Background: an optimization exercise with open tools, aiming at small area, a short achievable clock period and few clock cycles. Do not read the settings as production practice.
The RTL was checked by simulation tests, not by an equivalence proof against the original design.
Some runs may be left out. An edit can pass the tests and still lose a function that they never use.

===== config.mk =====
export PLATFORM = sky130hd
export DESIGN_NAME = div
export DESIGN_NICKNAME = div
export VERILOG_FILES = /design/flow/design.v
export SDC_FILE = /design/flow/constraint.sdc
export NUM_CORES = 4
export LEC_CHECK = 0
export CAP_MARGIN = 20
export CORE_MARGIN = 2
export CORE_UTILIZATION = 40
export PLACE_DENSITY = 0.65
export SLEW_MARGIN = 20

===== run.sh =====
#!/bin/bash
# synth_recipe.tcl (not shown) runs the flow's synth.tcl, then flattens the netlist and writes it again
# the make line also repeats each setting of config.mk as NAME=value (left out here)
make -C /OpenROAD-flow-scripts/flow DESIGN_CONFIG=/design/flow/config.mk WORK_HOME=/design/flow/orfs CLKGATE_MAP_FILE= SYNTH_SCRIPT=/design/flow/synth_recipe.tcl finish

===== design.v =====
module div (
    input wire clk,
    input wire rst_n,
    input wire [32-1:0] dividend_i,     
    input wire [32-1:0] divisor_i,      
    input wire                       start_i,        
    input wire                       ctrl_ready_i,   
    input wire [                3:0] op_i,           
    output reg [32-1:0] result_o,   
    output reg busy_o,   
    output reg valid_o   
);
    typedef enum logic [3:0] {
        STATE_IDLE  = 4'b0001,
        STATE_START = 4'b0010,
        STATE_CALC  = 4'b0100,
        STATE_END   = 4'b1000
    } state_t;
    state_t state;
    reg [32-1:0] dividend_r;
    reg [32-1:0] divisor_r;
    reg [3:0] op_r;
    reg [31:0] count;
    reg [32-1:0] div_result;
    reg [32-1:0] div_remain;
    reg [32-1:0] minuend;
    reg invert_result;
    wire op_div = op_r[0];
    wire op_divu = op_r[1];
    wire op_rem = op_r[2];
    wire op_remu = op_r[3];
    wire [31:0] dividend_invert = (-dividend_r);
    wire [31:0] divisor_invert = (-divisor_r);
    wire minuend_ge_divisor = minuend >= divisor_r;
    wire [31:0] minuend_sub_res = minuend - divisor_r;
    wire [31:0] div_result_tmp = minuend_ge_divisor ? ({div_result[30:0], 1'b1}) : ({div_result[30:0], 1'b0});
    wire [31:0] minuend_tmp = minuend_ge_divisor ? minuend_sub_res[30:0] : minuend[30:0];
    wire [31:0] dividend_abs = dividend_r[31] ? -dividend_r : dividend_r;
    wire [31:0] divisor_abs = divisor_r[31] ? -divisor_r : divisor_r;
    always @(posedge clk) begin
        if (!rst_n) begin
            state         <= STATE_IDLE;
            result_o      <= 32'h0;
            div_result    <= 32'h0;
            div_remain    <= 32'h0;
            op_r          <= 4'h0;
            dividend_r    <= 32'h0;
            divisor_r     <= 32'h0;
            minuend       <= 32'h0;
            invert_result <= 1'b0;
            busy_o        <= 1'b0;
            valid_o       <= 1'b0;
            count         <= 32'h0;
        end else begin
            case (state)
                STATE_IDLE: begin
                    if (ctrl_ready_i) begin
                        valid_o <= 1'b0;
                        if (start_i == 1'b1) begin
                            op_r       <= op_i;
                            dividend_r <= dividend_i;
                            divisor_r  <= divisor_i;
                            state      <= STATE_START;
                            busy_o     <= 1'b1;
                        end else begin
                            op_r       <= 3'h0;
                            dividend_r <= 32'h0;
                            divisor_r  <= 32'h0;
                            result_o   <= 32'h0;
                            busy_o     <= 1'b0;
                        end
                    end
                end
                STATE_START: begin
                    valid_o <= 1'b0;
                    if (divisor_r == 32'h0) begin
                        if (op_div | op_divu) begin
                            result_o <= 32'hffffffff;
                        end else begin
                            result_o <= dividend_r;
                        end
                        state   <= STATE_IDLE;
                        busy_o  <= 1'b0;
                        valid_o <= 1'b1;
                    end else if (
                        (op_div | op_rem) ? (dividend_abs < divisor_abs) : (dividend_r < divisor_r)
                    ) begin
                        if (op_div) begin
                            result_o <= 32'b0;
                        end else if (op_rem) begin
                            result_o <= dividend_r;
                        end else if (op_divu) begin
                            result_o <= 32'b0;
                        end else if (op_remu) begin
                            result_o <= dividend_r;
                        end
                        state   <= STATE_IDLE;
                        busy_o  <= 1'b0;
                        valid_o <= 1'b1;
                    end else begin
                        busy_o     <= 1'b1;
                        count      <= 32'h40000000;
                        state      <= STATE_CALC;
                        div_result <= 32'h0;
                        div_remain <= 32'h0;
                        if (op_div | op_rem) begin
                            if (dividend_r[31] == 1'b1) begin
                                dividend_r <= dividend_invert;
                                minuend    <= dividend_invert[31];
                            end else begin
                                minuend <= dividend_r[31];
                            end
                            if (divisor_r[31] == 1'b1) begin
                                divisor_r <= divisor_invert;
                            end
                        end else begin
                            minuend <= dividend_r[31];
                        end
                        if ((op_div && (dividend_r[31] ^ divisor_r[31] == 1'b1))
                            || (op_rem && (dividend_r[31] == 1'b1))) begin
                            invert_result <= 1'b1;
                        end else begin
                            invert_result <= 1'b0;
                        end
                    end
                end
                STATE_CALC: begin
                    busy_o     <= 1'b1;
                    dividend_r <= {dividend_r[30:0], 1'b0};
                    div_result <= div_result_tmp;
                    count      <= {1'b0, count[31:1]};
                    if (|count) begin
                        minuend <= {minuend_tmp[30:0], dividend_r[30]};
                    end else begin
                        state <= STATE_END;
                        if (minuend_ge_divisor) begin
                            div_remain <= minuend_sub_res;
                        end else begin
                            div_remain <= minuend;
                        end
                    end
                end
                STATE_END: begin
                    state   <= STATE_IDLE;
                    busy_o  <= 1'b0;
                    valid_o <= 1'b1;
                    if (op_div | op_divu) begin
                        if (invert_result) begin
                            result_o <= (-div_result);
                        end else begin
                            result_o <= div_result;
                        end
                    end else begin
                        if (invert_result) begin
                            result_o <= (-div_remain);
                        end else begin
                            result_o <= div_remain;
                        end
                    end
                end
            endcase
        end
    end
endmodule

===== constraint.sdc =====
create_clock -name core_clock -period 8.0 [get_ports {clk}]
set_input_delay 1.6000 -clock core_clock [delete_from_list [all_inputs] [get_ports {clk}]]
set_output_delay 1.6000 -clock core_clock [all_outputs]
set_load 0.01 [all_outputs]

Figure 1. Critical path on the layout (run 1).
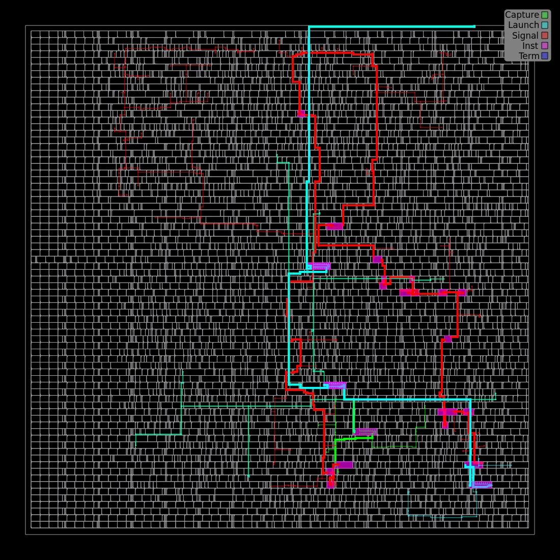
post-route setup TNS: 0 ns
final cell utilization of the core: 45.82%

Figure 2. Zoomed window (run 1).
Region (84, 126) to (124, 166) µm. Cells in gray, sequential cells in the stronger gray; small squares are vias.
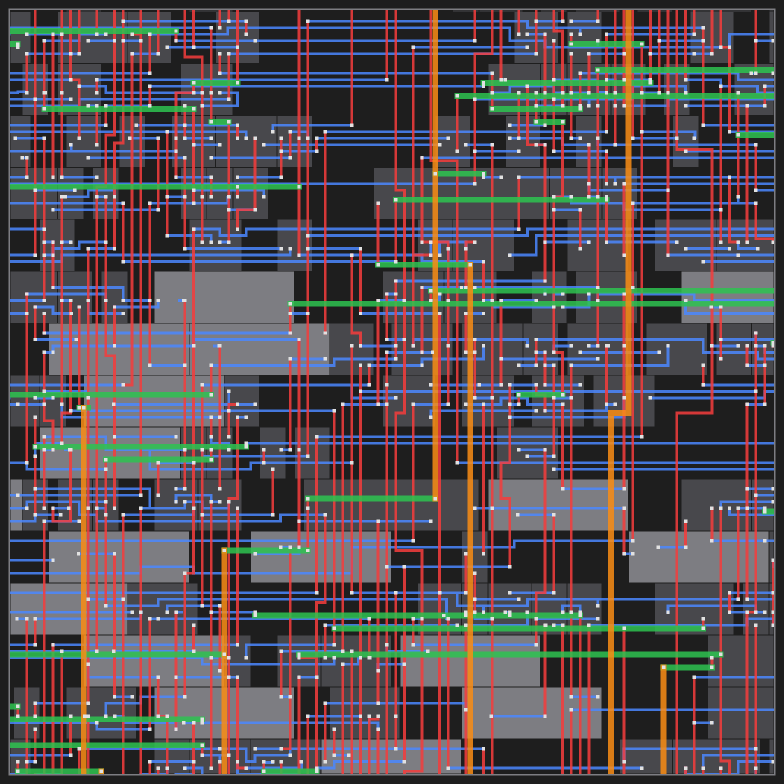
legend:
  blue:
    layer: M1
  red:
    layer: M2
  green:
    layer: M3
  orange:
    layer: M4
most frequent: nand2_1 (17), dfxtp_1 (16), o21ai_0 (9)
sequential cells in the window: 16
cells with their middle in the window: 115
netlist names of flops here include: div_remain (13), state (2)

==> run_results.csv, run 1 <==
group,metric,value,unit
run_status,status,"finished clean",
timing,hold_viol,0,
final_layout,design_area,0.01909,mm²
route,wl_per_cell,23.75,µm
place,dp_slack,2.515,ns
critical_path,critical-path-top-delay-family,"simple AND/OR/NAND/NOR gates",
critical_path,crit_path_frequent_cell,"a211oi_1",
critical_path,slowest_stage,"buf_4",
logic_synthesis,ys_seq_area_share,27.88,%
cts,clkTransAtPathRegs,0.06,ns
critical_path,critPathArrivalTime,6.07,ns
logic_synthesis,synth_commonest_cells,"a21oi_1 (254), nand2_1 (253), dfxtp_1 (234), clkbuf_1 (141), o21ai_0 (139)",
route,drt_iter0_drc,2175,
die,rows,75,
critical_path,cp-end-kind,"register",
logic_synthesis,synth.top_cell.area_share,27.88,%
critical_path,crit_buf_inv,1,
route,wl,64.94,mm
critical_path,cp-start-kind,"register",
die,start_util,40.32,%
cts,cts_hold_buf,0,
logic_synthesis,synth.distinct_cells,87,
logic_synthesis,synth_largest_area_cell,"dfxtp_1",
timing,skew,0.01514,ns
critical_path,cpPeakStageDelay,0.73,ns
final_layout,final_nets,2348,
die,dieWidth,208.9,µm
timing,rsz0062_at_grt,"no",
job,maxCapViolations,0,
global_routing,grt_usage,28.73,%
global_routing,overflow,0,
timing,max_freq,179.1,MHz
logic_synthesis,avgSynthCellArea,7.675,µm²
final_layout,drive_above_1_share,5.695,%
die,die_area,0.04366,mm²
place,port_buffers,105,
route,ant_nets,0,
cts,cts-resized-gates,0,
critical_path,worstPathCellList,"or4_4 > nor4_4 > nand4_1 > or4_1 > o31a_1 > xor2_1 > ha_1 > a21oi_1 > o21ai_0 > a211oi_1 > a21oi_1 > a311o_1 > nand3_4 > buf_4 > a211oi_1 > a211oi_1",
cts,cts_setup_buffers,0,
place,place.gp.congestion,0.9519,
critical_path,required,8.48,ns
logic_synthesis,synth_nets,2360,
logic_synthesis,synth-main-ff-cell,"dfxtp_1",
logic_synthesis,async_flop_share,0,%
logic_synthesis,netlist_instances,2189,
place,placed_cell_area,0.01812,mm²
logic_synthesis,synth.top_cells.by_area,"dfxtp_1 (28%), a21oi_1 (7.6%), ha_1 (7.3%)",
timing,tightest_slew,1.134,ns
worst_hold_path,hold_class,"reg2reg",
logic_synthesis,yosysMostFrequentCell,"a21oi_1",
timing,maxSlewViolCount,0,
place,hpwl,48.00,mm
global_routing,grt_max_degree,104,
timing,max_slew_margin,24.38,%
logic_synthesis,ys_warn_count,1,
global_routing,grt_pass1_wl,98.30,mm
cts,htreeDepth,1,
route,vias,17747,
die,ios,106,
cts,clk_latency,0.58,ns
timing,worst_slack,2.415,ns
route,drtPass1Iterations,6,
final_layout,syn_to_final_growth,13.64,%
die,die_h,208.9,µm
logic_synthesis,syn_area,0.01680,mm²
logic_synthesis,synth-edff-count,0,
critical_path,critPathKind,"reg2reg",
timing,setup_violations,0,
route,drc_errors,0,
route,via_per_inst,6.491,
global_routing,antenna_found_initial,1,
critical_path,crit_fanout,75,
logic_synthesis,synth_seq_cells,234,
final_layout,antennaDiodeCount,0,
cts,clockBufferDepth,3,
cts,cts-root-buf,"clkbuf_16",
timing,fin_crit_sh,69.81,%
die,core-area,0.04167,mm²
timing,min_period,5.585,ns
cts,tritoncts,"yes",
cts,clkSinkCount,234,
global_routing,grt_pass1_vias,15849,
cts,cts_buffers,27,
Testbench counts for the RTL of run 1, summed over its fixed seeds: cycles 141,936.
Figure 3. Metal layers overlaid (run 1).
Scale: 3 px per µm.
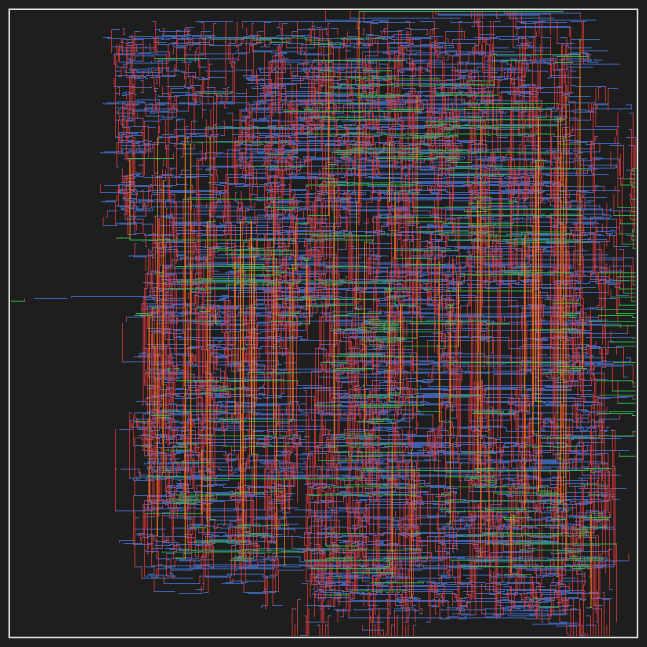
legend:
  green:
    layer: M3
    wire_length: 5190 µm
  blue:
    layer: M1
    wire_length: 27.8 mm
  orange:
    layer: M4
    wire_length: 3800 µm
  red:
    layer: M2
    wire_length: 28.1 mm

[run 1: layout make-up]
class | count | area, µm²
multi-input combinational | 1729 | 11310
fill | 4194 | 22570
inverter | 51 | 193.9
tap | 539 | 674.4
timing repair buffer | 134 | 1272
sequential | 234 | 4686
clock inverter | 14 | 219.0
clock buffer | 33 | 738.2
[run 1: layout by cell type, fill, tap and decap left out, drive strengths merged, types with 18 or more instances in the layout]
master and count:
a31oi 24, o41ai 24, or4 18, buf 29, nand4 20, o31ai 35, xor2 26, a21oi 254
o211ai 31, inv 53, clkbuf 33, nor3 51, o21ai 143, and3 24, a21o 18, a222oi 18
ha 98, a22o 39, nand3 116, clkdlybuf4s50 105, a211oi 88, nor2 93, or3 20, dfxtp 234
xnor2 78, nor4 26, nand2 253
[run 1: registers in the layout, summed over array words and instances (netlist names)]
signal,cells
div_result,32
invert_result,1
divisor_r,32
div_remain,32
result_o,32
count,31
state,4
minuend,32
dividend_r,32
valid_o,1
op_r,4
busy_o,1
[run 1: stage by stage]
step                      cells  hold slack, ns  utilization, %
after floorplan            2189          0.4322               -
after global placement     2687          0.4512           43.46
after detailed placement   2687          0.4570           43.49
after CTS                  2734          0.4675           45.79
after global routing       2734          0.4863           45.82
final                      2734          0.4635           45.82
[run 1: routing by layer]
metal	wire length, µm	vias up	GRT usage [%]
met5	0	-	0
met4	3796	0	15.47
met3	5189	128	2.600
met2	28120	856	43.53
met1	27830	8503	40.38
li1	-	8260	-
[run 1: logic make-up (layout without fill, tap and decap cells)]
| kind of cell | after synthesis | in the layout | share of synthesized area (%) |
|---|---|---|---|
| simple gates | 699 | 699 | 20.92 |
| compound gates | 817 | 817 | 32.28 |
| fa+ha+maj | 99 | 99 | 7.418 |
| buf+inv | 226 | 232 | 5.333 |
| xor+xnor | 104 | 104 | 5.422 |
| flops | 234 | 234 | 27.88 |
| mux | 10 | 10 | 0.7448 |
[run 1: worst reg2reg max path: stages, from the launching register on]
cell	delay [ns]
dfxtp_1	0.40
or4_4	0.61
nor4_4	0.20
nand4_1	0.24
or4_1	0.61
o31a_1	0.33
xor2_1	0.16
ha_1	0.33
a21oi_1	0.13
o21ai_0	0.15
a211oi_1	0.23
a21oi_1	0.12
a311o_1	0.41
nand3_4	0.34
buf_4	0.74
a211oi_1	0.24
a211oi_1	0.28
[run 1: worst paths after layout]
kind | start | endpoint | slack, ns | depth (start not counted)
setup reg to reg | dividend_r[10]$_SDFFE_PN0P_ | divisor_r[10]$_SDFFE_PN0P_ | 2.42 | 16
hold / removal | minuend[11]$_SDFFE_PN0P_ | minuend[11]$_SDFFE_PN0P_ | 0.46 | 2
setup / recovery | dividend_r[10]$_SDFFE_PN0P_ | divisor_r[10]$_SDFFE_PN0P_ | 2.42 | 16
hold reg to reg | minuend[11]$_SDFFE_PN0P_ | minuend[11]$_SDFFE_PN0P_ | 0.46 | 2
Figure 4. Wires after detailed routing (run 1).
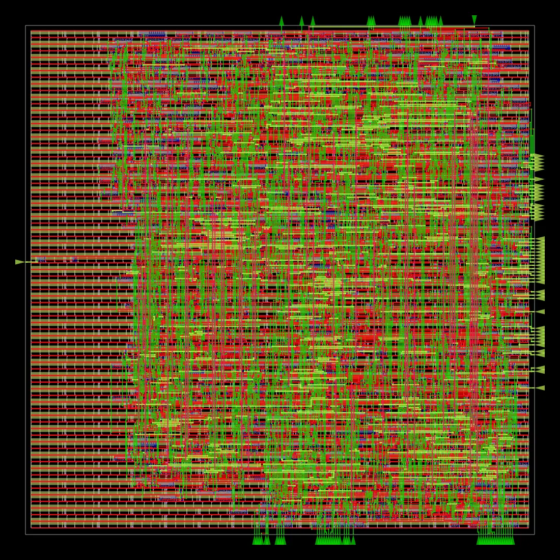

==> run 2: changes to the inputs <==
==> design.v (replaced) <==
module div (
    input wire clk,
    input wire rst_n,
    input wire [32-1:0] dividend_i,
    input wire [32-1:0] divisor_i,
    input wire                       start_i,
    input wire                       ctrl_ready_i,
    input wire [                3:0] op_i,
    output wire [32-1:0] result_o,
    output reg                        busy_o,
    output reg                        valid_o
);
    localparam [2:0] S_IDLE = 3'd0, S_PREP = 3'd1, S_ITER = 3'd2, S_FIN = 3'd3, S_FIX = 3'd4;
    reg  [2:0] state;
    reg [31:0] r;       
    reg [31:0] x;       
    reg [31:0] q;       
    reg  [4:0] cnt;
    reg        sa, sb;  
    reg        is_rem, is_div;
    wire sgn_i = op_i[0] | op_i[2];
    wire sa_i  = sgn_i & dividend_i[31];
    wire sb_i  = sgn_i & divisor_i[31];
    wire        cin = ~sb | (sa & (state == S_PREP));
    wire [32:0] sum = {1'b0, r} + {1'b0, x} + {32'd0, cin};
    wire        cout = sum[32];
    wire        negq = is_div & (sa ^ sb);
    wire        negr = is_rem & sa;
    reg  [31:0] inc_in;
    reg         inc_c;
    always @(*) begin
        case (state)
            S_PREP:  begin inc_in = r;  inc_c = sa; end
            S_FIX:   begin inc_in = ~r; inc_c = 1'b0; end
            default: begin
                inc_in = is_rem ? (r ^ {32{sa}}) : ~q;
                inc_c  = is_rem ? sa : 1'b1;
            end
        endcase
    end
    wire [31:0] inc_out = inc_in + {31'd0, inc_c};
    function automatic [5:0] blen(input [31:0] v);
        integer i;
        begin
            blen = 6'd0;
            for (i = 0; i < 32; i = i + 1) if (v[i]) blen = i[5:0] + 6'd1;
        end
    endfunction
    wire [5:0] la = blen(r) + {5'd0, sa};           
    wire [5:0] lb = blen(~x | {31'd0, sb});         
    wire [5:0] kk = la - lb;
    wire [4:0] k  = kk[4:0];
    reg  [31:0] x_init;
    always @(*) begin
        x_init = x;
        if (k[0]) x_init = {x_init[30:0], {1{~sb}}};
        if (k[1]) x_init = {x_init[29:0], {2{~sb}}};
        if (k[2]) x_init = {x_init[27:0], {4{~sb}}};
        if (k[3]) x_init = {x_init[23:0], {8{~sb}}};
        if (k[4]) x_init = {x_init[15:0], {16{~sb}}};
    end
    wire bz = ~sb & (&x);                           
    wire lt = ~cout;
    wire eq = sa & ~sb & (&sum[31:0]);             
    assign result_o = q;
    always @(posedge clk) begin
        if (!rst_n) begin
            state   <= S_IDLE;
            busy_o  <= 1'b0;
            valid_o <= 1'b0;
        end else begin
            case (state)
                S_IDLE: begin
                    r      <= dividend_i ^ {32{sa_i}};
                    x      <= divisor_i ^ {32{~sb_i}};
                    sa     <= sa_i;
                    sb     <= sb_i;
                    is_rem <= op_i[2] | op_i[3];
                    is_div <= op_i[0] | op_i[1];
                    if (ctrl_ready_i) begin
                        valid_o <= 1'b0;
                        if (start_i) begin
                            state  <= S_PREP;
                            busy_o <= 1'b1;
                        end
                    end
                end
                S_PREP: begin
                    if (bz | lt) begin
                        if (is_rem & sa & ~eq) begin
                            state <= S_FIX;
                        end else begin
                            q       <= is_rem ? (inc_out & {32{~eq}}) : {32{bz | eq}};
                            state   <= S_IDLE;
                            busy_o  <= 1'b0;
                            valid_o <= 1'b1;
                        end
                    end else begin
                        r     <= inc_out;
                        x     <= x_init;
                        cnt   <= k;
                        q     <= 32'd0;
                        state <= S_ITER;
                    end
                end
                S_ITER: begin
                    if (cout) r <= sum[31:0];
                    q   <= {q[30:0], cout};
                    x   <= {1'b1, x[31:1]};
                    cnt <= cnt - 5'd1;
                    if (cnt == 5'd0) begin
                        if (is_rem | negq) begin
                            state <= S_FIN;
                        end else begin
                            state   <= S_IDLE;
                            busy_o  <= 1'b0;
                            valid_o <= 1'b1;
                        end
                    end
                end
                default: begin   
                    q       <= inc_out;
                    state   <= S_IDLE;
                    busy_o  <= 1'b0;
                    valid_o <= 1'b1;
                end
            endcase
        end
    end
endmodule
--- a/config.mk
+++ b/config.mk
@@ -10,3 +10,4 @@
 export CORE_UTILIZATION = 40
 export PLACE_DENSITY = 0.65
+export SETUP_SLACK_MARGIN = 2
 export SLEW_MARGIN = 20
Figure 5. Wires after detailed routing (run 2).
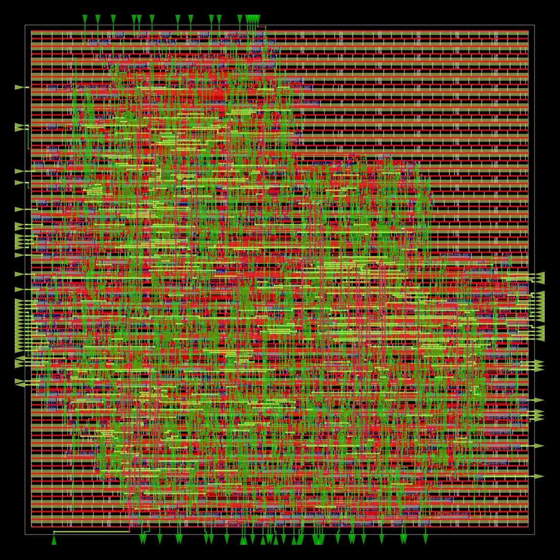
WL final: 43.28 mm
met1 wire length: 18.82 mm
top sig layer: met4
DR WL/cell: 22.26 µm

Figure 6. Floorplan with the power grid (run 2).
Scale: 2 px per µm. Pins as bars on the die edge. Tap cells in gray.
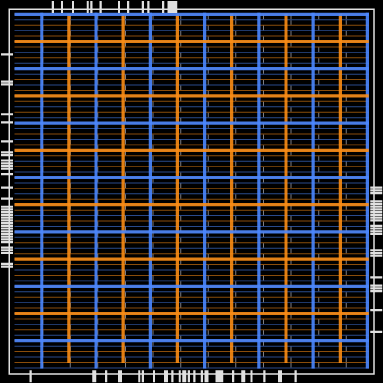
legend:
  orange:
    net: VDD
  blue:
    net: VSS
signal pins: 106
rows: 65
met5 straps: 13

==> run_results.csv, run 2 <==
group,metric,value,unit
worst_hold_path,hold_class,"reg2reg",
timing,tightest_slew,1.107,ns
timing,fin_crit_sh,70.00,%
cts,clockBufferDepth,2,
place,place.gp.congestion,0.9628,
cts,clkTransAtPathRegs,0.09,ns
route,drt_iter0_drc,1478,
timing,holdWs,0.5016,ns
route,via_per_inst,6.470,
timing,skew,0.02198,ns
worst_hold_path,hold_depth,2,
logic_synthesis,synth_commonest_cells,"nand2_1 (145), o21ai_0 (140), nor2_1 (136), edfxtp_1 (105), clkbuf_1 (88)",
cts,htreeDepth,3,
logic_synthesis,ys_warn_count,1,
route,ant_nets,0,
logic_synthesis,synth.top_cells.by_area,"edfxtp_1 (25%), xor2_1 (5.7%), o21ai_0 (5.5%)",
critical_path,required,8.12,ns
cts,cts-root-buf,"clkbuf_16",
cts,cts_buffers,9,
worst_hold_path,min-delay-start,"valid_o$_SDFFE_PN0P_",
logic_synthesis,synth_nets,1636,
critical_path,slowest_stage,"a31o_1",
critical_path,cp.depth,15,
timing,min_period,5.600,ns
place,port_buffers,105,
final_layout,antennaDiodeCount,0,
cts,clkSinkCount,110,
logic_synthesis,yosysMostFrequentCell,"nand2_1",
die,ios,106,
logic_synthesis,netlist_instances,1517,
die,rows,65,
critical_path,crit_fanout,27,
logic_synthesis,syn_area,0.01263,mm²
critical_path,cp-start-kind,"register",
critical_path,crit-reg2reg-capture,"q[30]$_DFFE_PP_",
logic_synthesis,avgSynthCellArea,8.324,µm²
route,drtPass1Iterations,8,
critical_path,critPathArrivalTime,5.72,ns
worst_hold_path,holdPathEnd,"valid_o$_SDFFE_PN0P_",
place,dp_cells,1926,
global_routing,grt_usage,25.67,%
cts,cts_hold_buf,0,
critical_path,r2r-start,"sb$_DFFE_PP_",
global_routing,grt_pass1_wl,67.24,mm
route,vias,12578,
cts,tritoncts,"yes",
critical_path,cpPeakStageDelay,0.68,ns
critical_path,r2r_cells,15,
logic_synthesis,synth-edff-count,105,
timing,maxSlewViolCount,0,
final_layout,final_nets,1656,
timing,tns,0,ns
final_layout,syn_to_final_growth,12.50,%
timing,max_freq,178.6,MHz
critical_path,rrSetupSlack,2.40,ns
final_layout,mostFrequentLayoutCell,"nand2_1",
logic_synthesis,synth.top_cell.area_share,24.97,%
logic_synthesis,async_flop_share,0,%
final_layout,final_cell_mix,"nand2_1 (144), o21ai_0 (140), nor2_1 (135)",
job,maxCapViolations,0,
logic_synthesis,ys_seq_area_share,25.76,%
final_layout,top_regs,"q x32, r x32, x x32",
critical_path,crit_start,"sb$_DFFE_PP_",
die,die_area,0.03301,mm²
run_status,status,"finished clean",
critical_path,worstPathCellList,"inv_1 > a21oi_1 > fa_1 > fa_1 > nand2b_1 > a21oi_1 > nor3_1 > o41ai_2 > o31ai_1 > xor2_2 > or4_4 > nor4_4 > nand4_2 > a31o_1 > a221o_1",
global_routing,antenna_found_initial,0,
timing,worst_slack,2.400,ns
final_layout,stdcell_count,1944,
place,hpwl,31.70,mm
final_layout,drive_above_1_share,7.134,%
critical_path,critical-path-top-delay-family,"compound AO/OA/AOI/OAI gates",
die,die_h,181.7,µm
logic_synthesis,synth.distinct_cells,91,
logic_synthesis,synth_seq_cells,110,
critical_path,critPathKind,"reg2reg",
global_routing,grt_max_degree,108,
timing,setup_violations,0,
cts,clk_latency,0.38,ns
final_layout,final_util,45.37,%
timing,max_slew_margin,26.22,%
die,dieWidth,181.7,µm
timing,hold_viol,0,
global_routing,grt_pass1_vias,11949,
global_routing,overflow,0,
place,dp_slack,2.284,ns
route,drc_errors,0,
logic_synthesis,synth_largest_area_cell,"edfxtp_1",
critical_path,cp-end-kind,"register",
die,core-area,0.03131,mm²
critical_path,crit_buf_inv,1,
logic_synthesis,synth-main-ff-cell,"edfxtp_1",
timing,rsz0062_at_grt,"no",
die,start_util,40.33,%
Testbench counts for the RTL of run 2, summed over its fixed seeds: cycles 63,044.
Figure 7. Zoomed window (run 2).
Region (71, 107) to (111, 147) µm. Cells in gray, sequential cells in the stronger gray; small squares are vias.
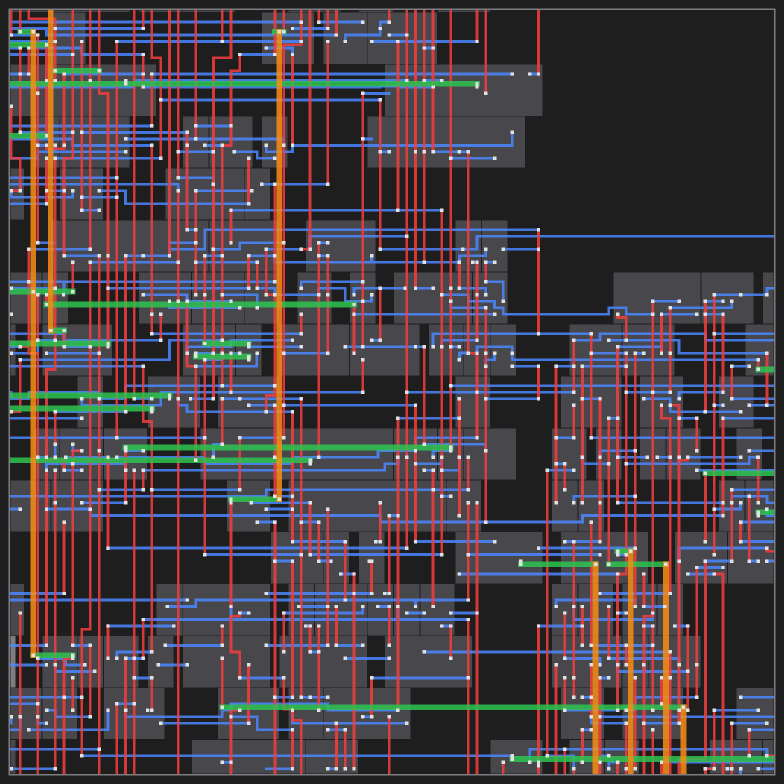
legend:
  red:
    layer: M2
  green:
    layer: M3
  orange:
    layer: M4
  blue:
    layer: M1
cells with their middle in the window: 112
most frequent: nand2_1 (13), inv_1 (11), o21ai_0 (10)
sequential cells in the window: 0

[run 2: cell families (layout without fill, tap and decap cells)]
| group | Yosys count | after routing | synth area share (%) |
|---|---|---|---|
| compound gates | 517 | 517 | 28.61 |
| fa+ha+maj | 47 | 47 | 4.836 |
| xor+xnor | 129 | 129 | 9.067 |
| mux | 74 | 74 | 8.175 |
| buf+inv | 176 | 201 | 6.193 |
| simple gates | 464 | 464 | 17.36 |
| flops | 110 | 110 | 25.76 |
[run 2: layout make-up]
type                       count  area [µm²]
fill                        3059       17110
multi-input combinational   1231        8702
sequential                   110        3254
timing repair buffer         129        1235
tap                          402       503.0
clock buffer                   9       225.2
inverter                      56       210.2
clock inverter                 7       76.32
[run 2: how the worst max path moves through the flow]
stage                                  to  slack [ns]
final                     q[30]$_DFFE_PP_        2.40
after global routing      x[31]$_DFFE_PP_        2.06
after CTS                  x[2]$_DFFE_PP_        2.24
after detailed placement   x[2]$_DFFE_PP_        2.28
after global placement     x[2]$_DFFE_PP_        2.31
after floorplan           q[10]$_DFFE_PP_        2.01
[run 2: metal layers]
metal  up-vias  wire [µm]  global-route usage (%)
met3       108       3258                   3.410
met2       616      19700                   41.32
met1      6055      18820                   35.36
li1       5799          -                       -
met5         -          0                       0
met4         0       1503                   9.138
[run 2: through the flow]
| stage | area (µm²) |
|---|---|
| floorplan | 12660 |
| global placement | 13880 |
| detailed placement | 13880 |
| CTS | 14180 |
| global route | 14210 |
| finish | 14210 |
[run 2: worst register-to-register path: cells and delay by family, from the launching register on]
kind | cells | cell delay, ns
simple gates | 5 | 1.39
flops | 1 | 0.62
fa+ha+maj | 2 | 0.83
buf+inv | 1 | 0.26
compound gates | 6 | 2.11
xor+xnor | 1 | 0.17
[run 2: repair_timing]
| action | CTS | global route |
|---|---|---|
| gates resized for setup | 0 | 1 |
| setup buffers | 0 | 1 |
| endpoints found under the hold margin | 0 | 0 |
| setup endpoints to repair | 0 | 46 |
Figure 8. Critical path on the layout (run 2).
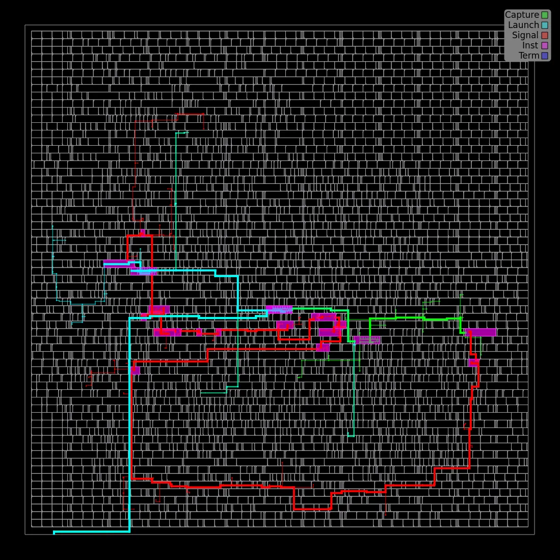

==> run 3: changes to the inputs <==
--- a/config.mk
+++ b/config.mk
@@ -10,4 +10,4 @@
 export CORE_UTILIZATION = 40
 export PLACE_DENSITY = 0.65
-export SETUP_SLACK_MARGIN = 2
+export SETUP_SLACK_MARGIN = 4
 export SLEW_MARGIN = 20
Figure 9. Critical path on the layout (run 3).
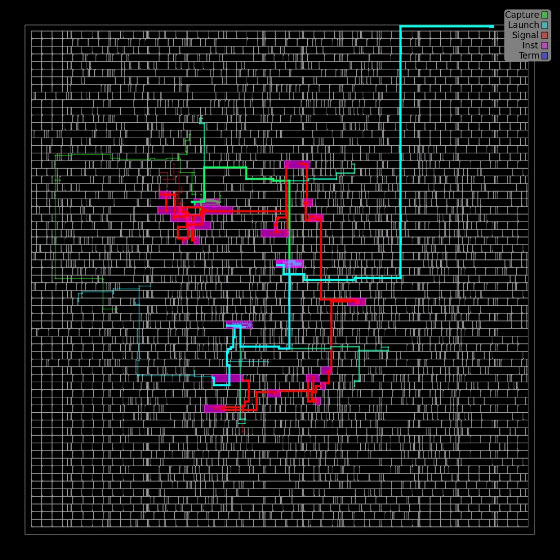
Final Non-Filler Cells: 2072
final cell utilization of the core: 52.98%
Worst Slack Setup Final: 2.730 ns
min cycle time layout: 5.270 ns

Figure 10. Zoomed window (run 3).
Region (71, 107) to (111, 147) µm. Cells in gray, sequential cells in the stronger gray; small squares are vias.
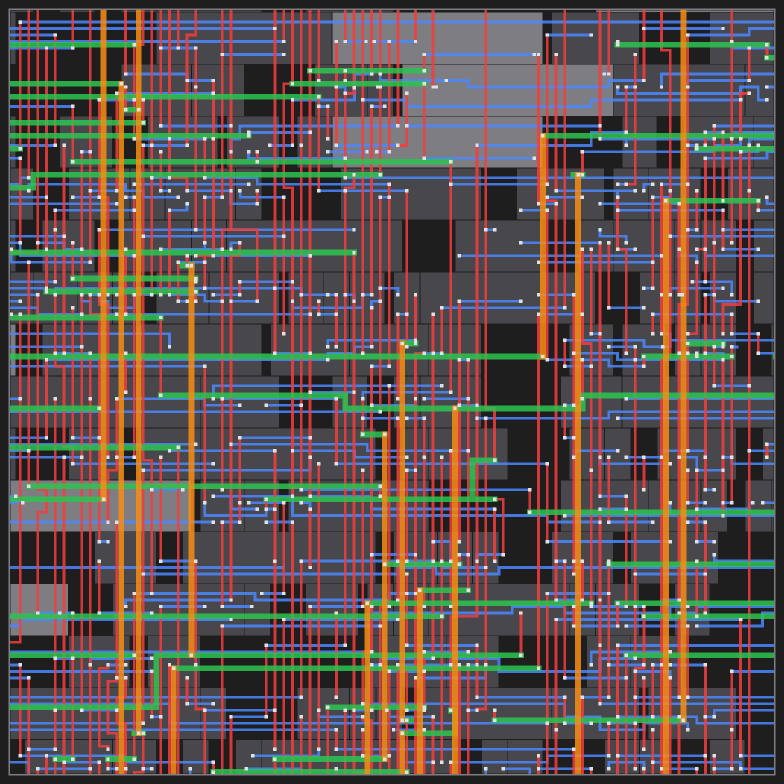
legend:
  red:
    layer: M2
  blue:
    layer: M1
  orange:
    layer: M4
  green:
    layer: M3
sequential cells in the window: 4
cells with their middle in the window: 122
most frequent: nand2_1 (11), ha_1 (8)
netlist names of flops here include: x (3), cnt (1)

==> run_results.csv, run 3 <==
group,metric,value,unit
final_layout,drive_above_1_share,21.14,%
die,ios,106,
cts,clkTransAtPathRegs,0.08,ns
cts,clkSinkCount,110,
critical_path,critPathArrivalTime,5.40,ns
timing,rsz0062_at_grt,"yes",
logic_synthesis,avgSynthCellArea,8.324,µm²
place,place.gp.congestion,0.9496,
timing,max_freq,189.7,MHz
run_status,status,"finished clean",
critical_path,required,8.13,ns
global_routing,grt_usage,29.53,%
timing,maxSlewViolCount,0,
route,drc_errors,0,
timing,fin_crit_sh,65.88,%
logic_synthesis,ys_seq_area_share,25.76,%
critical_path,crit_fanout,5,
logic_synthesis,synth.top_cell.area_share,24.97,%
logic_synthesis,synth.top_cells.by_area,"edfxtp_1 (25%), xor2_1 (5.7%), o21ai_0 (5.5%)",
logic_synthesis,synth-main-ff-cell,"edfxtp_1",
route,wl,52.28,mm
logic_synthesis,synth_largest_area_cell,"edfxtp_1",
timing,tightest_slew,1.094,ns
final_layout,fill_cells,2814,
die,rows,65,
global_routing,antenna_found_initial,0,
route,vias,13874,
critical_path,crit_buf_inv,3,
logic_synthesis,synth-edff-count,105,
cts,cts_buffers,9,
worst_hold_path,hold_class,"reg2reg",
route,ant_nets,0,
critical_path,r2r_cells,21,
final_layout,mostFrequentLayoutCell,"nand2_1",
critical_path,cp.depth,21,
cts,cts_hold_buf,0,
die,core-area,0.03131,mm²
place,port_buffers,105,
global_routing,grt_pass1_wl,75.16,mm
place,dp_slack,2.268,ns
timing,skew,0.01557,ns
final_layout,final_cell_mix,"nand2_1 (138), nor2_1 (130), o21ai_0 (105), edfxtp_1 (105), clkdlybuf4s50_1 (105)",
final_layout,seqCellArea,0.003262,mm²
critical_path,critPathKind,"reg2reg",
job,maxCapViolations,0,
timing,hold_viol,0,
global_routing,grt_pass1_vias,12403,
place,hpwl,33.95,mm
critical_path,worstPathCellList,"a211oi_4 > o31ai_2 > a211oi_2 > nor3_1 > nor3_1 > nor3_2 > o311ai_2 > a211oi_1 > or3_1 > a21oi_2 > ha_4 > inv_2 > fa_4 > buf_12 > buf_6 > mux4_2 > mux2i_4 > nor2_1 > nor3_1 > nor3_1 > a221o_1",
timing,setup_violations,0,
logic_synthesis,synth_seq_cells,110,
final_layout,syn_to_final_growth,31.36,%
logic_synthesis,synth_commonest_cells,"nand2_1 (145), o21ai_0 (140), nor2_1 (136), edfxtp_1 (105), clkbuf_1 (88)",
die,die_area,0.03301,mm²
cts,htreeDepth,3,
cts,cts-root-buf,"clkbuf_16",
worst_hold_path,hold_depth,2,
Figure 11. Floorplan with the power grid (run 3).
Scale: 2 px per µm. Pins as bars on the die edge. Tap cells in gray.
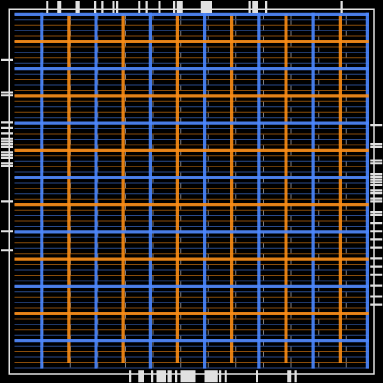
legend:
  blue:
    net: VSS
  orange:
    net: VDD
rows: 65
met1 rails: 66
Die Ht: 181.7 µm
Die X: 181.7 µm

-- run 3: cells by family (layout without fill, tap and decap cells) --
family / count (synthesis) / in the layout / synth area share (%)
compound gates: 517 / 520 / 28.61
xor+xnor: 129 / 130 / 9.067
fa+ha+maj: 47 / 47 / 4.836
buf+inv: 176 / 323 / 6.193
flops: 110 / 110 / 25.76
mux: 74 / 74 / 8.175
simple gates: 464 / 466 / 17.36
-- run 3: worst min-delay path, stage by stage, from the launching register on --
cell       delay [ns]
dfxtp_1          0.32
nand3_1          0.07
o2bb2ai_1        0.07
-- run 3: area by class of cell --
cell class / instances / area share, %
Clock inverter: 6 / 0.3998
Inverter: 56 / 1.297
Sequential cell: 110 / 19.67
Clock buffer: 10 / 1.380
Timing Repair Buffer: 251 / 16.32
Multi-Input combinational cell: 1237 / 57.90
Tap cell: 402 / 3.032
-- run 3: metal layers --
layer  up-vias  routed length, µm  track usage [%]
li1       6091                  -                -
met1      6678              20660            38.94
met2       901              23020            46.50
met3       204               5332            5.535
met4         0               3261            14.70
met5         -                  0                0
-- run 3: final timing paths --
path	startpoint	slack, ns	to
max reg2reg	r[4]$_DFFE_PP_	2.73	x[18]$_DFFE_PP_
min reg2reg	valid_o$_SDFFE_PN0P_	0.51	valid_o$_SDFFE_PN0P_
max	r[4]$_DFFE_PP_	2.73	x[18]$_DFFE_PP_
min	valid_o$_SDFFE_PN0P_	0.51	valid_o$_SDFFE_PN0P_
-- run 3: what timing repair did --
item                       4_1_cts  5_1_grt
pin swaps                       38       34
gates cloned                     8       10
buffers inserted                57       55
setup endpoints to repair      188      180
resized for setup              102       94
-- run 3: stage by stage --
stage	std cells	hold slack, ns	instance area, µm²
after floorplan	1517	0.4975	13010
after global placement	1926	0.4736	14080
after detailed placement	1926	0.4945	14080
after CTS	2007	0.5056	15460
after global routing	2072	0.5199	16590
final	2072	0.5075	16590
Figure 12. Metal layers overlaid (run 3).
Scale: 3 px per µm.
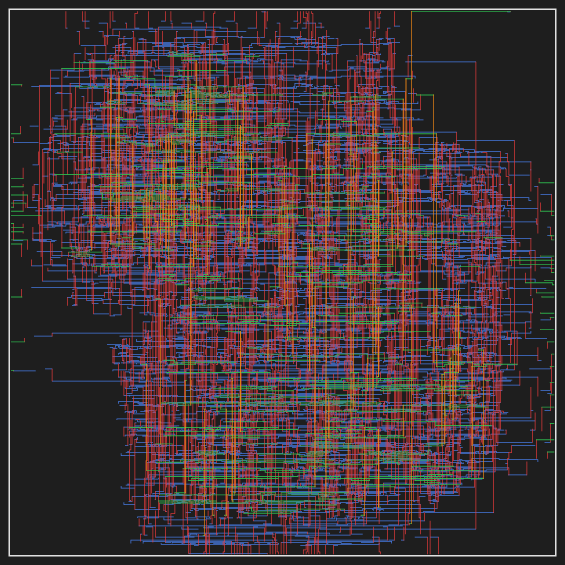

==> run 4: changes to the inputs <==
--- a/config.mk
+++ b/config.mk
@@ -10,4 +10,3 @@
 export CORE_UTILIZATION = 40
 export PLACE_DENSITY = 0.65
-export SETUP_SLACK_MARGIN = 4
 export SLEW_MARGIN = 20
Figure 13. Metal layers overlaid (run 4).
Scale: 3 px per µm.
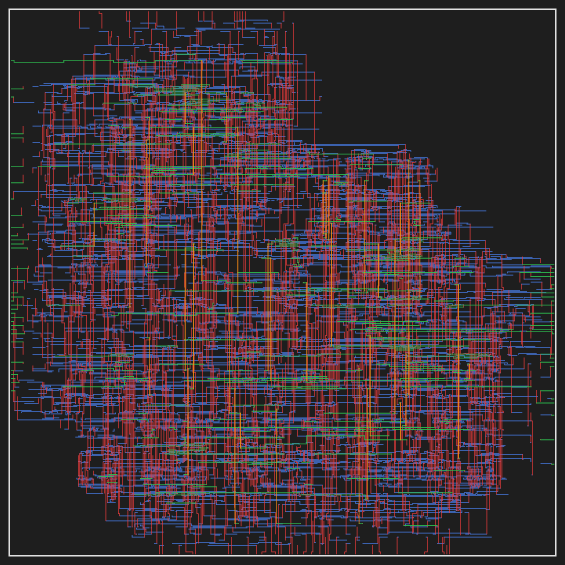
legend:
  green:
    layer: M3
    wire_length: 3590 µm
  orange:
    layer: M4
    wire_length: 1320 µm
  red:
    layer: M2
    wire_length: 20.1 mm
  blue:
    layer: M1
    wire_length: 18300 µm
DR WL/cell: 22.31 µm
Total Routing Usage GR: 25.87%

Figure 14. Placement density heat map (run 4).
Scale: 2 px per µm. The die is cut into 18 by 18 equal tiles; dark purple is low, yellow is high, 0 to 100% covered.
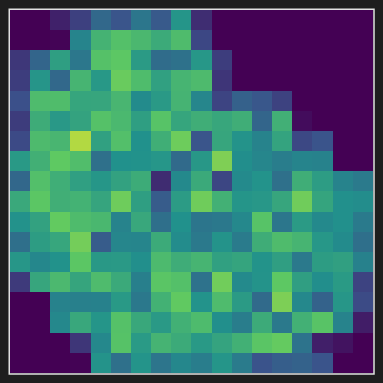
nearly empty tiles: 19%
mean over tiles: 42%
fullest tile: 88%
tiles over 75% full: 4.0%

==> run_results.csv, run 4 <==
group,metric,value,unit
timing,hold_viol,0,
logic_synthesis,syn_area,0.01263,mm²
timing,skew,0.01711,ns
timing,fin_crit_sh,74.17,%
critical_path,crit_fanout,16,
timing,worst_slack,2.067,ns
die,start_util,40.33,%
job,maxCapViolations,0,
timing,rsz0062_at_grt,"no",
global_routing,grt_pass1_wl,67.25,mm
route,drtPass1Iterations,6,
timing,tns,0,ns
global_routing,grt_pass1_vias,11623,
final_layout,top_regs,"q x32, r x32, x x32",
cts,clk_latency,0.39,ns
final_layout,mostFrequentLayoutCell,"nand2_1",
cts,clkTransAtPathRegs,0.08,ns
cts,htreeDepth,3,
place,hpwl,31.99,mm
die,ios,106,
logic_synthesis,yosysMostFrequentCell,"nand2_1",
route,wl,43.35,mm
route,ant_nets,0,
logic_synthesis,synth-edff-count,105,
critical_path,critPathKind,"reg2reg",
die,rows,65,
final_layout,final_nets,1654,
place,dp_slack,2.064,ns
logic_synthesis,synth_seq_cells,110,
logic_synthesis,synth.top_cells.by_area,"edfxtp_1 (25%), xor2_1 (5.7%), o21ai_0 (5.5%)",
cts,cts_setup_buffers,0,
final_layout,final_cell_mix,"nand2_1 (145), o21ai_0 (140), nor2_1 (135)",
timing,max_freq,168.5,MHz
worst_hold_path,hold_class,"reg2reg",
logic_synthesis,synth_nets,1636,
die,die_h,181.7,µm
timing,maxSlewViolCount,0,
cts,cts_buffers,9,
logic_synthesis,netlist_instances,1517,
route,drc_errors,0,
critical_path,cp-start-kind,"register",
critical_path,critPathArrivalTime,6.06,ns
critical_path,required,8.12,ns
global_routing,antenna_found_initial,2,
final_layout,syn_to_final_growth,12.53,%
cts,cts-root-buf,"clkbuf_16",
timing,max_slew_margin,32.08,%
logic_synthesis,avgSynthCellArea,8.324,µm²
cts,clkSinkCount,110,
die,core-area,0.03131,mm²
place,port_buffers,105,
cts,cts-resized-gates,0,
timing,min_period,5.933,ns
global_routing,overflow,0,
die,die_area,0.03301,mm²
timing,setup_violations,0,
final_layout,drive_above_1_share,6.883,%
route,via_per_inst,6.462,
route,vias,12555,
final_layout,stdcell_count,1943,
run_status,status,"finished clean",
die,dieWidth,181.7,µm
timing,tightest_slew,1.019,ns
place,dp_cells,1925,
logic_synthesis,async_flop_share,0,%
route,drt_iter0_drc,1443,
place,place.gp.congestion,0.9741,
global_routing,grt_max_degree,104,
logic_synthesis,synth_commonest_cells,"nand2_1 (145), o21ai_0 (140), nor2_1 (136), edfxtp_1 (105), clkbuf_1 (88)",
cts,cts_hold_buf,0,
logic_synthesis,synth_largest_area_cell,"edfxtp_1",
logic_synthesis,synth.top_cell.area_share,24.97,%
logic_synthesis,synth.distinct_cells,91,
cts,clockBufferDepth,2,
logic_synthesis,synth-main-ff-cell,"edfxtp_1",
final_layout,final_util,45.38,%
cts,tritoncts,"yes",
critical_path,cp-end-kind,"register",
logic_synthesis,ys_warn_count,1,
logic_synthesis,ys_seq_area_share,25.76,%
Figure 15. Zoomed window (run 4).
Region (71, 107) to (111, 147) µm. Cells in gray, sequential cells in the stronger gray; small squares are vias.
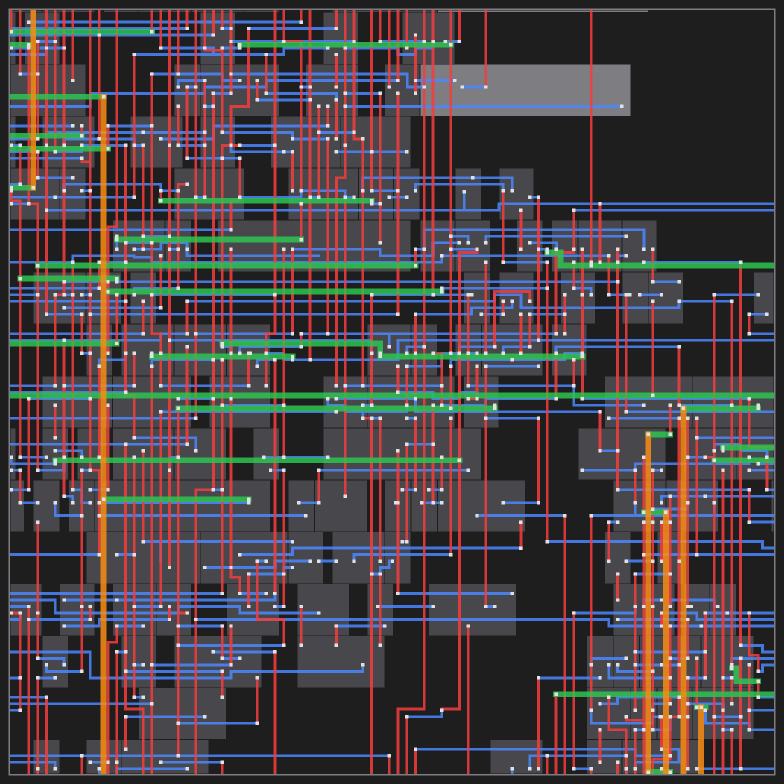
legend:
  orange:
    layer: M4
  green:
    layer: M3
  red:
    layer: M2
  blue:
    layer: M1
most frequent: nand2_1 (13), o21ai_0 (12)
sequential cells in the window: 1
cells with their middle in the window: 114
netlist names of flops here include: x (1)

-- run 4: cell types whose count changed in the layout (fill, tap and decap cells not counted), sizes merged, moves of 2 or more --
cell,before,now
a31o,6,3
and3,10,8
buf,136,22
clkbuf,19,10
inv,59,57
-- run 4: area by class of cell --
cell class | count | area [µm²]
tap | 402 | 503.0
multi-input combinational | 1231 | 8682
antenna | 1 | 2.502
sequential | 110 | 3253
clock inverter | 6 | 93.84
inverter | 56 | 210.2
fill | 3077 | 17100
clock buffer | 10 | 229.0
timing repair buffer | 127 | 1236
-- run 4: stage by stage --
step,hold WS (ns),area [µm²]
6_report,0.4939,14210
5_1_grt,0.5285,14210
4_1_cts,0.4947,14180
3_5_place_dp,0.4663,13860
3_3_place_gp,0.4768,13860
2_1_floorplan,0.4975,12630
-- run 4: cells by family (layout without fill, tap and decap cells) --
kind of cell | count (synthesis) | in the layout | synth area share (%)
AOI/OAI and AO/OA | 517 | 517 | 28.61
xor gates and xnor gates | 129 | 129 | 9.067
and+or+nand+nor | 464 | 464 | 17.36
muxes | 74 | 74 | 8.175
adders and majority gates | 47 | 47 | 4.836
buffers and inverters | 176 | 199 | 6.193
DFF | 110 | 110 | 25.76
other | 0 | 1 | 0
-- run 4: final timing paths --
check                           slack [ns]              endpoint            startpoint  cells after the start
worst max register to register        2.07        x[9]$_DFFE_PP_        r[1]$_DFFE_PP_                     21
worst max-delay path                  2.07        x[9]$_DFFE_PP_        r[1]$_DFFE_PP_                     21
worst min register to register        0.49  valid_o$_SDFFE_PN0P_  valid_o$_SDFFE_PN0P_                      2
worst min-delay path                  0.49  valid_o$_SDFFE_PN0P_  valid_o$_SDFFE_PN0P_                      2
-- run 4: critical path, stage by stage, from the launching register on --
cell	delay, ns
edfxtp_1	0.49
inv_1	0.17
a211oi_1	0.27
o31ai_1	0.11
a211oi_1	0.33
nor3_1	0.09
nor3_1	0.16
nor3_1	0.07
o311ai_0	0.31
a211oi_1	0.17
or3_1	0.36
a21oi_1	0.23
ha_1	0.28
ha_1	0.30
a21o_1	0.17
a21oi_1	0.31
xor2_2	0.74
buf_4	0.34
a21o_1	0.19
nor2_1	0.09
o21ai_0	0.39
nand2_1	0.10
-- run 4: layer usage --
| layer | part of all wire [%] | GRT usage (%) |
|---|---|---|
| met1 | 42 | 35.27 |
| met2 | 46 | 41.85 |
| met3 | 8.3 | 4.091 |
| met4 | 3.0 | 8.715 |
| met5 | 0 | 0 |
Figure 16. Critical path on the layout (run 4).
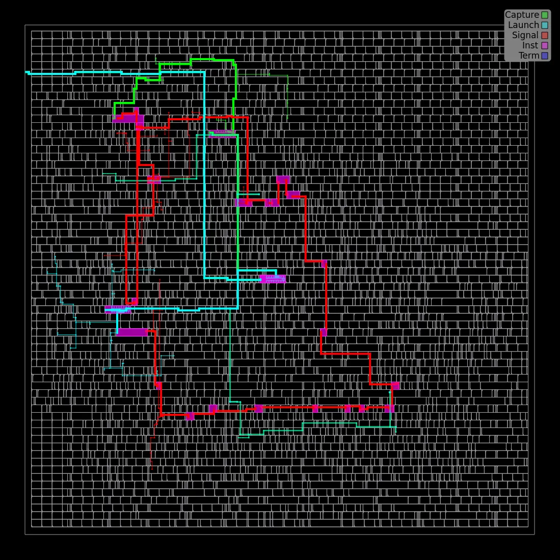

==> run 5: changes to the inputs <==
--- a/design.v
+++ b/design.v
@@ -17,37 +17,38 @@
     reg [31:0] q;       
     reg  [4:0] cnt;
+    reg  [4:0] pa, pb;  
     reg        sa, sb;  
     reg        is_rem, is_div;
-    wire sgn_i = op_i[0] | op_i[2];
-    wire sa_i  = sgn_i & dividend_i[31];
-    wire sb_i  = sgn_i & divisor_i[31];
+    reg        eq_r, bz_r;
+    function automatic [4:0] msb32(input [31:0] v);
+        reg [7:0] nz;
+        reg [1:0] p [0:7];
+        reg [2:0] g;
+        integer i;
+        begin
+            for (i = 0; i < 8; i = i + 1) begin
+                nz[i]   = |v[4*i+:4];
+                p[i][1] = v[4*i+3] | v[4*i+2];
+                p[i][0] = v[4*i+3] | (~v[4*i+2] & v[4*i+1]);
+            end
+            g[2] = |nz[7:4];
+            g[1] = g[2] ? (nz[7] | nz[6]) : (nz[3] | nz[2]);
+            g[0] = g[2] ? (nz[7] | (~nz[6] & nz[5])) : (nz[3] | (~nz[2] & nz[1]));
+            msb32 = {g, p[g]};
+        end
+    endfunction
+    wire        sgn_i = op_i[0] | op_i[2];
+    wire        sa_i  = sgn_i & dividend_i[31];
+    wire        sb_i  = sgn_i & divisor_i[31];
+    wire [31:0] a_m   = dividend_i ^ {32{sa_i}};    
+    wire [31:0] b_m   = divisor_i ^ {32{sb_i}};     
     wire        cin = ~sb | (sa & (state == S_PREP));
     wire [32:0] sum = {1'b0, r} + {1'b0, x} + {32'd0, cin};
     wire        cout = sum[32];
-    wire        negq = is_div & (sa ^ sb);
-    wire        negr = is_rem & sa;
-    reg  [31:0] inc_in;
-    reg         inc_c;
-    always @(*) begin
-        case (state)
-            S_PREP:  begin inc_in = r;  inc_c = sa; end
-            S_FIX:   begin inc_in = ~r; inc_c = 1'b0; end
-            default: begin
-                inc_in = is_rem ? (r ^ {32{sa}}) : ~q;
-                inc_c  = is_rem ? sa : 1'b1;
-            end
-        endcase
-    end
+    wire        prep = (state == S_PREP);
+    wire [31:0] inc_in = prep ? r : (is_rem ? (r ^ {32{sa}}) : ~q);
+    wire        inc_c  = (prep | is_rem) ? sa : 1'b1;
     wire [31:0] inc_out = inc_in + {31'd0, inc_c};
-    function automatic [5:0] blen(input [31:0] v);
-        integer i;
-        begin
-            blen = 6'd0;
-            for (i = 0; i < 32; i = i + 1) if (v[i]) blen = i[5:0] + 6'd1;
-        end
-    endfunction
-    wire [5:0] la = blen(r) + {5'd0, sa};           
-    wire [5:0] lb = blen(~x | {31'd0, sb});         
-    wire [5:0] kk = la - lb;
+    wire [5:0] kk = {1'b0, pa} + {5'd0, sa} - {1'b0, pb};
     wire [4:0] k  = kk[4:0];
     reg  [31:0] x_init;
@@ -62,5 +63,5 @@
     wire bz = ~sb & (&x);                           
     wire lt = ~cout;
-    wire eq = sa & ~sb & (&sum[31:0]);             
+    wire eq = ~sb & (&sum[31:0]);                   
     assign result_o = q;
     always @(posedge clk) begin
@@ -72,6 +73,8 @@
             case (state)
                 S_IDLE: begin
-                    r      <= dividend_i ^ {32{sa_i}};
-                    x      <= divisor_i ^ {32{~sb_i}};
+                    r      <= a_m;
+                    x      <= ~b_m;
+                    pa     <= msb32(a_m);
+                    pb     <= msb32(b_m | {31'd0, sb_i});
                     sa     <= sa_i;
                     sb     <= sb_i;
@@ -87,9 +90,14 @@
                 end
                 S_PREP: begin
+                    r    <= inc_out;
+                    x    <= x_init;
+                    cnt  <= k;
+                    q    <= is_rem ? inc_out : {32{bz}};
+                    eq_r <= eq;
+                    bz_r <= bz;
                     if (bz | lt) begin
-                        if (is_rem & sa & ~eq) begin
+                        if (sa & (is_rem | ~sb)) begin
                             state <= S_FIX;
                         end else begin
-                            q       <= is_rem ? (inc_out & {32{~eq}}) : {32{bz | eq}};
                             state   <= S_IDLE;
                             busy_o  <= 1'b0;
@@ -97,8 +105,4 @@
                         end
                     end else begin
-                        r     <= inc_out;
-                        x     <= x_init;
-                        cnt   <= k;
-                        q     <= 32'd0;
                         state <= S_ITER;
                     end
@@ -110,5 +114,5 @@
                     cnt <= cnt - 5'd1;
                     if (cnt == 5'd0) begin
-                        if (is_rem | negq) begin
+                        if (is_rem | (is_div & (sa ^ sb))) begin
                             state <= S_FIN;
                         end else begin
@@ -118,4 +122,11 @@
                         end
                     end
+                end
+                S_FIX: begin
+                    if (eq_r) q <= {32{~is_rem}};
+                    else      q <= is_rem ? inc_out : {32{bz_r}};
+                    state   <= S_IDLE;
+                    busy_o  <= 1'b0;
+                    valid_o <= 1'b1;
                 end
                 default: begin   
Figure 17. Critical path on the layout (run 5).
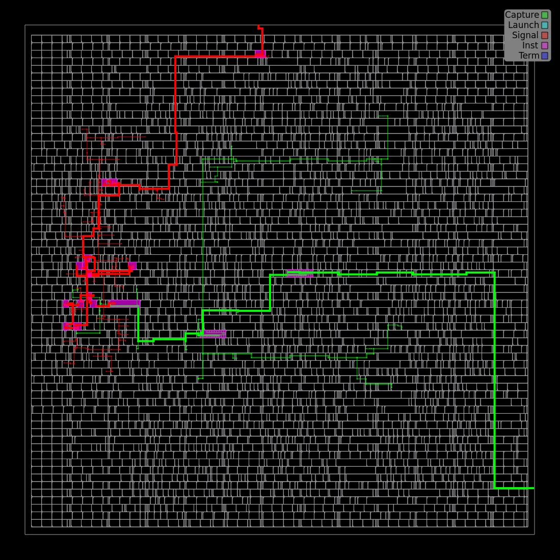
Worst Slack Setup Final: 2.646 ns
final cell utilization of the core: 46.89%
Final Non-Filler Cells: 2046

Figure 18. Zoomed window (run 5).
Region (72, 108) to (112, 148) µm. Cells in gray, sequential cells in the stronger gray; small squares are vias.
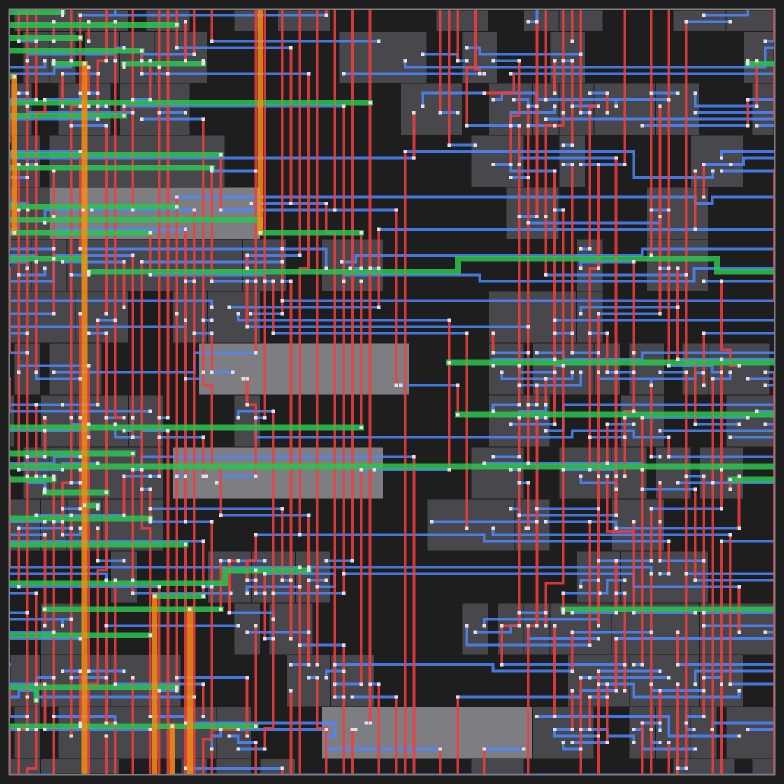
legend:
  orange:
    layer: M4
  green:
    layer: M3
  red:
    layer: M2
  blue:
    layer: M1
most frequent: nor2_1 (13), nand2_1 (12), a21oi_1 (9)
netlist names of flops here include: x (3), is_rem (1)
sequential cells in the window: 4
cells with their middle in the window: 104

Figure 19. Metal layers overlaid (run 5).
Scale: 3 px per µm.
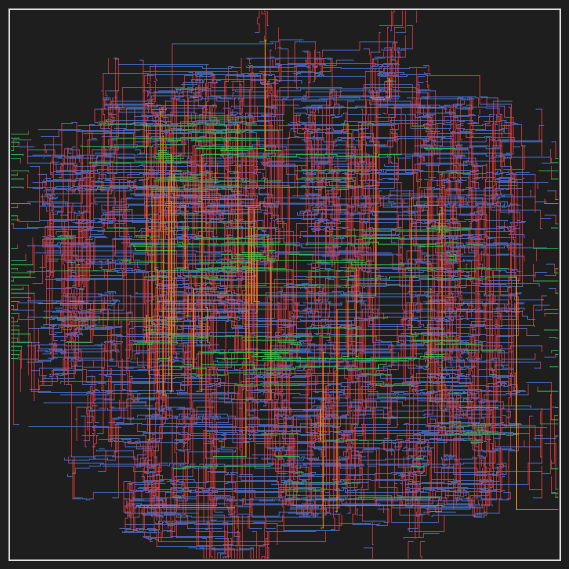
legend:
  red:
    layer: M2
    wire_length: 21.2 mm
  blue:
    layer: M1
    wire_length: 20.6 mm
  orange:
    layer: M4
    wire_length: 1620 µm
  green:
    layer: M3
    wire_length: 3690 µm
Total Routing Usage GR: 27.94%
vias: 13002
DR WL/cell: 23.02 µm
WL final: 47.11 mm

==> run_results.csv, run 5 <==
group,metric,value,unit
cts,cts-resized-gates,0,
cts,clockBufferDepth,2,
timing,rsz0062_at_grt,"no",
timing,maxSlewViolCount,0,
global_routing,grt_pass1_vias,12015,
final_layout,top_regs,"q x32, r x32, x x32",
route,via_per_inst,6.355,
global_routing,grt_max_degree,69,
logic_synthesis,async_flop_share,0,%
critical_path,cpPeakStageDelay,0.68,ns
logic_synthesis,ys_seq_area_share,28.14,%
die,core-area,0.03156,mm²
timing,hold_viol,0,
critical_path,cp-start-kind,"primary input",
logic_synthesis,synth.top_cells.by_area,"edfxtp_1 (27%), xnor2_1 (6.5%), a21oi_1 (5.8%)",
critical_path,slowest_stage,"clkinv_1",
critical_path,r2r-start,"sb$_DFFE_PP_",
final_layout,drive_above_1_share,6.934,%
route,ant_nets,0,
die,die_h,183.2,µm
timing,max_freq,186.8,MHz
final_layout,fill_cells,3086,
logic_synthesis,synth_largest_area_cell,"edfxtp_1",
global_routing,overflow,0,
cts,clk_latency,0.44,ns
final_layout,final_nets,1749,
place,hpwl,35.38,mm
global_routing,antenna_found_initial,0,
logic_synthesis,synth_commonest_cells,"nand2_1 (161), a21oi_1 (149), nor2_1 (131), o21ai_0 (128), edfxtp_1 (117)",
timing,skew,0.01617,ns
cts,cts_buffers,17,
die,dieWidth,183.2,µm
cts,htreeDepth,4,
critical_path,crit_fanout,25,
critical_path,crit_start,"op_i[0]",
critical_path,required,8.28,ns
route,drc_errors,0,
logic_synthesis,synth.top_cell.area_share,27.36,%
logic_synthesis,synth-edff-count,117,
place,place.gp.congestion,0.9467,
job,maxCapViolations,0,
logic_synthesis,synth-main-ff-cell,"edfxtp_1",
final_layout,syn_to_final_growth,15.23,%
timing,tightest_slew,1.009,ns
logic_synthesis,netlist_instances,1587,
route,drt_iter0_drc,1483,
timing,min_period,5.354,ns
logic_synthesis,ys_warn_count,3,
timing,max_slew_margin,32.04,%
timing,holdWs,0.6149,ns
logic_synthesis,synth_nets,1705,
critical_path,critPathKind,"in2reg",
die,ios,106,
place,port_buffers,105,
global_routing,grt_pass1_wl,72.37,mm
run_status,status,"finished clean",
die,rows,65,
logic_synthesis,avgSynthCellArea,8.091,µm²
critical_path,cp-end-kind,"register",
critical_path,worstPathCellList,"clkdlybuf4s50_1 > o21ai_1 > buf_4 > clkinv_1 > buf_4 > or3_1 > or3_1 > o21ai_0 > a21boi_0 > o21ai_0 > a21oi_1 > and2_1 > o21ai_0 > a31oi_1",
critical_path,critPathArrivalTime,5.64,ns
cts,cts-root-buf,"clkbuf_16",
cts,cts_hold_buf,0,
timing,tns,0,ns
die,die_area,0.03355,mm²
final_layout,mostFrequentLayoutCell,"nand2_1",
cts,clkTransAtPathRegs,0.06,ns
worst_hold_path,min-delay-start,"q[14]$_DFFE_PP_",
cts,tritoncts,"yes",
route,drtPass1Iterations,5,
timing,fin_crit_sh,66.93,%
logic_synthesis,syn_area,0.01284,mm²
worst_hold_path,hold_class,"reg2reg",
cts,clkSinkCount,122,
logic_synthesis,yosysMostFrequentCell,"nand2_1",
critical_path,crit_path_frequent_cell,"o21ai_0",
die,start_util,40.69,%
logic_synthesis,synth.distinct_cells,82,
cts,cts_setup_buffers,0,
final_layout,final_cell_mix,"nand2_1 (161), a21oi_1 (148), nor2_1 (129)",
logic_synthesis,synth_seq_cells,122,
timing,setup_violations,0,
final_layout,antennaDiodeCount,0,
Testbench counts for the RTL of run 5, summed over its fixed seeds: cycles 63,313.
-- run 5: cell types whose count changed after synthesis, moves of 23 or more --
cell	delta
nor2b_1	+23
a221o_1	-28
xnor2_1	+50
xor2_1	-51
a21oi_1	+63
nand2b_1	+24
-- run 5: cells by family after synthesis --
| kind of cell | after synthesis | share of synthesized area [%] |
|---|---|---|
| muxes | 47 | 5.087 |
| buffers and inverters | 156 | 4.814 |
| adders and majority gates | 46 | 4.658 |
| and+or+nand+nor | 544 | 20.97 |
| xor gates and xnor gates | 126 | 8.595 |
| DFF | 122 | 28.14 |
| AOI/OAI and AO/OA | 546 | 27.73 |
-- run 5: per-stage QoR --
stage | setup slack [ns] | util, % | area, µm² | instances
after floorplan | 1.816 | - | 12840 | 1587
final | 2.646 | 46.89 | 14800 | 2046
after detailed placement | 2.258 | 45.10 | 14230 | 2014
after global routing | 2.348 | 46.89 | 14800 | 2046
after CTS | 2.701 | 46.85 | 14780 | 2046
after global placement | 2.306 | 45.10 | 14230 | 2014
-- run 5: final timing paths --
check,endpoint,slack (ns),cells after the start
worst min-delay path,q[15]$_DFFE_PP_,0.61,2
worst max-delay path,pb[0]$_DFFE_PP_,2.65,14
worst max register to register,eq_r$_DFFE_PP_,2.94,14
worst min register to register,q[15]$_DFFE_PP_,0.61,2
-- run 5: critical path, delay by kind of cell --
| family | cells | cell delay [ns] |
|---|---|---|
| AND/OR/NAND/NOR | 3 | 0.83 |
| buffers and inverters | 4 | 2.04 |
| AO/OA/AOI/OAI | 7 | 1.13 |
-- run 5: layout make-up --
cell class	instances	area, µm²	area share [%]
Inverter	51	191.4	1.294
Sequential cell	122	3613	24.42
Multi-Input combinational cell	1309	8698	58.79
Clock inverter	15	125.1	0.8457
Tap cell	402	503.0	3.400
Clock buffer	17	425.4	2.875
Timing Repair Buffer	130	1239	8.372
-- run 5: routing by layer --
layer	global-route usage (%)	wire length, µm
met1	39.12	20590
met2	43.88	21200
met3	3.892	3689
met4	10.40	1624
met5	0	0
Figure 20. Placement density heat map (run 5).
Scale: 2 px per µm. The die is cut into 18 by 18 equal tiles; dark purple is low, yellow is high, 0 to 100% covered.
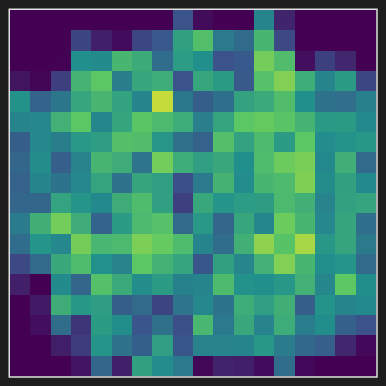

==> run 6: changes to the inputs <==
--- a/config.mk
+++ b/config.mk
@@ -10,3 +10,4 @@
 export CORE_UTILIZATION = 40
 export PLACE_DENSITY = 0.65
+export SETUP_SLACK_MARGIN = 3
 export SLEW_MARGIN = 20
Figure 21. Placement density heat map (run 6).
Scale: 2 px per µm. The die is cut into 18 by 18 equal tiles; dark purple is low, yellow is high, 0 to 100% covered.
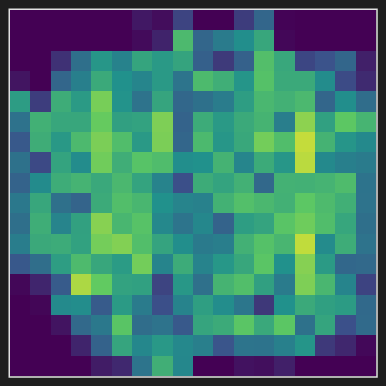
mean over tiles: 43%
tiles over 75% full: 6.2%
nearly empty tiles: 14%
fullest tile: 91%

Figure 22. Critical path on the layout (run 6).
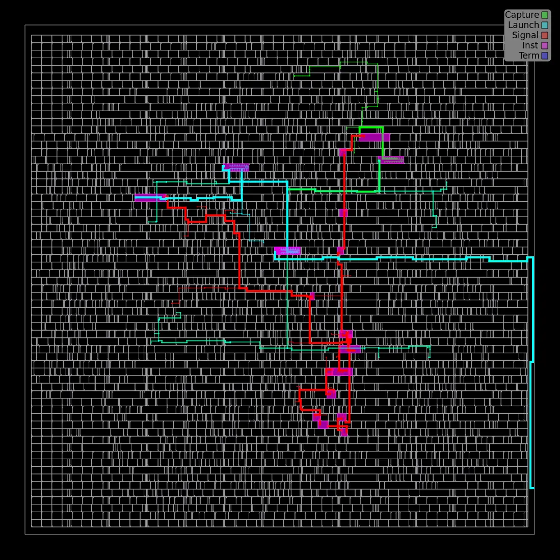
min cycle time layout: 4.795 ns
Worst Slack Setup Final: 3.205 ns
final cell utilization of the core: 47.24%
Final Non-Filler Cells: 2052

Figure 23. Zoomed window (run 6).
Region (72, 108) to (112, 148) µm. Cells in gray, sequential cells in the stronger gray; small squares are vias.
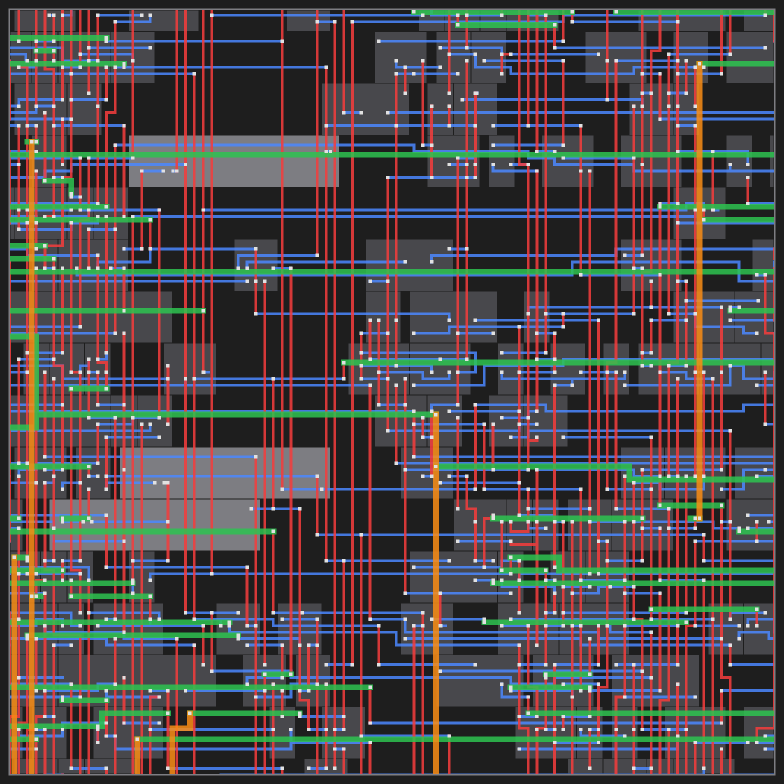
legend:
  green:
    layer: M3
  orange:
    layer: M4
  blue:
    layer: M1
  red:
    layer: M2
sequential cells in the window: 3
netlist names of flops here include: x (3)
cells with their middle in the window: 105
most frequent: nand2_1 (13), nor2_1 (11), a21oi_1 (8)

==> run_results.csv, run 6 <==
group,metric,value,unit
run_status,status,"finished clean",
die,start_util,40.69,%
final_layout,antennaDiodeCount,0,
global_routing,antenna_found_initial,0,
timing,rsz0062_at_grt,"no",
logic_synthesis,yosysMostFrequentCell,"nand2_1",
cts,clkTransAtPathRegs,0.06,ns
final_layout,syn_to_final_growth,16.09,%
logic_synthesis,synth_commonest_cells,"nand2_1 (161), a21oi_1 (149), nor2_1 (131), o21ai_0 (128), edfxtp_1 (117)",
route,via_per_inst,6.447,
place,hpwl,35.34,mm
cts,tritoncts,"yes",
critical_path,r2r-start,"sb$_DFFE_PP_",
logic_synthesis,ys_warn_count,3,
global_routing,grt_pass1_wl,72.67,mm
cts,cts_buffers,17,
logic_synthesis,syn_area,0.01284,mm²
critical_path,crit_start,"sb$_DFFE_PP_",
critical_path,cpPeakStageDelay,0.59,ns
global_routing,grt_pass1_vias,12355,
timing,skew,0.01289,ns
global_routing,grt_usage,28.00,%
die,rows,65,
critical_path,cp-end-kind,"register",
cts,cts-root-buf,"clkbuf_16",
die,die_area,0.03355,mm²
worst_hold_path,hold_depth,2,
timing,hold_viol,0,
die,die_h,183.2,µm
timing,max_freq,208.5,MHz
timing,max_slew_margin,27.01,%
logic_synthesis,avgSynthCellArea,8.091,µm²
die,dieWidth,183.2,µm
critical_path,crit_buf_inv,1,
logic_synthesis,synth.top_cells.by_area,"edfxtp_1 (27%), xnor2_1 (6.5%), a21oi_1 (5.8%)",
logic_synthesis,async_flop_share,0,%
logic_synthesis,synth-edff-count,117,
logic_synthesis,synth.distinct_cells,82,
critical_path,critPathKind,"reg2reg",
logic_synthesis,synth_largest_area_cell,"edfxtp_1",
cts,htreeDepth,4,
timing,fin_crit_sh,59.94,%
die,ios,106,
timing,setup_violations,0,
critical_path,critPathArrivalTime,5.03,ns
logic_synthesis,synth-main-ff-cell,"edfxtp_1",
logic_synthesis,synth.top_cell.area_share,27.36,%
critical_path,worstPathCellList,"inv_1 > a21oi_1 > fa_1 > fa_1 > nand2b_1 > a21oi_2 > o211ai_1 > a221o_1 > nor4_1 > nand4b_1 > nor4_1 > nand4_1 > or4_1 > nor4_1",
route,wl_per_cell,23.04,µm
cts,clockBufferDepth,2,
final_layout,mostFrequentLayoutCell,"nand2_1",
critical_path,r2r_cells,14,
final_layout,seqCellArea,0.003613,mm²
logic_synthesis,synth_nets,1705,
critical_path,critical-path-top-delay-family,"simple AND/OR/NAND/NOR gates",
final_layout,drive_above_1_share,7.576,%
route,drc_errors,0,
final_layout,fill_cells,3066,
global_routing,overflow,0,
critical_path,cp.depth,14,
logic_synthesis,ys_seq_area_share,28.14,%
route,drt_iter0_drc,1818,
place,port_buffers,105,
cts,clk_latency,0.44,ns
route,vias,13230,
die,core-area,0.03156,mm²
job,maxCapViolations,0,
route,wl,47.28,mm
timing,tns,0,ns
critical_path,crit_fanout,11,
## run 6: stage by stage
stage                     cells  hold slack, ns  util [%]  setup WS [ns]  cell area [µm²]
final                      2052          0.5781     47.24          3.205            14910
after global routing       2052          0.6049     47.24          2.981            14910
after CTS                  2043          0.5828     46.94          3.152            14810
after detailed placement   2011          0.5685     45.04          2.788            14210
after global placement     2011          0.5603     45.04          2.832            14210
after floorplan            1587          0.5833         -          3.040            12860
## run 6: worst register-to-register path, stage by stage (launching register included)
cell and delay [ns]:
edfxtp_1 0.59, inv_1 0.26, a21oi_1 0.09, fa_1 0.45, fa_1 0.42, nand2b_1 0.19, a21oi_2 0.25, o211ai_1 0.11
a221o_1 0.35, nor4_1 0.29, nand4b_1 0.18, nor4_1 0.40, nand4_1 0.15, or4_1 0.56, nor4_1 0.31
## run 6: area by class of cell
type,instances,area share (%)
clock inverter,10,0.5288
clock buffer,22,3.475
sequential,122,24.24
inverter,51,1.335
multi-input combinational,1309,58.41
tap,402,3.374
timing repair buffer,136,8.638
## run 6: logic make-up after synthesis
logic type                 count (synthesis)  synth area share [%]
AOI/OAI and AO/OA                        546                 27.73
and+or+nand+nor                          544                 20.97
buffers and inverters                    156                 4.814
xor gates and xnor gates                 126                 8.595
DFF                                      122                 28.14
muxes                                     47                 5.087
adders and majority gates                 46                 4.658
## run 6: path summary, 6_finish.rpt
kind | endpoint | slack (ns)
max | eq_r$_DFFE_PP_ | 3.20
min | busy_o$_SDFFE_PN0P_ | 0.58
min reg2reg | busy_o$_SDFFE_PN0P_ | 0.58
max reg2reg | eq_r$_DFFE_PP_ | 3.20
## run 6: repair_timing
| item | 4_1_cts | 5_1_grt |
|---|---|---|
| setup buffers | 0 | 9 |
| endpoints found under the setup margin | 0 | 35 |
| resized for setup | 0 | 4 |
| hold buffers | 0 | 0 |
## run 6: metal layers
layer / track usage [%] / share of wire (%)
met5: 0 / 0
met3: 4.925 / 8.0
met2: 44.91 / 45
met1: 37.51 / 43
met4: 11.07 / 3.9
Figure 24. Floorplan with the power grid (run 6).
Scale: 2 px per µm. Pins as bars on the die edge. Tap cells in gray.
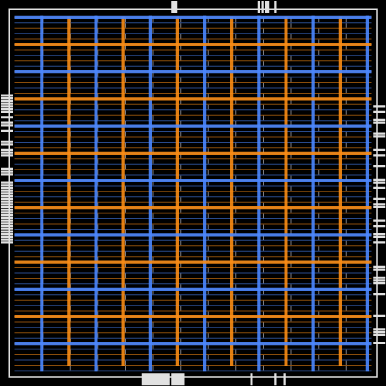

==> run 7: changes to the inputs <==
--- a/config.mk
+++ b/config.mk
@@ -10,4 +10,4 @@
 export CORE_UTILIZATION = 40
 export PLACE_DENSITY = 0.65
-export SETUP_SLACK_MARGIN = 3
+export SETUP_SLACK_MARGIN = 5
 export SLEW_MARGIN = 20
Figure 25. Floorplan with the power grid (run 7).
Scale: 2 px per µm. Pins as bars on the die edge. Tap cells in gray.
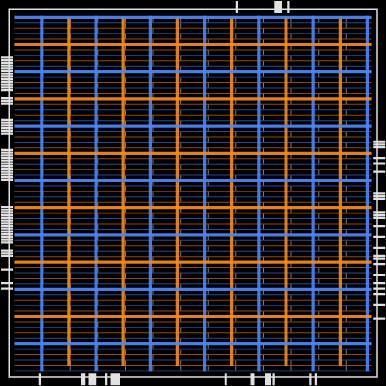
legend:
  blue:
    net: VSS
  orange:
    net: VDD
met4 straps: 13
met5 straps: 13
rows: 65
signal pins: 106
core region area: 0.03156 mm²
Die X: 183.2 µm
Die Ht: 183.2 µm

Figure 26. Wires after detailed routing (run 7).
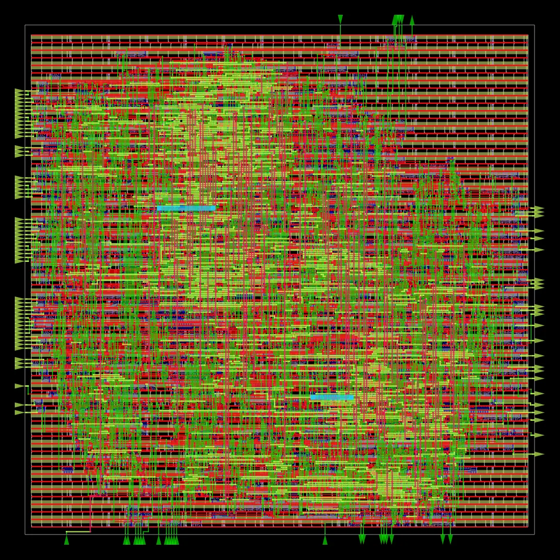
met1 wire length: 22.23 mm
WL final: 58.98 mm
top sig layer: met5
vias: 15465
met3 wire len: 7.162 mm

==> run_results.csv, run 7 <==
group,metric,value,unit
run_status,status,"finished clean",
critical_path,crit_path_frequent_cell,"buf_6",
logic_synthesis,synth-main-ff-cell,"edfxtp_1",
cts,clkSinkCount,122,
route,drc_errors,0,
worst_hold_path,hold_class,"reg2reg",
global_routing,grt_usage,32.70,%
logic_synthesis,synth_largest_area_cell,"edfxtp_1",
logic_synthesis,syn_area,0.01284,mm²
logic_synthesis,netlist_instances,1587,
critical_path,cp-start-kind,"register",
timing,min_period,4.124,ns
timing,skew,0.01319,ns
cts,clockBufferDepth,2,
place,placed_cell_area,0.01452,mm²
logic_synthesis,async_flop_share,0,%
cts,clk_latency,0.45,ns
logic_synthesis,synth.top_cells.by_area,"edfxtp_1 (27%), xnor2_1 (6.5%), a21oi_1 (5.8%)",
timing,worst_slack,3.876,ns
die,ios,106,
route,via_per_inst,6.786,
route,ant_nets,0,
final_layout,drive_above_1_share,33.53,%
final_layout,final_cell_mix,"buf_4 (158), nand2_1 (141), edfxtp_1 (117)",
logic_synthesis,yosysMostFrequentCell,"nand2_1",
logic_synthesis,synth_nets,1705,
die,die_area,0.03355,mm²
cts,cts_buffers,17,
critical_path,cpPeakStageDelay,0.42,ns
cts,clkTransAtPathRegs,0.06,ns
critical_path,required,8.16,ns
cts,htreeDepth,4,
timing,max_slew_margin,34.04,%
timing,maxSlewViolCount,0,
route,drtPass1Iterations,10,
logic_synthesis,synth-edff-count,117,
die,rows,65,
critical_path,slowest_stage,"dfxtp_4",
cts,cts-root-buf,"clkbuf_16",
cts,tritoncts,"yes",
cts,cts_hold_buf,0,
timing,tightest_slew,0.9894,ns
global_routing,overflow,0,
global_routing,antenna_found_initial,3,
route,wl_per_cell,25.88,µm
logic_synthesis,synth.distinct_cells,82,
place,dp_slack,2.283,ns
critical_path,crit_fanout,9,
logic_synthesis,ys_seq_area_share,28.14,%
global_routing,grt_max_degree,51,
place,port_buffers,105,
critical_path,critical-path-top-delay-family,"compound AO/OA/AOI/OAI gates",
critical_path,cp-end-kind,"register",
logic_synthesis,synth_seq_cells,122,
global_routing,grt_pass1_vias,13921,
final_layout,top_regs,"q x32, r x32, x x32",
timing,hold_viol,0,
timing,tns,0,ns
final_layout,syn_to_final_growth,50.81,%
critical_path,critPathArrivalTime,4.28,ns
final_layout,final_nets,1982,
place,place.gp.congestion,0.9611,
timing,rsz0062_at_grt,"yes",
job,maxCapViolations,0,
logic_synthesis,synth.top_cell.area_share,27.36,%
critical_path,worstPathCellList,"nor3b_4 > a21oi_4 > fa_2 > fa_2 > nand2b_4 > a21oi_4 > buf_6 > o21ai_4 > a21oi_2 > o311a_1 > a41oi_4 > buf_6 > buf_6 > o21a_4 > buf_6 > a21oi_4 > buf_6 > buf_12",
logic_synthesis,ys_warn_count,3,
logic_synthesis,avgSynthCellArea,8.091,µm²
timing,max_freq,242.5,MHz
die,start_util,40.69,%
timing,fin_crit_sh,51.55,%
timing,setup_violations,0,
final_layout,mostFrequentLayoutCell,"buf_4",
final_layout,design_area,0.01936,mm²
critical_path,crit_buf_inv,6,
logic_synthesis,synth_commonest_cells,"nand2_1 (161), a21oi_1 (149), nor2_1 (131), o21ai_0 (128), edfxtp_1 (117)",
route,drt_iter0_drc,2253,
critical_path,critPathKind,"reg2reg",
timing,holdWs,0.6040,ns
global_routing,grt_pass1_wl,83.46,mm
place,hpwl,34.96,mm
Figure 27. Zoomed window (run 7).
Region (72, 108) to (112, 148) µm. Cells in gray, sequential cells in the stronger gray; small squares are vias.
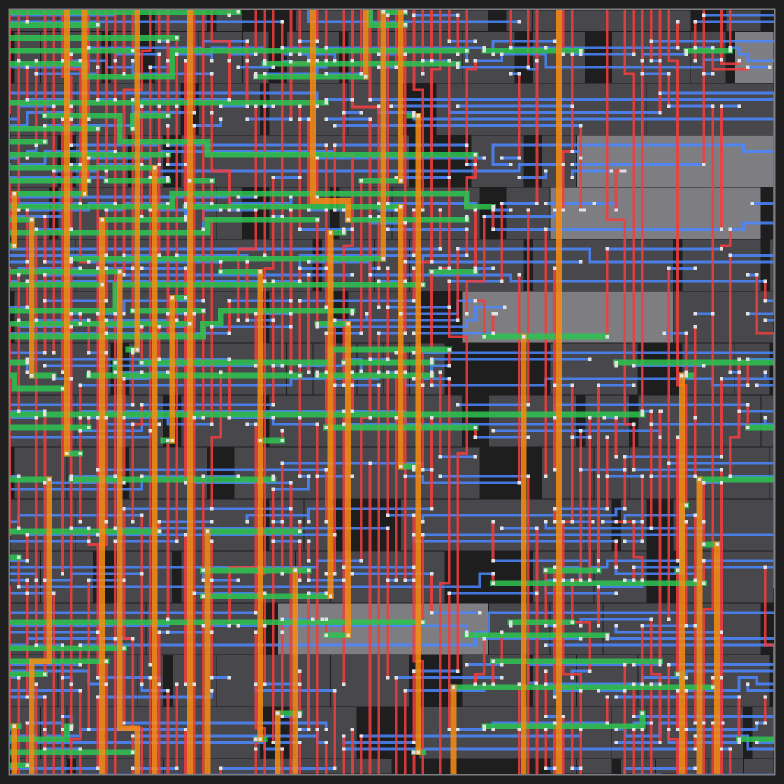
legend:
  orange:
    layer: M4
  red:
    layer: M2
  green:
    layer: M3
  blue:
    layer: M1
sequential cells in the window: 4
cells with their middle in the window: 125
netlist names of flops here include: x (4)
most frequent: nand2_1 (11), buf_4 (10), buf_6 (9)

[run 7: cell types whose count changed in the layout (fill, tap and decap cells not counted), moves of 25 or more]
cell             previous run  this run
a21oi_1                   147       110
o21ai_1                     3        35
nor2_1                    129       104
a21oi_2                     1        27
buf_6                       1        49
o21ai_0                   128        69
clkdlybuf4s50_1           105        57
buf_4                      30       158
[run 7: path summary, 6_finish.rpt]
check	slack, ns	start	to	cells after the start
max	3.88	state[0]$_SDFFE_PN0P_	r[9]$_DFFE_PP_	18
min	0.60	q[11]$_DFFE_PP_	q[12]$_DFFE_PP_	2
max reg2reg	3.88	state[0]$_SDFFE_PN0P_	r[9]$_DFFE_PP_	18
min reg2reg	0.60	q[11]$_DFFE_PP_	q[12]$_DFFE_PP_	2
[run 7: repair_timing]
| item | CTS | global route |
|---|---|---|
| pin swaps | 116 | 107 |
| gates resized for setup | 345 | 191 |
| cloned | 20 | 4 |
| buffers inserted | 167 | 46 |
| endpoints found under the setup margin | 195 | 181 |
[run 7: through the flow]
stage               util, %  std cells
detailed placement    46.00       2010
global route          61.36       2278
global placement      46.00       2010
floorplan                 -       1587
CTS                   57.34       2228
finish                61.36       2279
[run 7: logic make-up after synthesis]
family | Yosys count | synth area share [%]
AOI/OAI and AO/OA | 546 | 27.73
and+or+nand+nor | 544 | 20.97
buffers and inverters | 156 | 4.814
xor gates and xnor gates | 126 | 8.595
DFF | 122 | 28.14
muxes | 47 | 5.087
adders and majority gates | 46 | 4.658
[run 7: layout make-up]
| class | instances | area [µm²] |
|---|---|---|
| multi-input combinational | 1314 | 10650 |
| antenna | 1 | 2.502 |
| clock buffer | 19 | 432.9 |
| fill | 2480 | 12190 |
| timing repair inverter | 5 | 37.54 |
| clock inverter | 12 | 107.6 |
| sequential | 122 | 3618 |
| timing repair buffer | 353 | 3779 |
| tap | 402 | 503.0 |
| inverter | 51 | 237.7 |
[run 7: layer usage]
metal	routed length [µm]	global-route usage [%]
met1	22230	43.22
met2	25880	50.79
met3	7162	6.970
met4	3678	16.10
met5	33	0
[run 7: worst reg2reg max path, stage by stage (launching register included)]
cell,delay [ns]
dfxtp_4,0.42
nor3b_4,0.29
a21oi_4,0.09
fa_2,0.39
fa_2,0.41
nand2b_4,0.17
a21oi_4,0.18
buf_6,0.13
o21ai_4,0.06
a21oi_2,0.23
o311a_1,0.25
a41oi_4,0.17
buf_6,0.16
buf_6,0.11
o21a_4,0.21
buf_6,0.12
a21oi_4,0.18
buf_6,0.13
buf_12,0.13
Figure 28. Metal layers overlaid (run 7).
Scale: 3 px per µm.
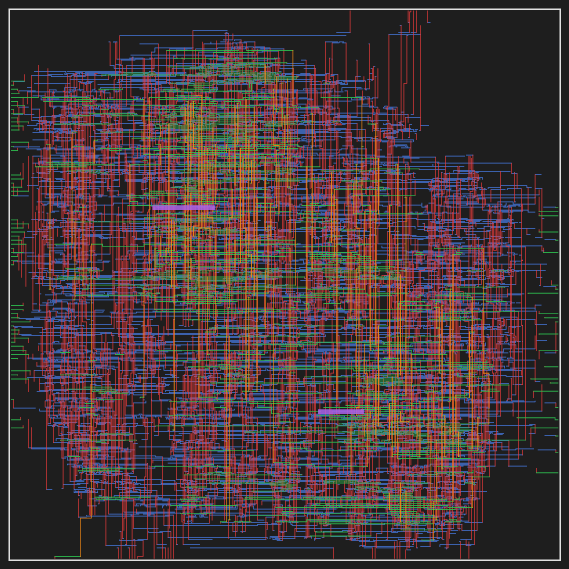

==> run 8: changes to the inputs <==
--- a/config.mk
+++ b/config.mk
@@ -6,4 +6,5 @@
 export NUM_CORES = 4
 export LEC_CHECK = 0
+export ABC_AREA = 1
 export CAP_MARGIN = 20
 export CORE_MARGIN = 2
Figure 29. Metal layers overlaid (run 8).
Scale: 3 px per µm.
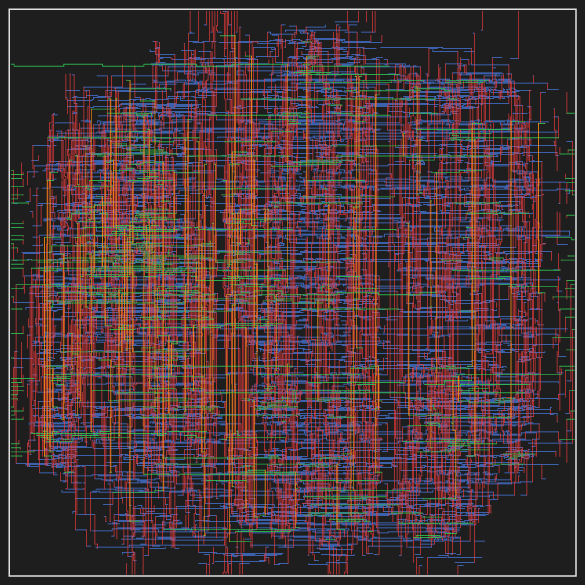
legend:
  blue:
    layer: M1
    wire_length: 22.8 mm
  green:
    layer: M3
    wire_length: 4760 µm
  orange:
    layer: M4
    wire_length: 4390 µm
  red:
    layer: M2
    wire_length: 28.7 mm

Figure 30. Critical path on the layout (run 8).
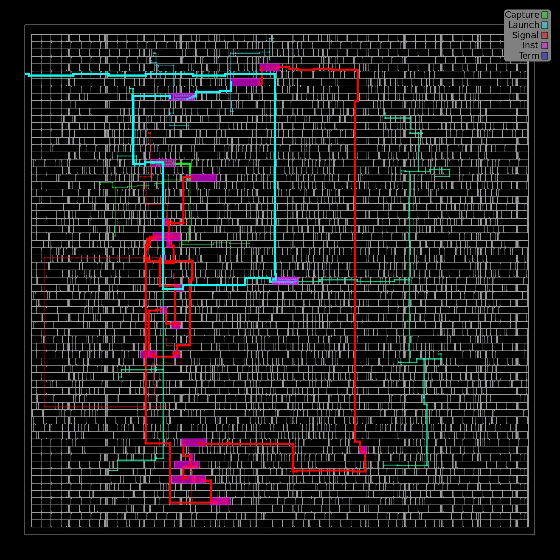
Worst Slack Setup Final: 4.563 ns
min cycle time layout: 3.437 ns
final cell utilization of the core: 57.06%
Final Non-Filler Cells: 2726

Figure 31. Floorplan with the power grid (run 8).
Scale: 2 px per µm. Pins as bars on the die edge. Tap cells in gray.
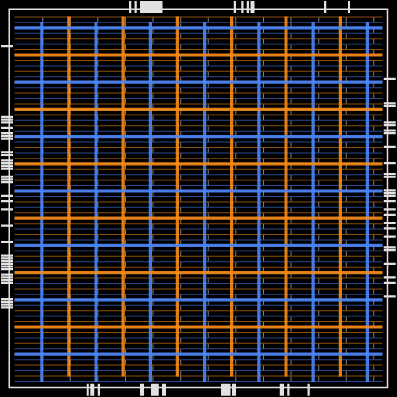
legend:
  orange:
    net: VDD
  blue:
    net: VSS
tap cells: 448
signal pins: 106
met4 straps: 13

==> run_results.csv, run 8 <==
group,metric,value,unit
run_status,status,"finished clean",
critical_path,critPathArrivalTime,3.64,ns
final_layout,mostFrequentLayoutCell,"nand2_1",
die,die_h,188.4,µm
logic_synthesis,synth_simple_gate_area_share,33.24,%
logic_synthesis,synth-main-ff-cell,"edfxtp_1",
logic_synthesis,synth-compound-area-share,15.15,%
global_routing,grt_pass1_vias,14996,
final_layout,fill_cells,3102,
die,core-area,0.03353,mm²
timing,setup_violations,0,
final_layout,final_nets,2383,
logic_synthesis,synth_top_family_by_area,"simple AND/OR/NAND/NOR gates",
final_layout,top_regs,"q x32, r x32, x x32",
final_layout,seqCellArea,0.003618,mm²
route,vias,15861,
timing,holdWs,0.4457,ns
die,ios,106,
die,rows,67,
timing,fin_crit_sh,42.96,%
die,die_area,0.03551,mm²
route,drtPass1Iterations,7,
place,place.gp.congestion,1.013,
final_layout,multiInputGateArea,0.01043,mm²
route,drt_iter0_drc,1836,
logic_synthesis,synthXorXnorAreaFrac,8.700,%
logic_synthesis,netlist_instances,2057,
timing,tightest_slew,0.9622,ns
final_layout,drive_above_1_share,23.57,%
timing,maxSlewViolCount,0,
critical_path,critPathKind,"reg2reg",
final_layout,final_cell_mix,"nand2_1 (578), inv_1 (216), nor2_1 (125), nand3_1 (125), edfxtp_1 (117)",
critical_path,cp-start-kind,"register",
logic_synthesis,synth.top_cells.by_area,"edfxtp_1 (26%), nand2_1 (18%), inv_1 (6.5%)",
critical_path,required,8.20,ns
cts,clkSinkCount,122,
job,maxCapViolations,0,
logic_synthesis,async_flop_share,0,%
cts,clk_latency,0.46,ns
logic_synthesis,synth_nets,2175,
final_layout,syn_to_final_growth,40.62,%
timing,max_slew_margin,35.47,%
cts,clockBufferDepth,2,
timing,skew,0.01154,ns
die,start_util,40.57,%
logic_synthesis,ys_seq_area_share,26.56,%
timing,rsz0062_at_grt,"yes",
logic_synthesis,ys_warn_count,3,
cts,tritoncts,"yes",
logic_synthesis,avgSynthCellArea,6.614,µm²
route,via_per_inst,5.818,
timing,tns,0,ns
global_routing,grt_pass1_wl,87.89,mm
cts,cts-root-buf,"clkbuf_16",
logic_synthesis,synth.top_cell.area_share,25.82,%
route,drc_errors,0,
place,hpwl,40.87,mm
logic_synthesis,synth-edff-count,117,
logic_synthesis,syn_area,0.01361,mm²
route,ant_nets,0,
logic_synthesis,synthAdderAreaFrac,4.396,%
route,wl_per_cell,22.27,µm
critical_path,rrSetupSlack,4.56,ns
global_routing,grt_usage,32.98,%
die,dieWidth,188.4,µm
worst_hold_path,hold_class,"reg2reg",
critical_path,crit_fanout,11,
timing,max_freq,291.0,MHz
logic_synthesis,synth_largest_area_cell,"edfxtp_1",
cts,clkTransAtPathRegs,0.07,ns
cts,cts_buffers,17,
logic_synthesis,synth_seq_cells,122,
final_layout,antennaDiodeCount,0,
cts,cts_hold_buf,0,
logic_synthesis,synth_commonest_cells,"nand2_1 (650), inv_1 (236), nand3_1 (152), nor2_1 (144), o21ai_0 (121)",
timing,hold_viol,0,
global_routing,antenna_found_initial,0,
global_routing,overflow,0,
cts,htreeDepth,4,
critical_path,cp-end-kind,"register",
logic_synthesis,muxShareOfSynthArea,1.619,%
place,dp_cells,2544,
logic_synthesis,synth.distinct_cells,53,
route,wl,60.72,mm
global_routing,grt_max_degree,62,
logic_synthesis,yosysMostFrequentCell,"nand2_1",
place,port_buffers,105,
-- run 8: changes by cell type after synthesis, sizes merged, moves of 35 or more --
cell	delta
nand3	+120
nand2	+498
inv	+194
xor2	+56
xnor2	-55
a21oi	-87
nand2b	-35
-- run 8: worst paths after layout --
kind                                           from                  end  cells past startpoint
worst max-delay path                   sa$_DFFE_PP_      x[22]$_DFFE_PP_                     17
worst min-delay path            busy_o$_SDFFE_PN0P_  busy_o$_SDFFE_PN0P_                      2
worst max register to register         sa$_DFFE_PP_      x[22]$_DFFE_PP_                     17
worst min register to register  busy_o$_SDFFE_PN0P_  busy_o$_SDFFE_PN0P_                      2
-- run 8: routing by layer --
metal  track usage [%]  routed length, µm  up-vias
met5                 0                  0        -
met4             20.67               4390        0
met3             3.725               4759      225
met2             55.80              28720      917
met1             40.13              22840     7414
li1                  -                  -     7305
-- run 8: area by class of cell --
cell class / count / area share (%)
multi-input combinational: 1607 / 54.49
clock buffer: 19 / 2.315
timing repair buffer: 264 / 14.67
timing repair inverter: 3 / 0.2093
sequential: 122 / 18.91
inverter: 250 / 5.461
clock inverter: 13 / 1.014
tap: 448 / 2.930
-- run 8: repair_timing --
| action | 4_1_cts | 5_1_grt |
|---|---|---|
| gates cloned | 17 | 2 |
| pin swaps | 88 | 91 |
| buffers inserted | 81 | 50 |
| endpoints found under the setup margin | 211 | 123 |
| resized for setup | 332 | 205 |
-- run 8: logic make-up after synthesis --
family                   after synthesis
AO/OA/AOI/OAI                        345
XOR/XNOR                             127
flip-flops                           122
AND/OR/NAND/NOR                     1060
buffers and inverters                335
multiplexers                          22
adder cells (fa/ha/maj)               46
-- run 8: per-stage QoR --
stage / instance area [µm²] / setup slack, ns
after floorplan: 13710 / 4.704
after global placement: 14990 / 2.966
after detailed placement: 14990 / 3.028
after CTS: 17700 / 4.736
after global routing: 19130 / 4.515
final: 19130 / 4.563
-- run 8: worst max-delay path, stage by stage, from the launching register on --
cell        delay [ns]
edfxtp_1          0.39
buf_12            0.14
clkinvlp_4        0.17
ha_4              0.31
inv_2             0.03
ha_4              0.15
fa_2              0.50
buf_6             0.16
buf_12            0.12
buf_16            0.15
nand2_2           0.09
o21ai_4           0.08
nand2_2           0.10
o21ai_2           0.07
o21ai_2           0.40
nand2_1           0.13
nand3_1           0.09
nand2_1           0.08
Figure 32. Wires after detailed routing (run 8).
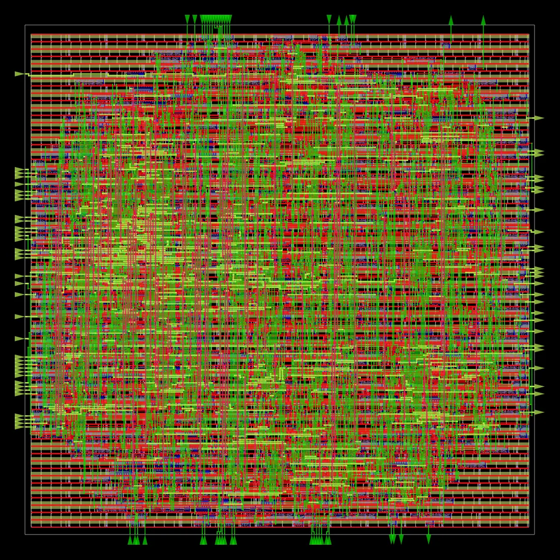

==> run 9: changes to the inputs <==
--- a/config.mk
+++ b/config.mk
@@ -11,4 +11,4 @@
 export CORE_UTILIZATION = 40
 export PLACE_DENSITY = 0.65
-export SETUP_SLACK_MARGIN = 5
+export SETUP_SLACK_MARGIN = 4.5
 export SLEW_MARGIN = 20
Figure 33. Wires after detailed routing (run 9).
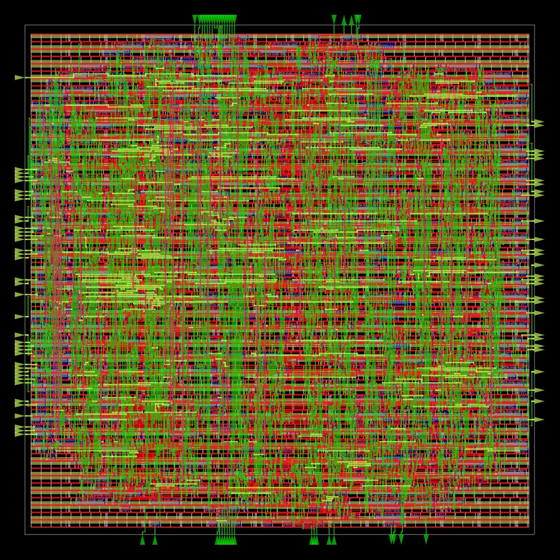
DR WL/cell: 21.89 µm
vias: 15018
top sig layer: met4
met3 wire len: 3.464 mm

Figure 34. Placement density heat map (run 9).
Scale: 2 px per µm. The die is cut into 19 by 19 equal tiles; dark purple is low, yellow is high, 0 to 100% covered.
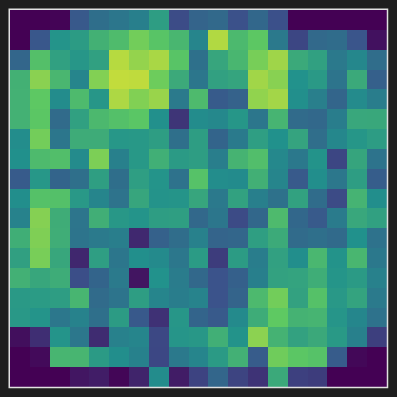
nearly empty tiles: 5.0%
fullest tile: 91%
tiles over 75% full: 7.8%
mean over tiles: 47%
final cell utilization of the core: 51.11%
core region area: 0.03353 mm²
Initial Util: 40.57%

Figure 35. Zoomed window (run 9).
Region (74, 112) to (114, 152) µm. Cells in gray, sequential cells in the stronger gray; small squares are vias.
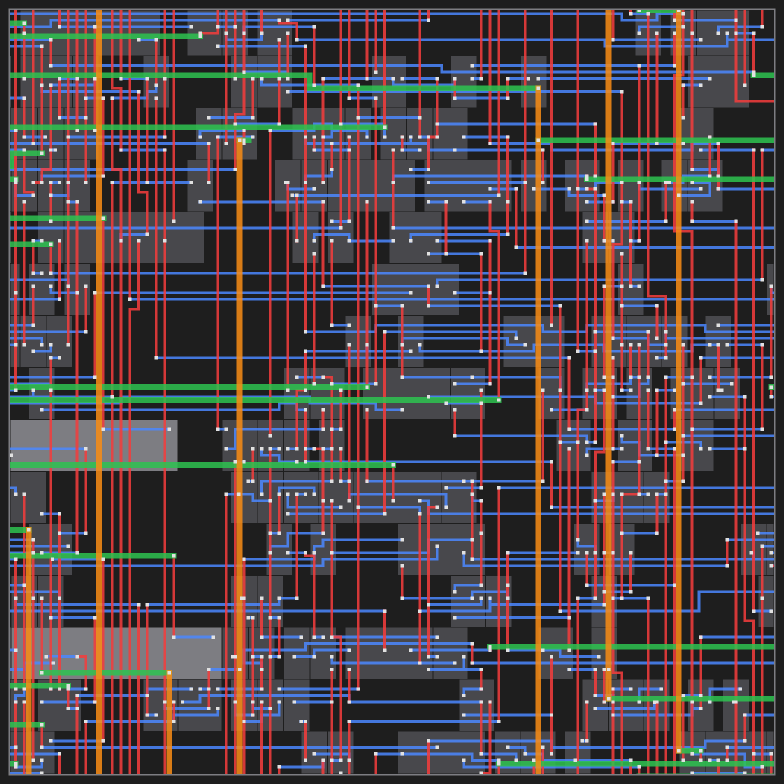
legend:
  red:
    layer: M2
  orange:
    layer: M4
  blue:
    layer: M1
  green:
    layer: M3
cells with their middle in the window: 131
netlist names of flops here include: pa (2)
most frequent: nand2_1 (44), nor2_1 (17), inv_1 (15)
sequential cells in the window: 2

==> run_results.csv, run 9 <==
group,metric,value,unit
cts,tritoncts,"yes",
logic_synthesis,synth-edff-count,117,
worst_hold_path,hold_class,"reg2reg",
final_layout,top_regs,"q x32, r x32, x x32",
critical_path,slowest_stage,"fa_2",
cts,clockBufferDepth,2,
timing,min_period,3.478,ns
timing,setup_violations,0,
logic_synthesis,synth.distinct_cells,53,
global_routing,grt_max_degree,70,
critical_path,required,8.15,ns
global_routing,overflow,0,
logic_synthesis,synth_seq_cells,122,
logic_synthesis,synth_nets,2175,
die,die_h,188.4,µm
route,wl,57.92,mm
die,rows,67,
cts,cts-root-buf,"clkbuf_16",
critical_path,crit_fanout,24,
run_status,status,"finished clean",
logic_synthesis,netlist_instances,2057,
final_layout,mostFrequentLayoutCell,"nand2_1",
critical_path,cpPeakStageDelay,0.62,ns
cts,cts_hold_buf,0,
cts,clkSinkCount,122,
route,drc_errors,0,
critical_path,critPathArrivalTime,3.63,ns
final_layout,final_cell_mix,"nand2_1 (634), inv_1 (226), nand3_1 (149)",
critical_path,cp-end-kind,"register",
timing,max_slew_margin,46.74,%
critical_path,critical-path-top-delay-family,"adder cells",
route,drt_iter0_drc,1521,
cts,clk_latency,0.44,ns
logic_synthesis,async_flop_share,0,%
die,ios,106,
timing,maxSlewViolCount,0,
critical_path,critPathKind,"reg2reg",
logic_synthesis,yosysMostFrequentCell,"nand2_1",
final_layout,fill_cells,3386,
final_layout,drive_above_1_share,12.97,%
route,via_per_inst,5.676,
cts,cts_buffers,17,
final_layout,syn_to_final_growth,25.97,%
logic_synthesis,synth_commonest_cells,"nand2_1 (650), inv_1 (236), nand3_1 (152), nor2_1 (144), o21ai_0 (121)",
logic_synthesis,ys_seq_area_share,26.56,%
timing,max_freq,287.5,MHz
global_routing,antenna_found_initial,0,
critical_path,crit_buf_inv,6,
die,dieWidth,188.4,µm
global_routing,grt_usage,31.86,%
timing,tns,0,ns
critical_path,crit_path_frequent_cell,"mux2i_2",
timing,fin_crit_sh,43.47,%
route,ant_nets,0,
job,maxCapViolations,0,
place,hpwl,42.29,mm
final_layout,antennaDiodeCount,0,
place,port_buffers,105,
timing,hold_viol,0,
timing,tightest_slew,0.7916,ns
logic_synthesis,synth.top_cell.area_share,25.82,%
logic_synthesis,avgSynthCellArea,6.614,µm²
logic_synthesis,syn_area,0.01361,mm²
timing,rsz0062_at_grt,"yes",
logic_synthesis,synth-main-ff-cell,"edfxtp_1",
cts,clkTransAtPathRegs,0.06,ns
final_layout,final_nets,2303,
critical_path,cp-start-kind,"register",
logic_synthesis,synth.top_cells.by_area,"edfxtp_1 (26%), nand2_1 (18%), inv_1 (6.5%)",
critical_path,worstPathCellList,"buf_12 > clkinvlp_4 > buf_4 > ha_1 > inv_1 > ha_2 > fa_2 > buf_12 > inv_12 > mux2i_2 > mux2i_2 > mux2i_2 > nand2_1 > nand3_1 > o211ai_1",
logic_synthesis,synth_largest_area_cell,"edfxtp_1",
place,place.gp.congestion,0.9887,
die,die_area,0.03551,mm²
cts,htreeDepth,4,
timing,skew,0.01338,ns
logic_synthesis,ys_warn_count,3,
route,drtPass1Iterations,9,
global_routing,grt_pass1_vias,14423,
global_routing,grt_pass1_wl,84.75,mm
run 9: area by class of cell:
| class | count | area, µm² | share of cell area [%] |
|---|---|---|---|
| Multi-Input combinational cell | 1606 | 9410 | 54.91 |
| Timing Repair Buffer | 186 | 1967 | 11.48 |
| Timing Repair inverter | 2 | 15.01 | 0.08760 |
| Clock buffer | 21 | 514.2 | 3.000 |
| Inverter | 250 | 974.7 | 5.687 |
| Clock inverter | 11 | 82.58 | 0.4818 |
| Tap cell | 448 | 560.5 | 3.271 |
| Sequential cell | 122 | 3615 | 21.09 |
run 9: logic make-up (layout without fill, tap and decap cells):
logic type                 count (synthesis)  after routing  share of synthesized area, %
DFF                                      122            122                         26.56
and+or+nand+nor                         1060           1066                         33.24
buffers and inverters                    335            470                         10.35
xor gates and xnor gates                 127            127                         8.700
adders and majority gates                 46             46                         4.396
AOI/OAI and AO/OA                        345            345                         15.15
muxes                                     22             22                         1.619
run 9: timing repair:
| action | in CTS | in global routing |
|---|---|---|
| pin swaps | 22 | 30 |
| endpoints found under the setup margin | 147 | 98 |
| gates resized for setup | 124 | 80 |
| cloned | 10 | 3 |
| buffers inserted | 34 | 23 |
run 9: worst paths after layout:
kind | start | endpoint | slack (ns) | cells past startpoint
hold reg to reg | busy_o$_SDFFE_PN0P_ | busy_o$_SDFFE_PN0P_ | 0.45 | 2
setup reg to reg | sa$_DFFE_PP_ | x[31]$_DFFE_PP_ | 4.52 | 15
setup / recovery | sa$_DFFE_PP_ | x[31]$_DFFE_PP_ | 4.52 | 15
hold / removal | busy_o$_SDFFE_PN0P_ | busy_o$_SDFFE_PN0P_ | 0.45 | 2
run 9: per-layer routing:
metal | wire length, µm | vias up | share of wire [%] | GRT usage [%]
li1 | - | 7130 | - | -
met1 | 22990 | 7089 | 40 | 38.68
met2 | 28900 | 671 | 50 | 56.80
met3 | 3464 | 128 | 6.0 | 3.408
met4 | 2561 | 0 | 4.4 | 14.36
met5 | 0 | - | 0 | 0
run 9: tightest hold or removal path: cells and delay by family, from the launching register on:
kind | cells | cell delay [ns]
flip-flops | 1 | 0.31
buffers and inverters | 1 | 0.05
AO/OA/AOI/OAI | 1 | 0.05
run 9: stage by stage:
step | instance area, µm² | setup WS (ns) | cells | hold WS, ns
after floorplan | 13610 | 4.500 | 2057 | 0.4650
after global placement | 14910 | 2.929 | 2544 | 0.4349
after detailed placement | 14910 | 2.917 | 2544 | 0.4384
after CTS | 16660 | 4.507 | 2620 | 0.4473
after global routing | 17140 | 4.442 | 2646 | 0.4628
final | 17140 | 4.522 | 2646 | 0.4484
Figure 36. Floorplan with the power grid (run 9).
Scale: 2 px per µm. Pins as bars on the die edge. Tap cells in gray.
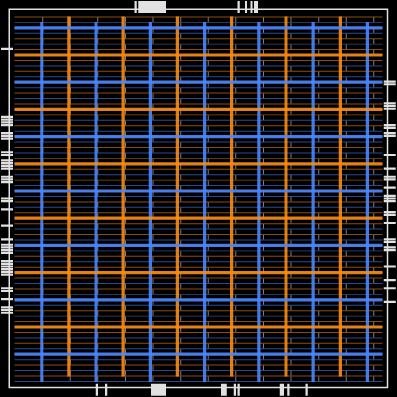

==> run 10: changes to the inputs <==
--- a/config.mk
+++ b/config.mk
@@ -9,6 +9,6 @@
 export CAP_MARGIN = 20
 export CORE_MARGIN = 2
-export CORE_UTILIZATION = 40
-export PLACE_DENSITY = 0.65
+export CORE_UTILIZATION = 55
+export PLACE_DENSITY = 0.7
 export SETUP_SLACK_MARGIN = 4.5
 export SLEW_MARGIN = 20
Figure 37. Floorplan with the power grid (run 10).
Scale: 3 px per µm. Pins as bars on the die edge. Tap cells in gray.
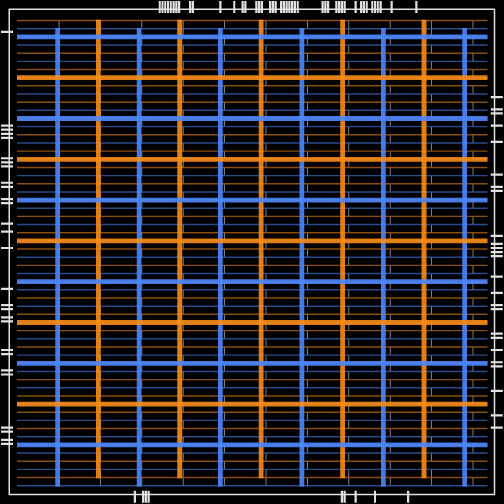
legend:
  blue:
    net: VSS
  orange:
    net: VDD
tap cells: 324
rows: 57
met1 rails: 58

Figure 38. Placement density heat map (run 10).
Scale: 2 px per µm. The die is cut into 16 by 16 equal tiles; dark purple is low, yellow is high, 0 to 100% covered.
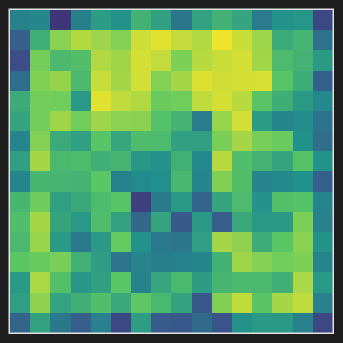
densest ninth of the die: top center
mean over tiles: 63%
tiles over 75% full: 31%

==> run_results.csv, run 10 <==
group,metric,value,unit
route,drt_iter0_drc,2174,
final_layout,multiInputGateArea,0.009348,mm²
place,port_buffers,105,
global_routing,grt_usage,42.24,%
logic_synthesis,synth.distinct_cells,53,
cts,clkTransAtPathRegs,0.07,ns
route,via_per_inst,6.219,
cts,clkSinkCount,122,
critical_path,cp-end-kind,"register",
critical_path,critPathArrivalTime,3.60,ns
timing,worst_slack,4.570,ns
timing,tns,0,ns
timing,max_slew_margin,38.63,%
logic_synthesis,synth_commonest_cells,"nand2_1 (650), inv_1 (236), nand3_1 (152), nor2_1 (144), o21ai_0 (121)",
global_routing,antenna_found_initial,0,
die,die_h,161.3,µm
route,ant_nets,0,
logic_synthesis,netlist_instances,2057,
die,dieWidth,161.3,µm
logic_synthesis,synth_nets,2175,
cts,clockBufferDepth,2,
logic_synthesis,synth_seq_cells,122,
global_routing,grt_max_degree,92,
cts,htreeDepth,4,
route,wl,56.14,mm
critical_path,crit_buf_inv,2,
timing,rsz0062_at_grt,"yes",
critical_path,cp-start-kind,"primary input",
cts,cts_buffers,17,
critical_path,required,8.17,ns
timing,skew,0.01733,ns
timing,maxSlewViolCount,0,
logic_synthesis,ys_seq_area_share,26.56,%
place,dp_slack,3.271,ns
route,drtPass1Iterations,8,
final_layout,mostFrequentLayoutCell,"nand2_1",
logic_synthesis,synth-edff-count,117,
die,core-area,0.02432,mm²
critical_path,crit_fanout,7,
logic_synthesis,synth-main-ff-cell,"edfxtp_1",
run_status,status,"finished clean",
logic_synthesis,synth_largest_area_cell,"edfxtp_1",
timing,hold_viol,0,
logic_synthesis,syn_area,0.01361,mm²
critical_path,cpPeakStageDelay,0.35,ns
final_layout,antennaDiodeCount,0,
global_routing,grt_pass1_vias,14927,
cts,tritoncts,"yes",
logic_synthesis,yosysMostFrequentCell,"nand2_1",
final_layout,top_regs,"q x32, r x32, x x32",
logic_synthesis,ys_warn_count,3,
timing,fin_crit_sh,42.87,%
route,drc_errors,0,
critical_path,critical-path-top-delay-family,"simple AND/OR/NAND/NOR gates",
final_layout,final_util,69.48,%
route,wl_per_cell,22.32,µm
critical_path,critPathKind,"in2reg",
cts,clk_latency,0.44,ns
final_layout,fill_cells,2021,
timing,min_period,3.430,ns
logic_synthesis,async_flop_share,0,%
timing,tightest_slew,0.9205,ns
logic_synthesis,synth.top_cell.area_share,25.82,%
cts,cts-root-buf,"clkbuf_16",
final_layout,syn_to_final_growth,24.20,%
critical_path,worstPathCellList,"clkbuf_2 > nand2_8 > buf_12 > xnor2_2 > nor2_1 > nand3_1 > nand2_1 > nand2_1 > nand2_2 > nand2_2 > nand2_1 > nor2_1 > nor2_1 > nand4_1",
timing,max_freq,291.6,MHz
route,vias,15642,
place,hpwl,38.49,mm
place,dp_cells,2418,
place,place.gp.congestion,1.002,
final_layout,seqCellArea,0.003616,mm²
die,ios,106,
logic_synthesis,avgSynthCellArea,6.614,µm²
job,maxCapViolations,0,
final_layout,final_cell_mix,"nand2_1 (633), inv_1 (225), nand3_1 (151)",
critical_path,slowest_stage,"clkbuf_2",
global_routing,grt_pass1_wl,83.86,mm
final_layout,drive_above_1_share,12.00,%
timing,setup_violations,0,
die,start_util,55.94,%
die,die_area,0.02601,mm²
die,rows,57,
worst_hold_path,hold_class,"reg2reg",
global_routing,overflow,0,
final_layout,final_nets,2296,
final_layout,stdcell_count,2515,
logic_synthesis,synth.top_cells.by_area,"edfxtp_1 (26%), nand2_1 (18%), inv_1 (6.5%)",
Figure 39. Zoomed window (run 10).
Region (61, 93) to (101, 133) µm. Cells in gray, sequential cells in the stronger gray; small squares are vias.
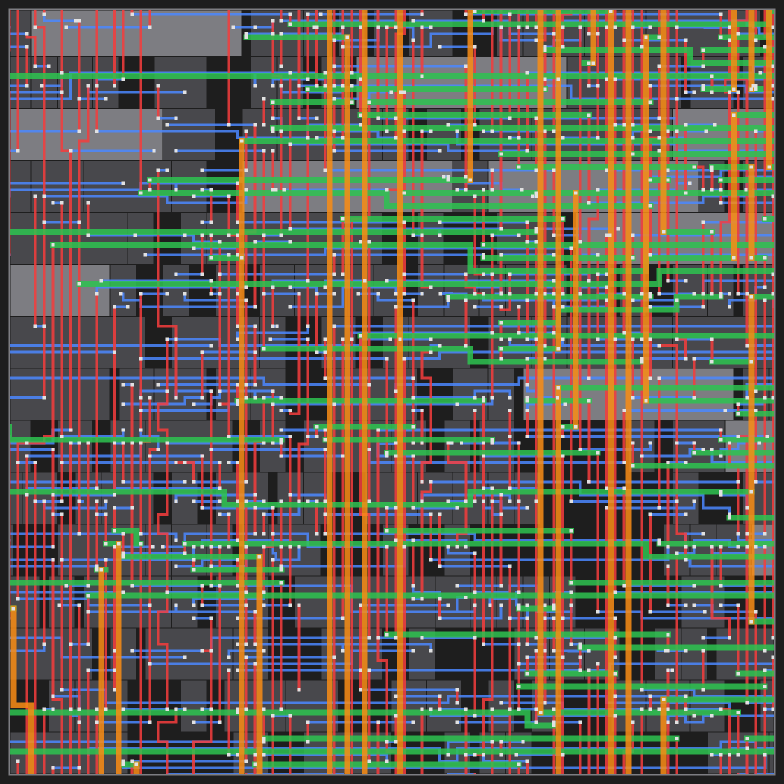
legend:
  orange:
    layer: M4
  green:
    layer: M3
  red:
    layer: M2
  blue:
    layer: M1
cells with their middle in the window: 163
netlist names of flops here include: r (4)
most frequent: nand2_1 (34), nor2_1 (21), nand3_1 (17)
sequential cells in the window: 7

-- run 10: cell types whose count changed in the layout (fill, tap and decap cells not counted), sizes merged --
cell	before	now
buf	75	70
bufbuf	2	4
bufinv	0	2
clkbuf	29	23
clkinv	11	9
inv	242	245
nand2	665	664
-- run 10: final cells by class --
class                   instances  area share, %
clock buffers                  18          2.540
clock inverters                14         0.9700
inverters                     250          5.768
multi-input cells            1605          55.32
flip-flops and latches        122          21.40
well taps                     324          2.399
repair buffers                180          11.51
repair inverters                2        0.08886
-- run 10: layer usage --
layer	vias up	global-route usage, %	part of all wire (%)
met4	0	29.42	8.1
li1	7121	-	-
met1	7164	50.86	35
met5	-	0	0
met2	1081	68.83	46
met3	276	7.550	11
-- run 10: worst paths after layout --
kind,from,cells after the start,slack (ns),end
max,dividend_i[31],14,4.57,pa[0]$_DFFE_PP_
min,busy_o$_SDFFE_PN0P_,2,0.44,busy_o$_SDFFE_PN0P_
max reg2reg,sa$_DFFE_PP_,14,4.63,x[31]$_DFFE_PP_
min reg2reg,busy_o$_SDFFE_PN0P_,2,0.44,busy_o$_SDFFE_PN0P_
-- run 10: cell families after synthesis --
kind of cell | Yosys count | synth area share, %
AND/OR/NAND/NOR | 1060 | 33.24
multiplexers | 22 | 1.619
XOR/XNOR | 127 | 8.700
AO/OA/AOI/OAI | 345 | 15.15
adder cells (fa/ha/maj) | 46 | 4.396
flip-flops | 122 | 26.56
buffers and inverters | 335 | 10.35
-- run 10: tightest hold or removal path, stage by stage, from the launching register on --
cell and delay (ns):
dfxtp_1 0.31, inv_1 0.05, a21oi_1 0.05
-- run 10: stage by stage --
stage	hold slack, ns	area (µm²)
after floorplan	0.4650	13610
after global placement	0.4351	14730
after detailed placement	0.4384	14740
after CTS	0.4483	16520
after global routing	0.4872	16900
final	0.4449	16900
-- run 10: timing repair --
action                     CTS  global route
setup endpoints to repair  128            98
cloned                      10             2
gates resized for setup    120            55
hold buffers                 0             0
setup buffers               40            13
pin swaps                   30            23
hold endpoints to repair     0             0
Figure 40. Wires after detailed routing (run 10).
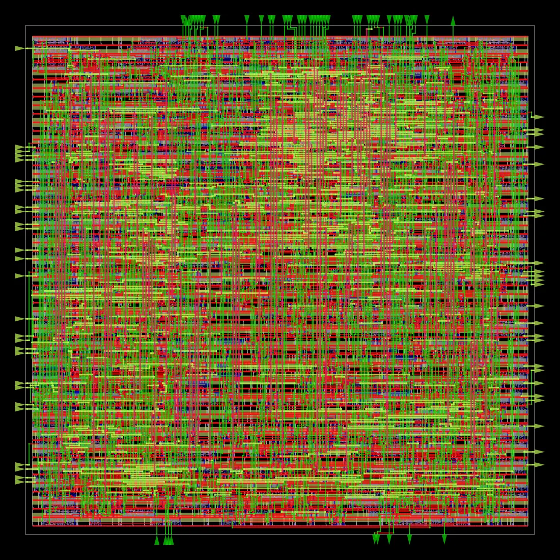

==> run 11: changes to the inputs <==
--- a/config.mk
+++ b/config.mk
@@ -11,4 +11,4 @@
 export CORE_UTILIZATION = 55
 export PLACE_DENSITY = 0.7
-export SETUP_SLACK_MARGIN = 4.5
+export SETUP_SLACK_MARGIN = 4
 export SLEW_MARGIN = 20
Figure 41. Wires after detailed routing (run 11).
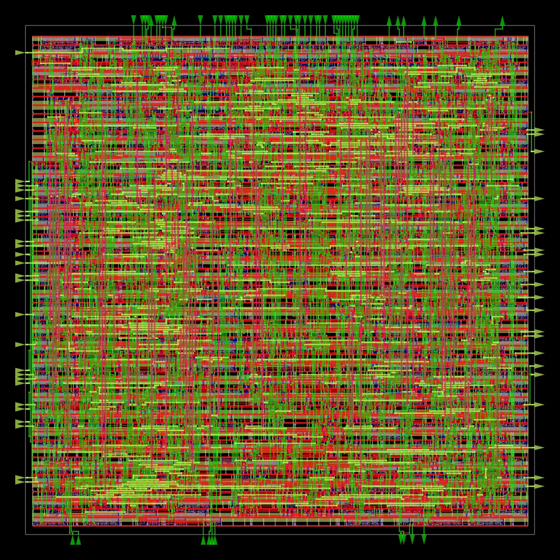
routed wire length on met2: 24.45 mm
Total Routing Usage GR: 39.70%

Figure 42. Placement density heat map (run 11).
Scale: 2 px per µm. The die is cut into 16 by 16 equal tiles; dark purple is low, yellow is high, 0 to 100% covered.
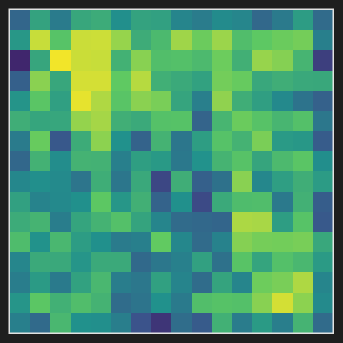
mean over tiles: 58%
tiles over 75% full: 19%
fullest tile: 98%
core region area: 0.02432 mm²
Initial Util: 55.94%
final cell utilization of the core: 64.02%

Figure 43. Zoomed window (run 11).
Region (61, 93) to (101, 133) µm. Cells in gray, sequential cells in the stronger gray; small squares are vias.
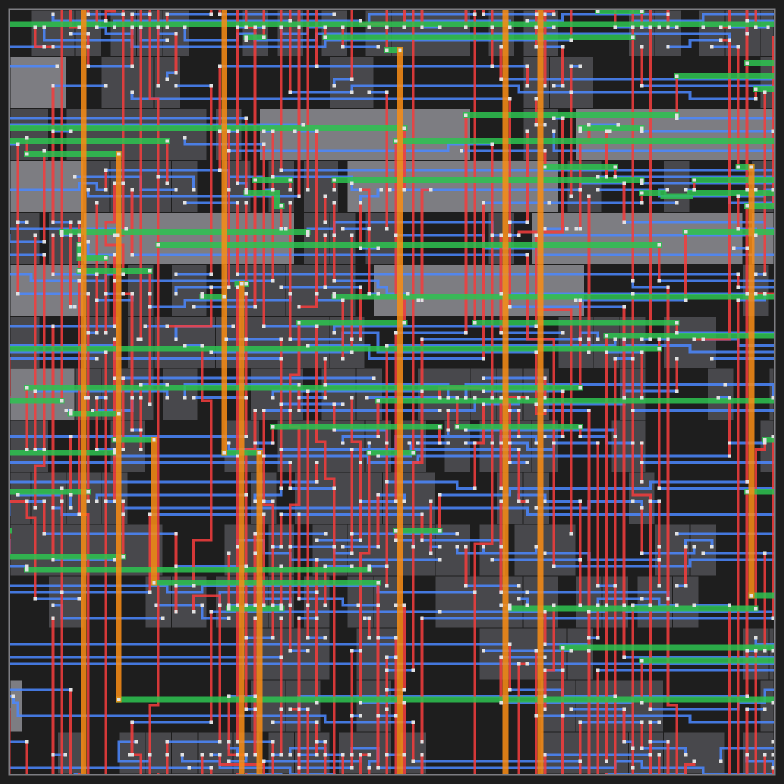
legend:
  orange:
    layer: M4
  green:
    layer: M3
  red:
    layer: M2
  blue:
    layer: M1
netlist names of flops here include: r (4)
most frequent: nand2_1 (44), nor2_1 (16), a21oi_1 (15)
cells with their middle in the window: 145
sequential cells in the window: 6

==> run_results.csv, run 11 <==
group,metric,value,unit
route,vias,15019,
timing,hold_viol,0,
logic_synthesis,synth-edff-count,117,
logic_synthesis,syn_area,0.01361,mm²
route,drt_iter0_drc,2181,
cts,cts_hold_buf,0,
logic_synthesis,synth.distinct_cells,53,
route,wl_per_cell,21.39,µm
critical_path,crit_fanout,32,
place,place.gp.congestion,0.9992,
cts,cts-resized-gates,12,
run_status,status,"finished clean",
final_layout,final_cell_mix,"nand2_1 (648), inv_1 (234), nand3_1 (152)",
timing,maxSlewViolCount,0,
job,maxCapViolations,0,
critical_path,cp-end-kind,"register",
logic_synthesis,synth_largest_area_cell,"edfxtp_1",
cts,tritoncts,"yes",
timing,worst_slack,4.109,ns
cts,cts-root-buf,"clkbuf_16",
die,rows,57,
logic_synthesis,synth.top_cells.by_area,"edfxtp_1 (26%), nand2_1 (18%), inv_1 (6.5%)",
worst_hold_path,hold_class,"reg2reg",
timing,skew,0.02317,ns
logic_synthesis,netlist_instances,2057,
route,via_per_inst,6.115,
route,drc_errors,0,
logic_synthesis,synth.top_cell.area_share,25.82,%
critical_path,cpPeakStageDelay,0.60,ns
timing,fin_crit_sh,48.64,%
cts,htreeDepth,4,
critical_path,critPathArrivalTime,4.08,ns
route,wl,52.53,mm
logic_synthesis,yosysMostFrequentCell,"nand2_1",
final_layout,seqCellArea,0.003613,mm²
timing,tns,0,ns
critical_path,critPathKind,"in2reg",
## run 11: cell types whose count changed in the layout (fill, tap and decap cells not counted), sizes merged
cell	before	now
inv	245	249
clkinvlp	10	3
clkbuf	23	19
bufbuf	4	0
clkdlybuf4s50	101	105
diode	0	1
nand2	664	660
clkinv	9	11
buf	70	19
## run 11: layout make-up
| type | instances | share of cell area (%) |
|---|---|---|
| diodes | 1 | 0.01607 |
| clock buffers | 18 | 2.821 |
| clock inverters | 14 | 1.021 |
| inverters | 250 | 6.099 |
| multi-input cells | 1601 | 56.07 |
| flip-flops and latches | 122 | 23.21 |
| well taps | 324 | 2.604 |
| repair buffers | 125 | 8.132 |
| repair inverters | 1 | 0.03214 |
## run 11: cell families after synthesis
logic type | share of synthesized area, %
AOI/OAI and AO/OA | 15.15
xor gates and xnor gates | 8.700
adders and majority gates | 4.396
buffers and inverters | 10.35
DFF | 26.56
muxes | 1.619
and+or+nand+nor | 33.24
## run 11: path summary, 6_finish.rpt
kind         cells past startpoint             endpoint  slack [ns]                 from
max                             14      pb[0]$_DFFE_PP_        4.11              op_i[0]
min                              2  busy_o$_SDFFE_PN0P_        0.45  busy_o$_SDFFE_PN0P_
max reg2reg                     15      x[20]$_DFFE_PP_        4.14         sa$_DFFE_PP_
min reg2reg                      2  busy_o$_SDFFE_PN0P_        0.45  busy_o$_SDFFE_PN0P_
## run 11: layer usage
metal	wire, µm	up-vias	track usage [%]
met2	24450	938	67.11
met3	4899	217	5.907
met5	0	-	0
met1	19350	6874	48.05
li1	-	6990	-
met4	3827	0	23.74
## run 11: per-stage QoR
stage	instance area (µm²)
after global placement	14730
after detailed placement	14730
after global routing	15570
final	15570
after CTS	15380
after floorplan	13610

-- afterwards: timing with drivers on the ports --
The flow's constraints put no driver on any port. The routed layouts listed below were extracted and timed again, unchanged, in two steps.
Step 1 assumes that a clkbuf_16 drives the clock port and a buf_2 every other input.
Step 2, shift: input delay + t, output delay - t, t = (earliest + latest rising clock arrival at the registers) / 2. This alone moves slack from input paths to output paths.
a / b / c = no drivers / after step 1 / after step 2; a / b = the first two.
run | shift t [ns] | setup slack, ns | hold WS [ns] | worst slew at a driven data input, ns
run 1 | 0.629 | 2.415 / 2.415 / 2.415 | 0.463 / 0.463 / 0.463 | 0.05
run 2 | 0.419 | 2.400 / 2.400 / 2.400 | 0.502 / 0.502 / 0.502 | 0.04
run 3 | 0.426 | 2.730 / 2.730 / 2.730 | 0.508 / 0.508 / 0.508 | 0.07
run 4 | 0.432 | 2.067 / 2.067 / 2.067 | 0.494 / 0.494 / 0.494 | 0.04
run 5 | 0.485 | 2.646 / 2.670 / 2.185 | 0.615 / 0.615 / 0.615 | 0.05
run 6 | 0.484 | 3.205 / 3.205 / 2.773 | 0.578 / 0.578 / 0.578 | 0.05
run 7 | 0.498 | 3.876 / 3.876 / 3.876 | 0.604 / 0.604 / 0.604 | 0.06
run 8 | 0.510 | 4.563 / 4.563 / 4.171 | 0.446 / 0.446 / 0.446 | 0.06
run 9 | 0.484 | 4.522 / 4.522 / 4.190 | 0.448 / 0.448 / 0.448 | 0.04
run 10 | 0.480 | 4.570 / 4.596 / 4.116 | 0.445 / 0.445 / 0.445 | 0.06
run 11 | 0.481 | 4.109 / 4.131 / 3.649 | 0.450 / 0.450 / 0.450 | 0.06
After both steps setup and hold are still met in every run listed. The setup slack of run 5, which loses most, moves by +0.024 ns with the drivers and by -0.461 ns with both steps.
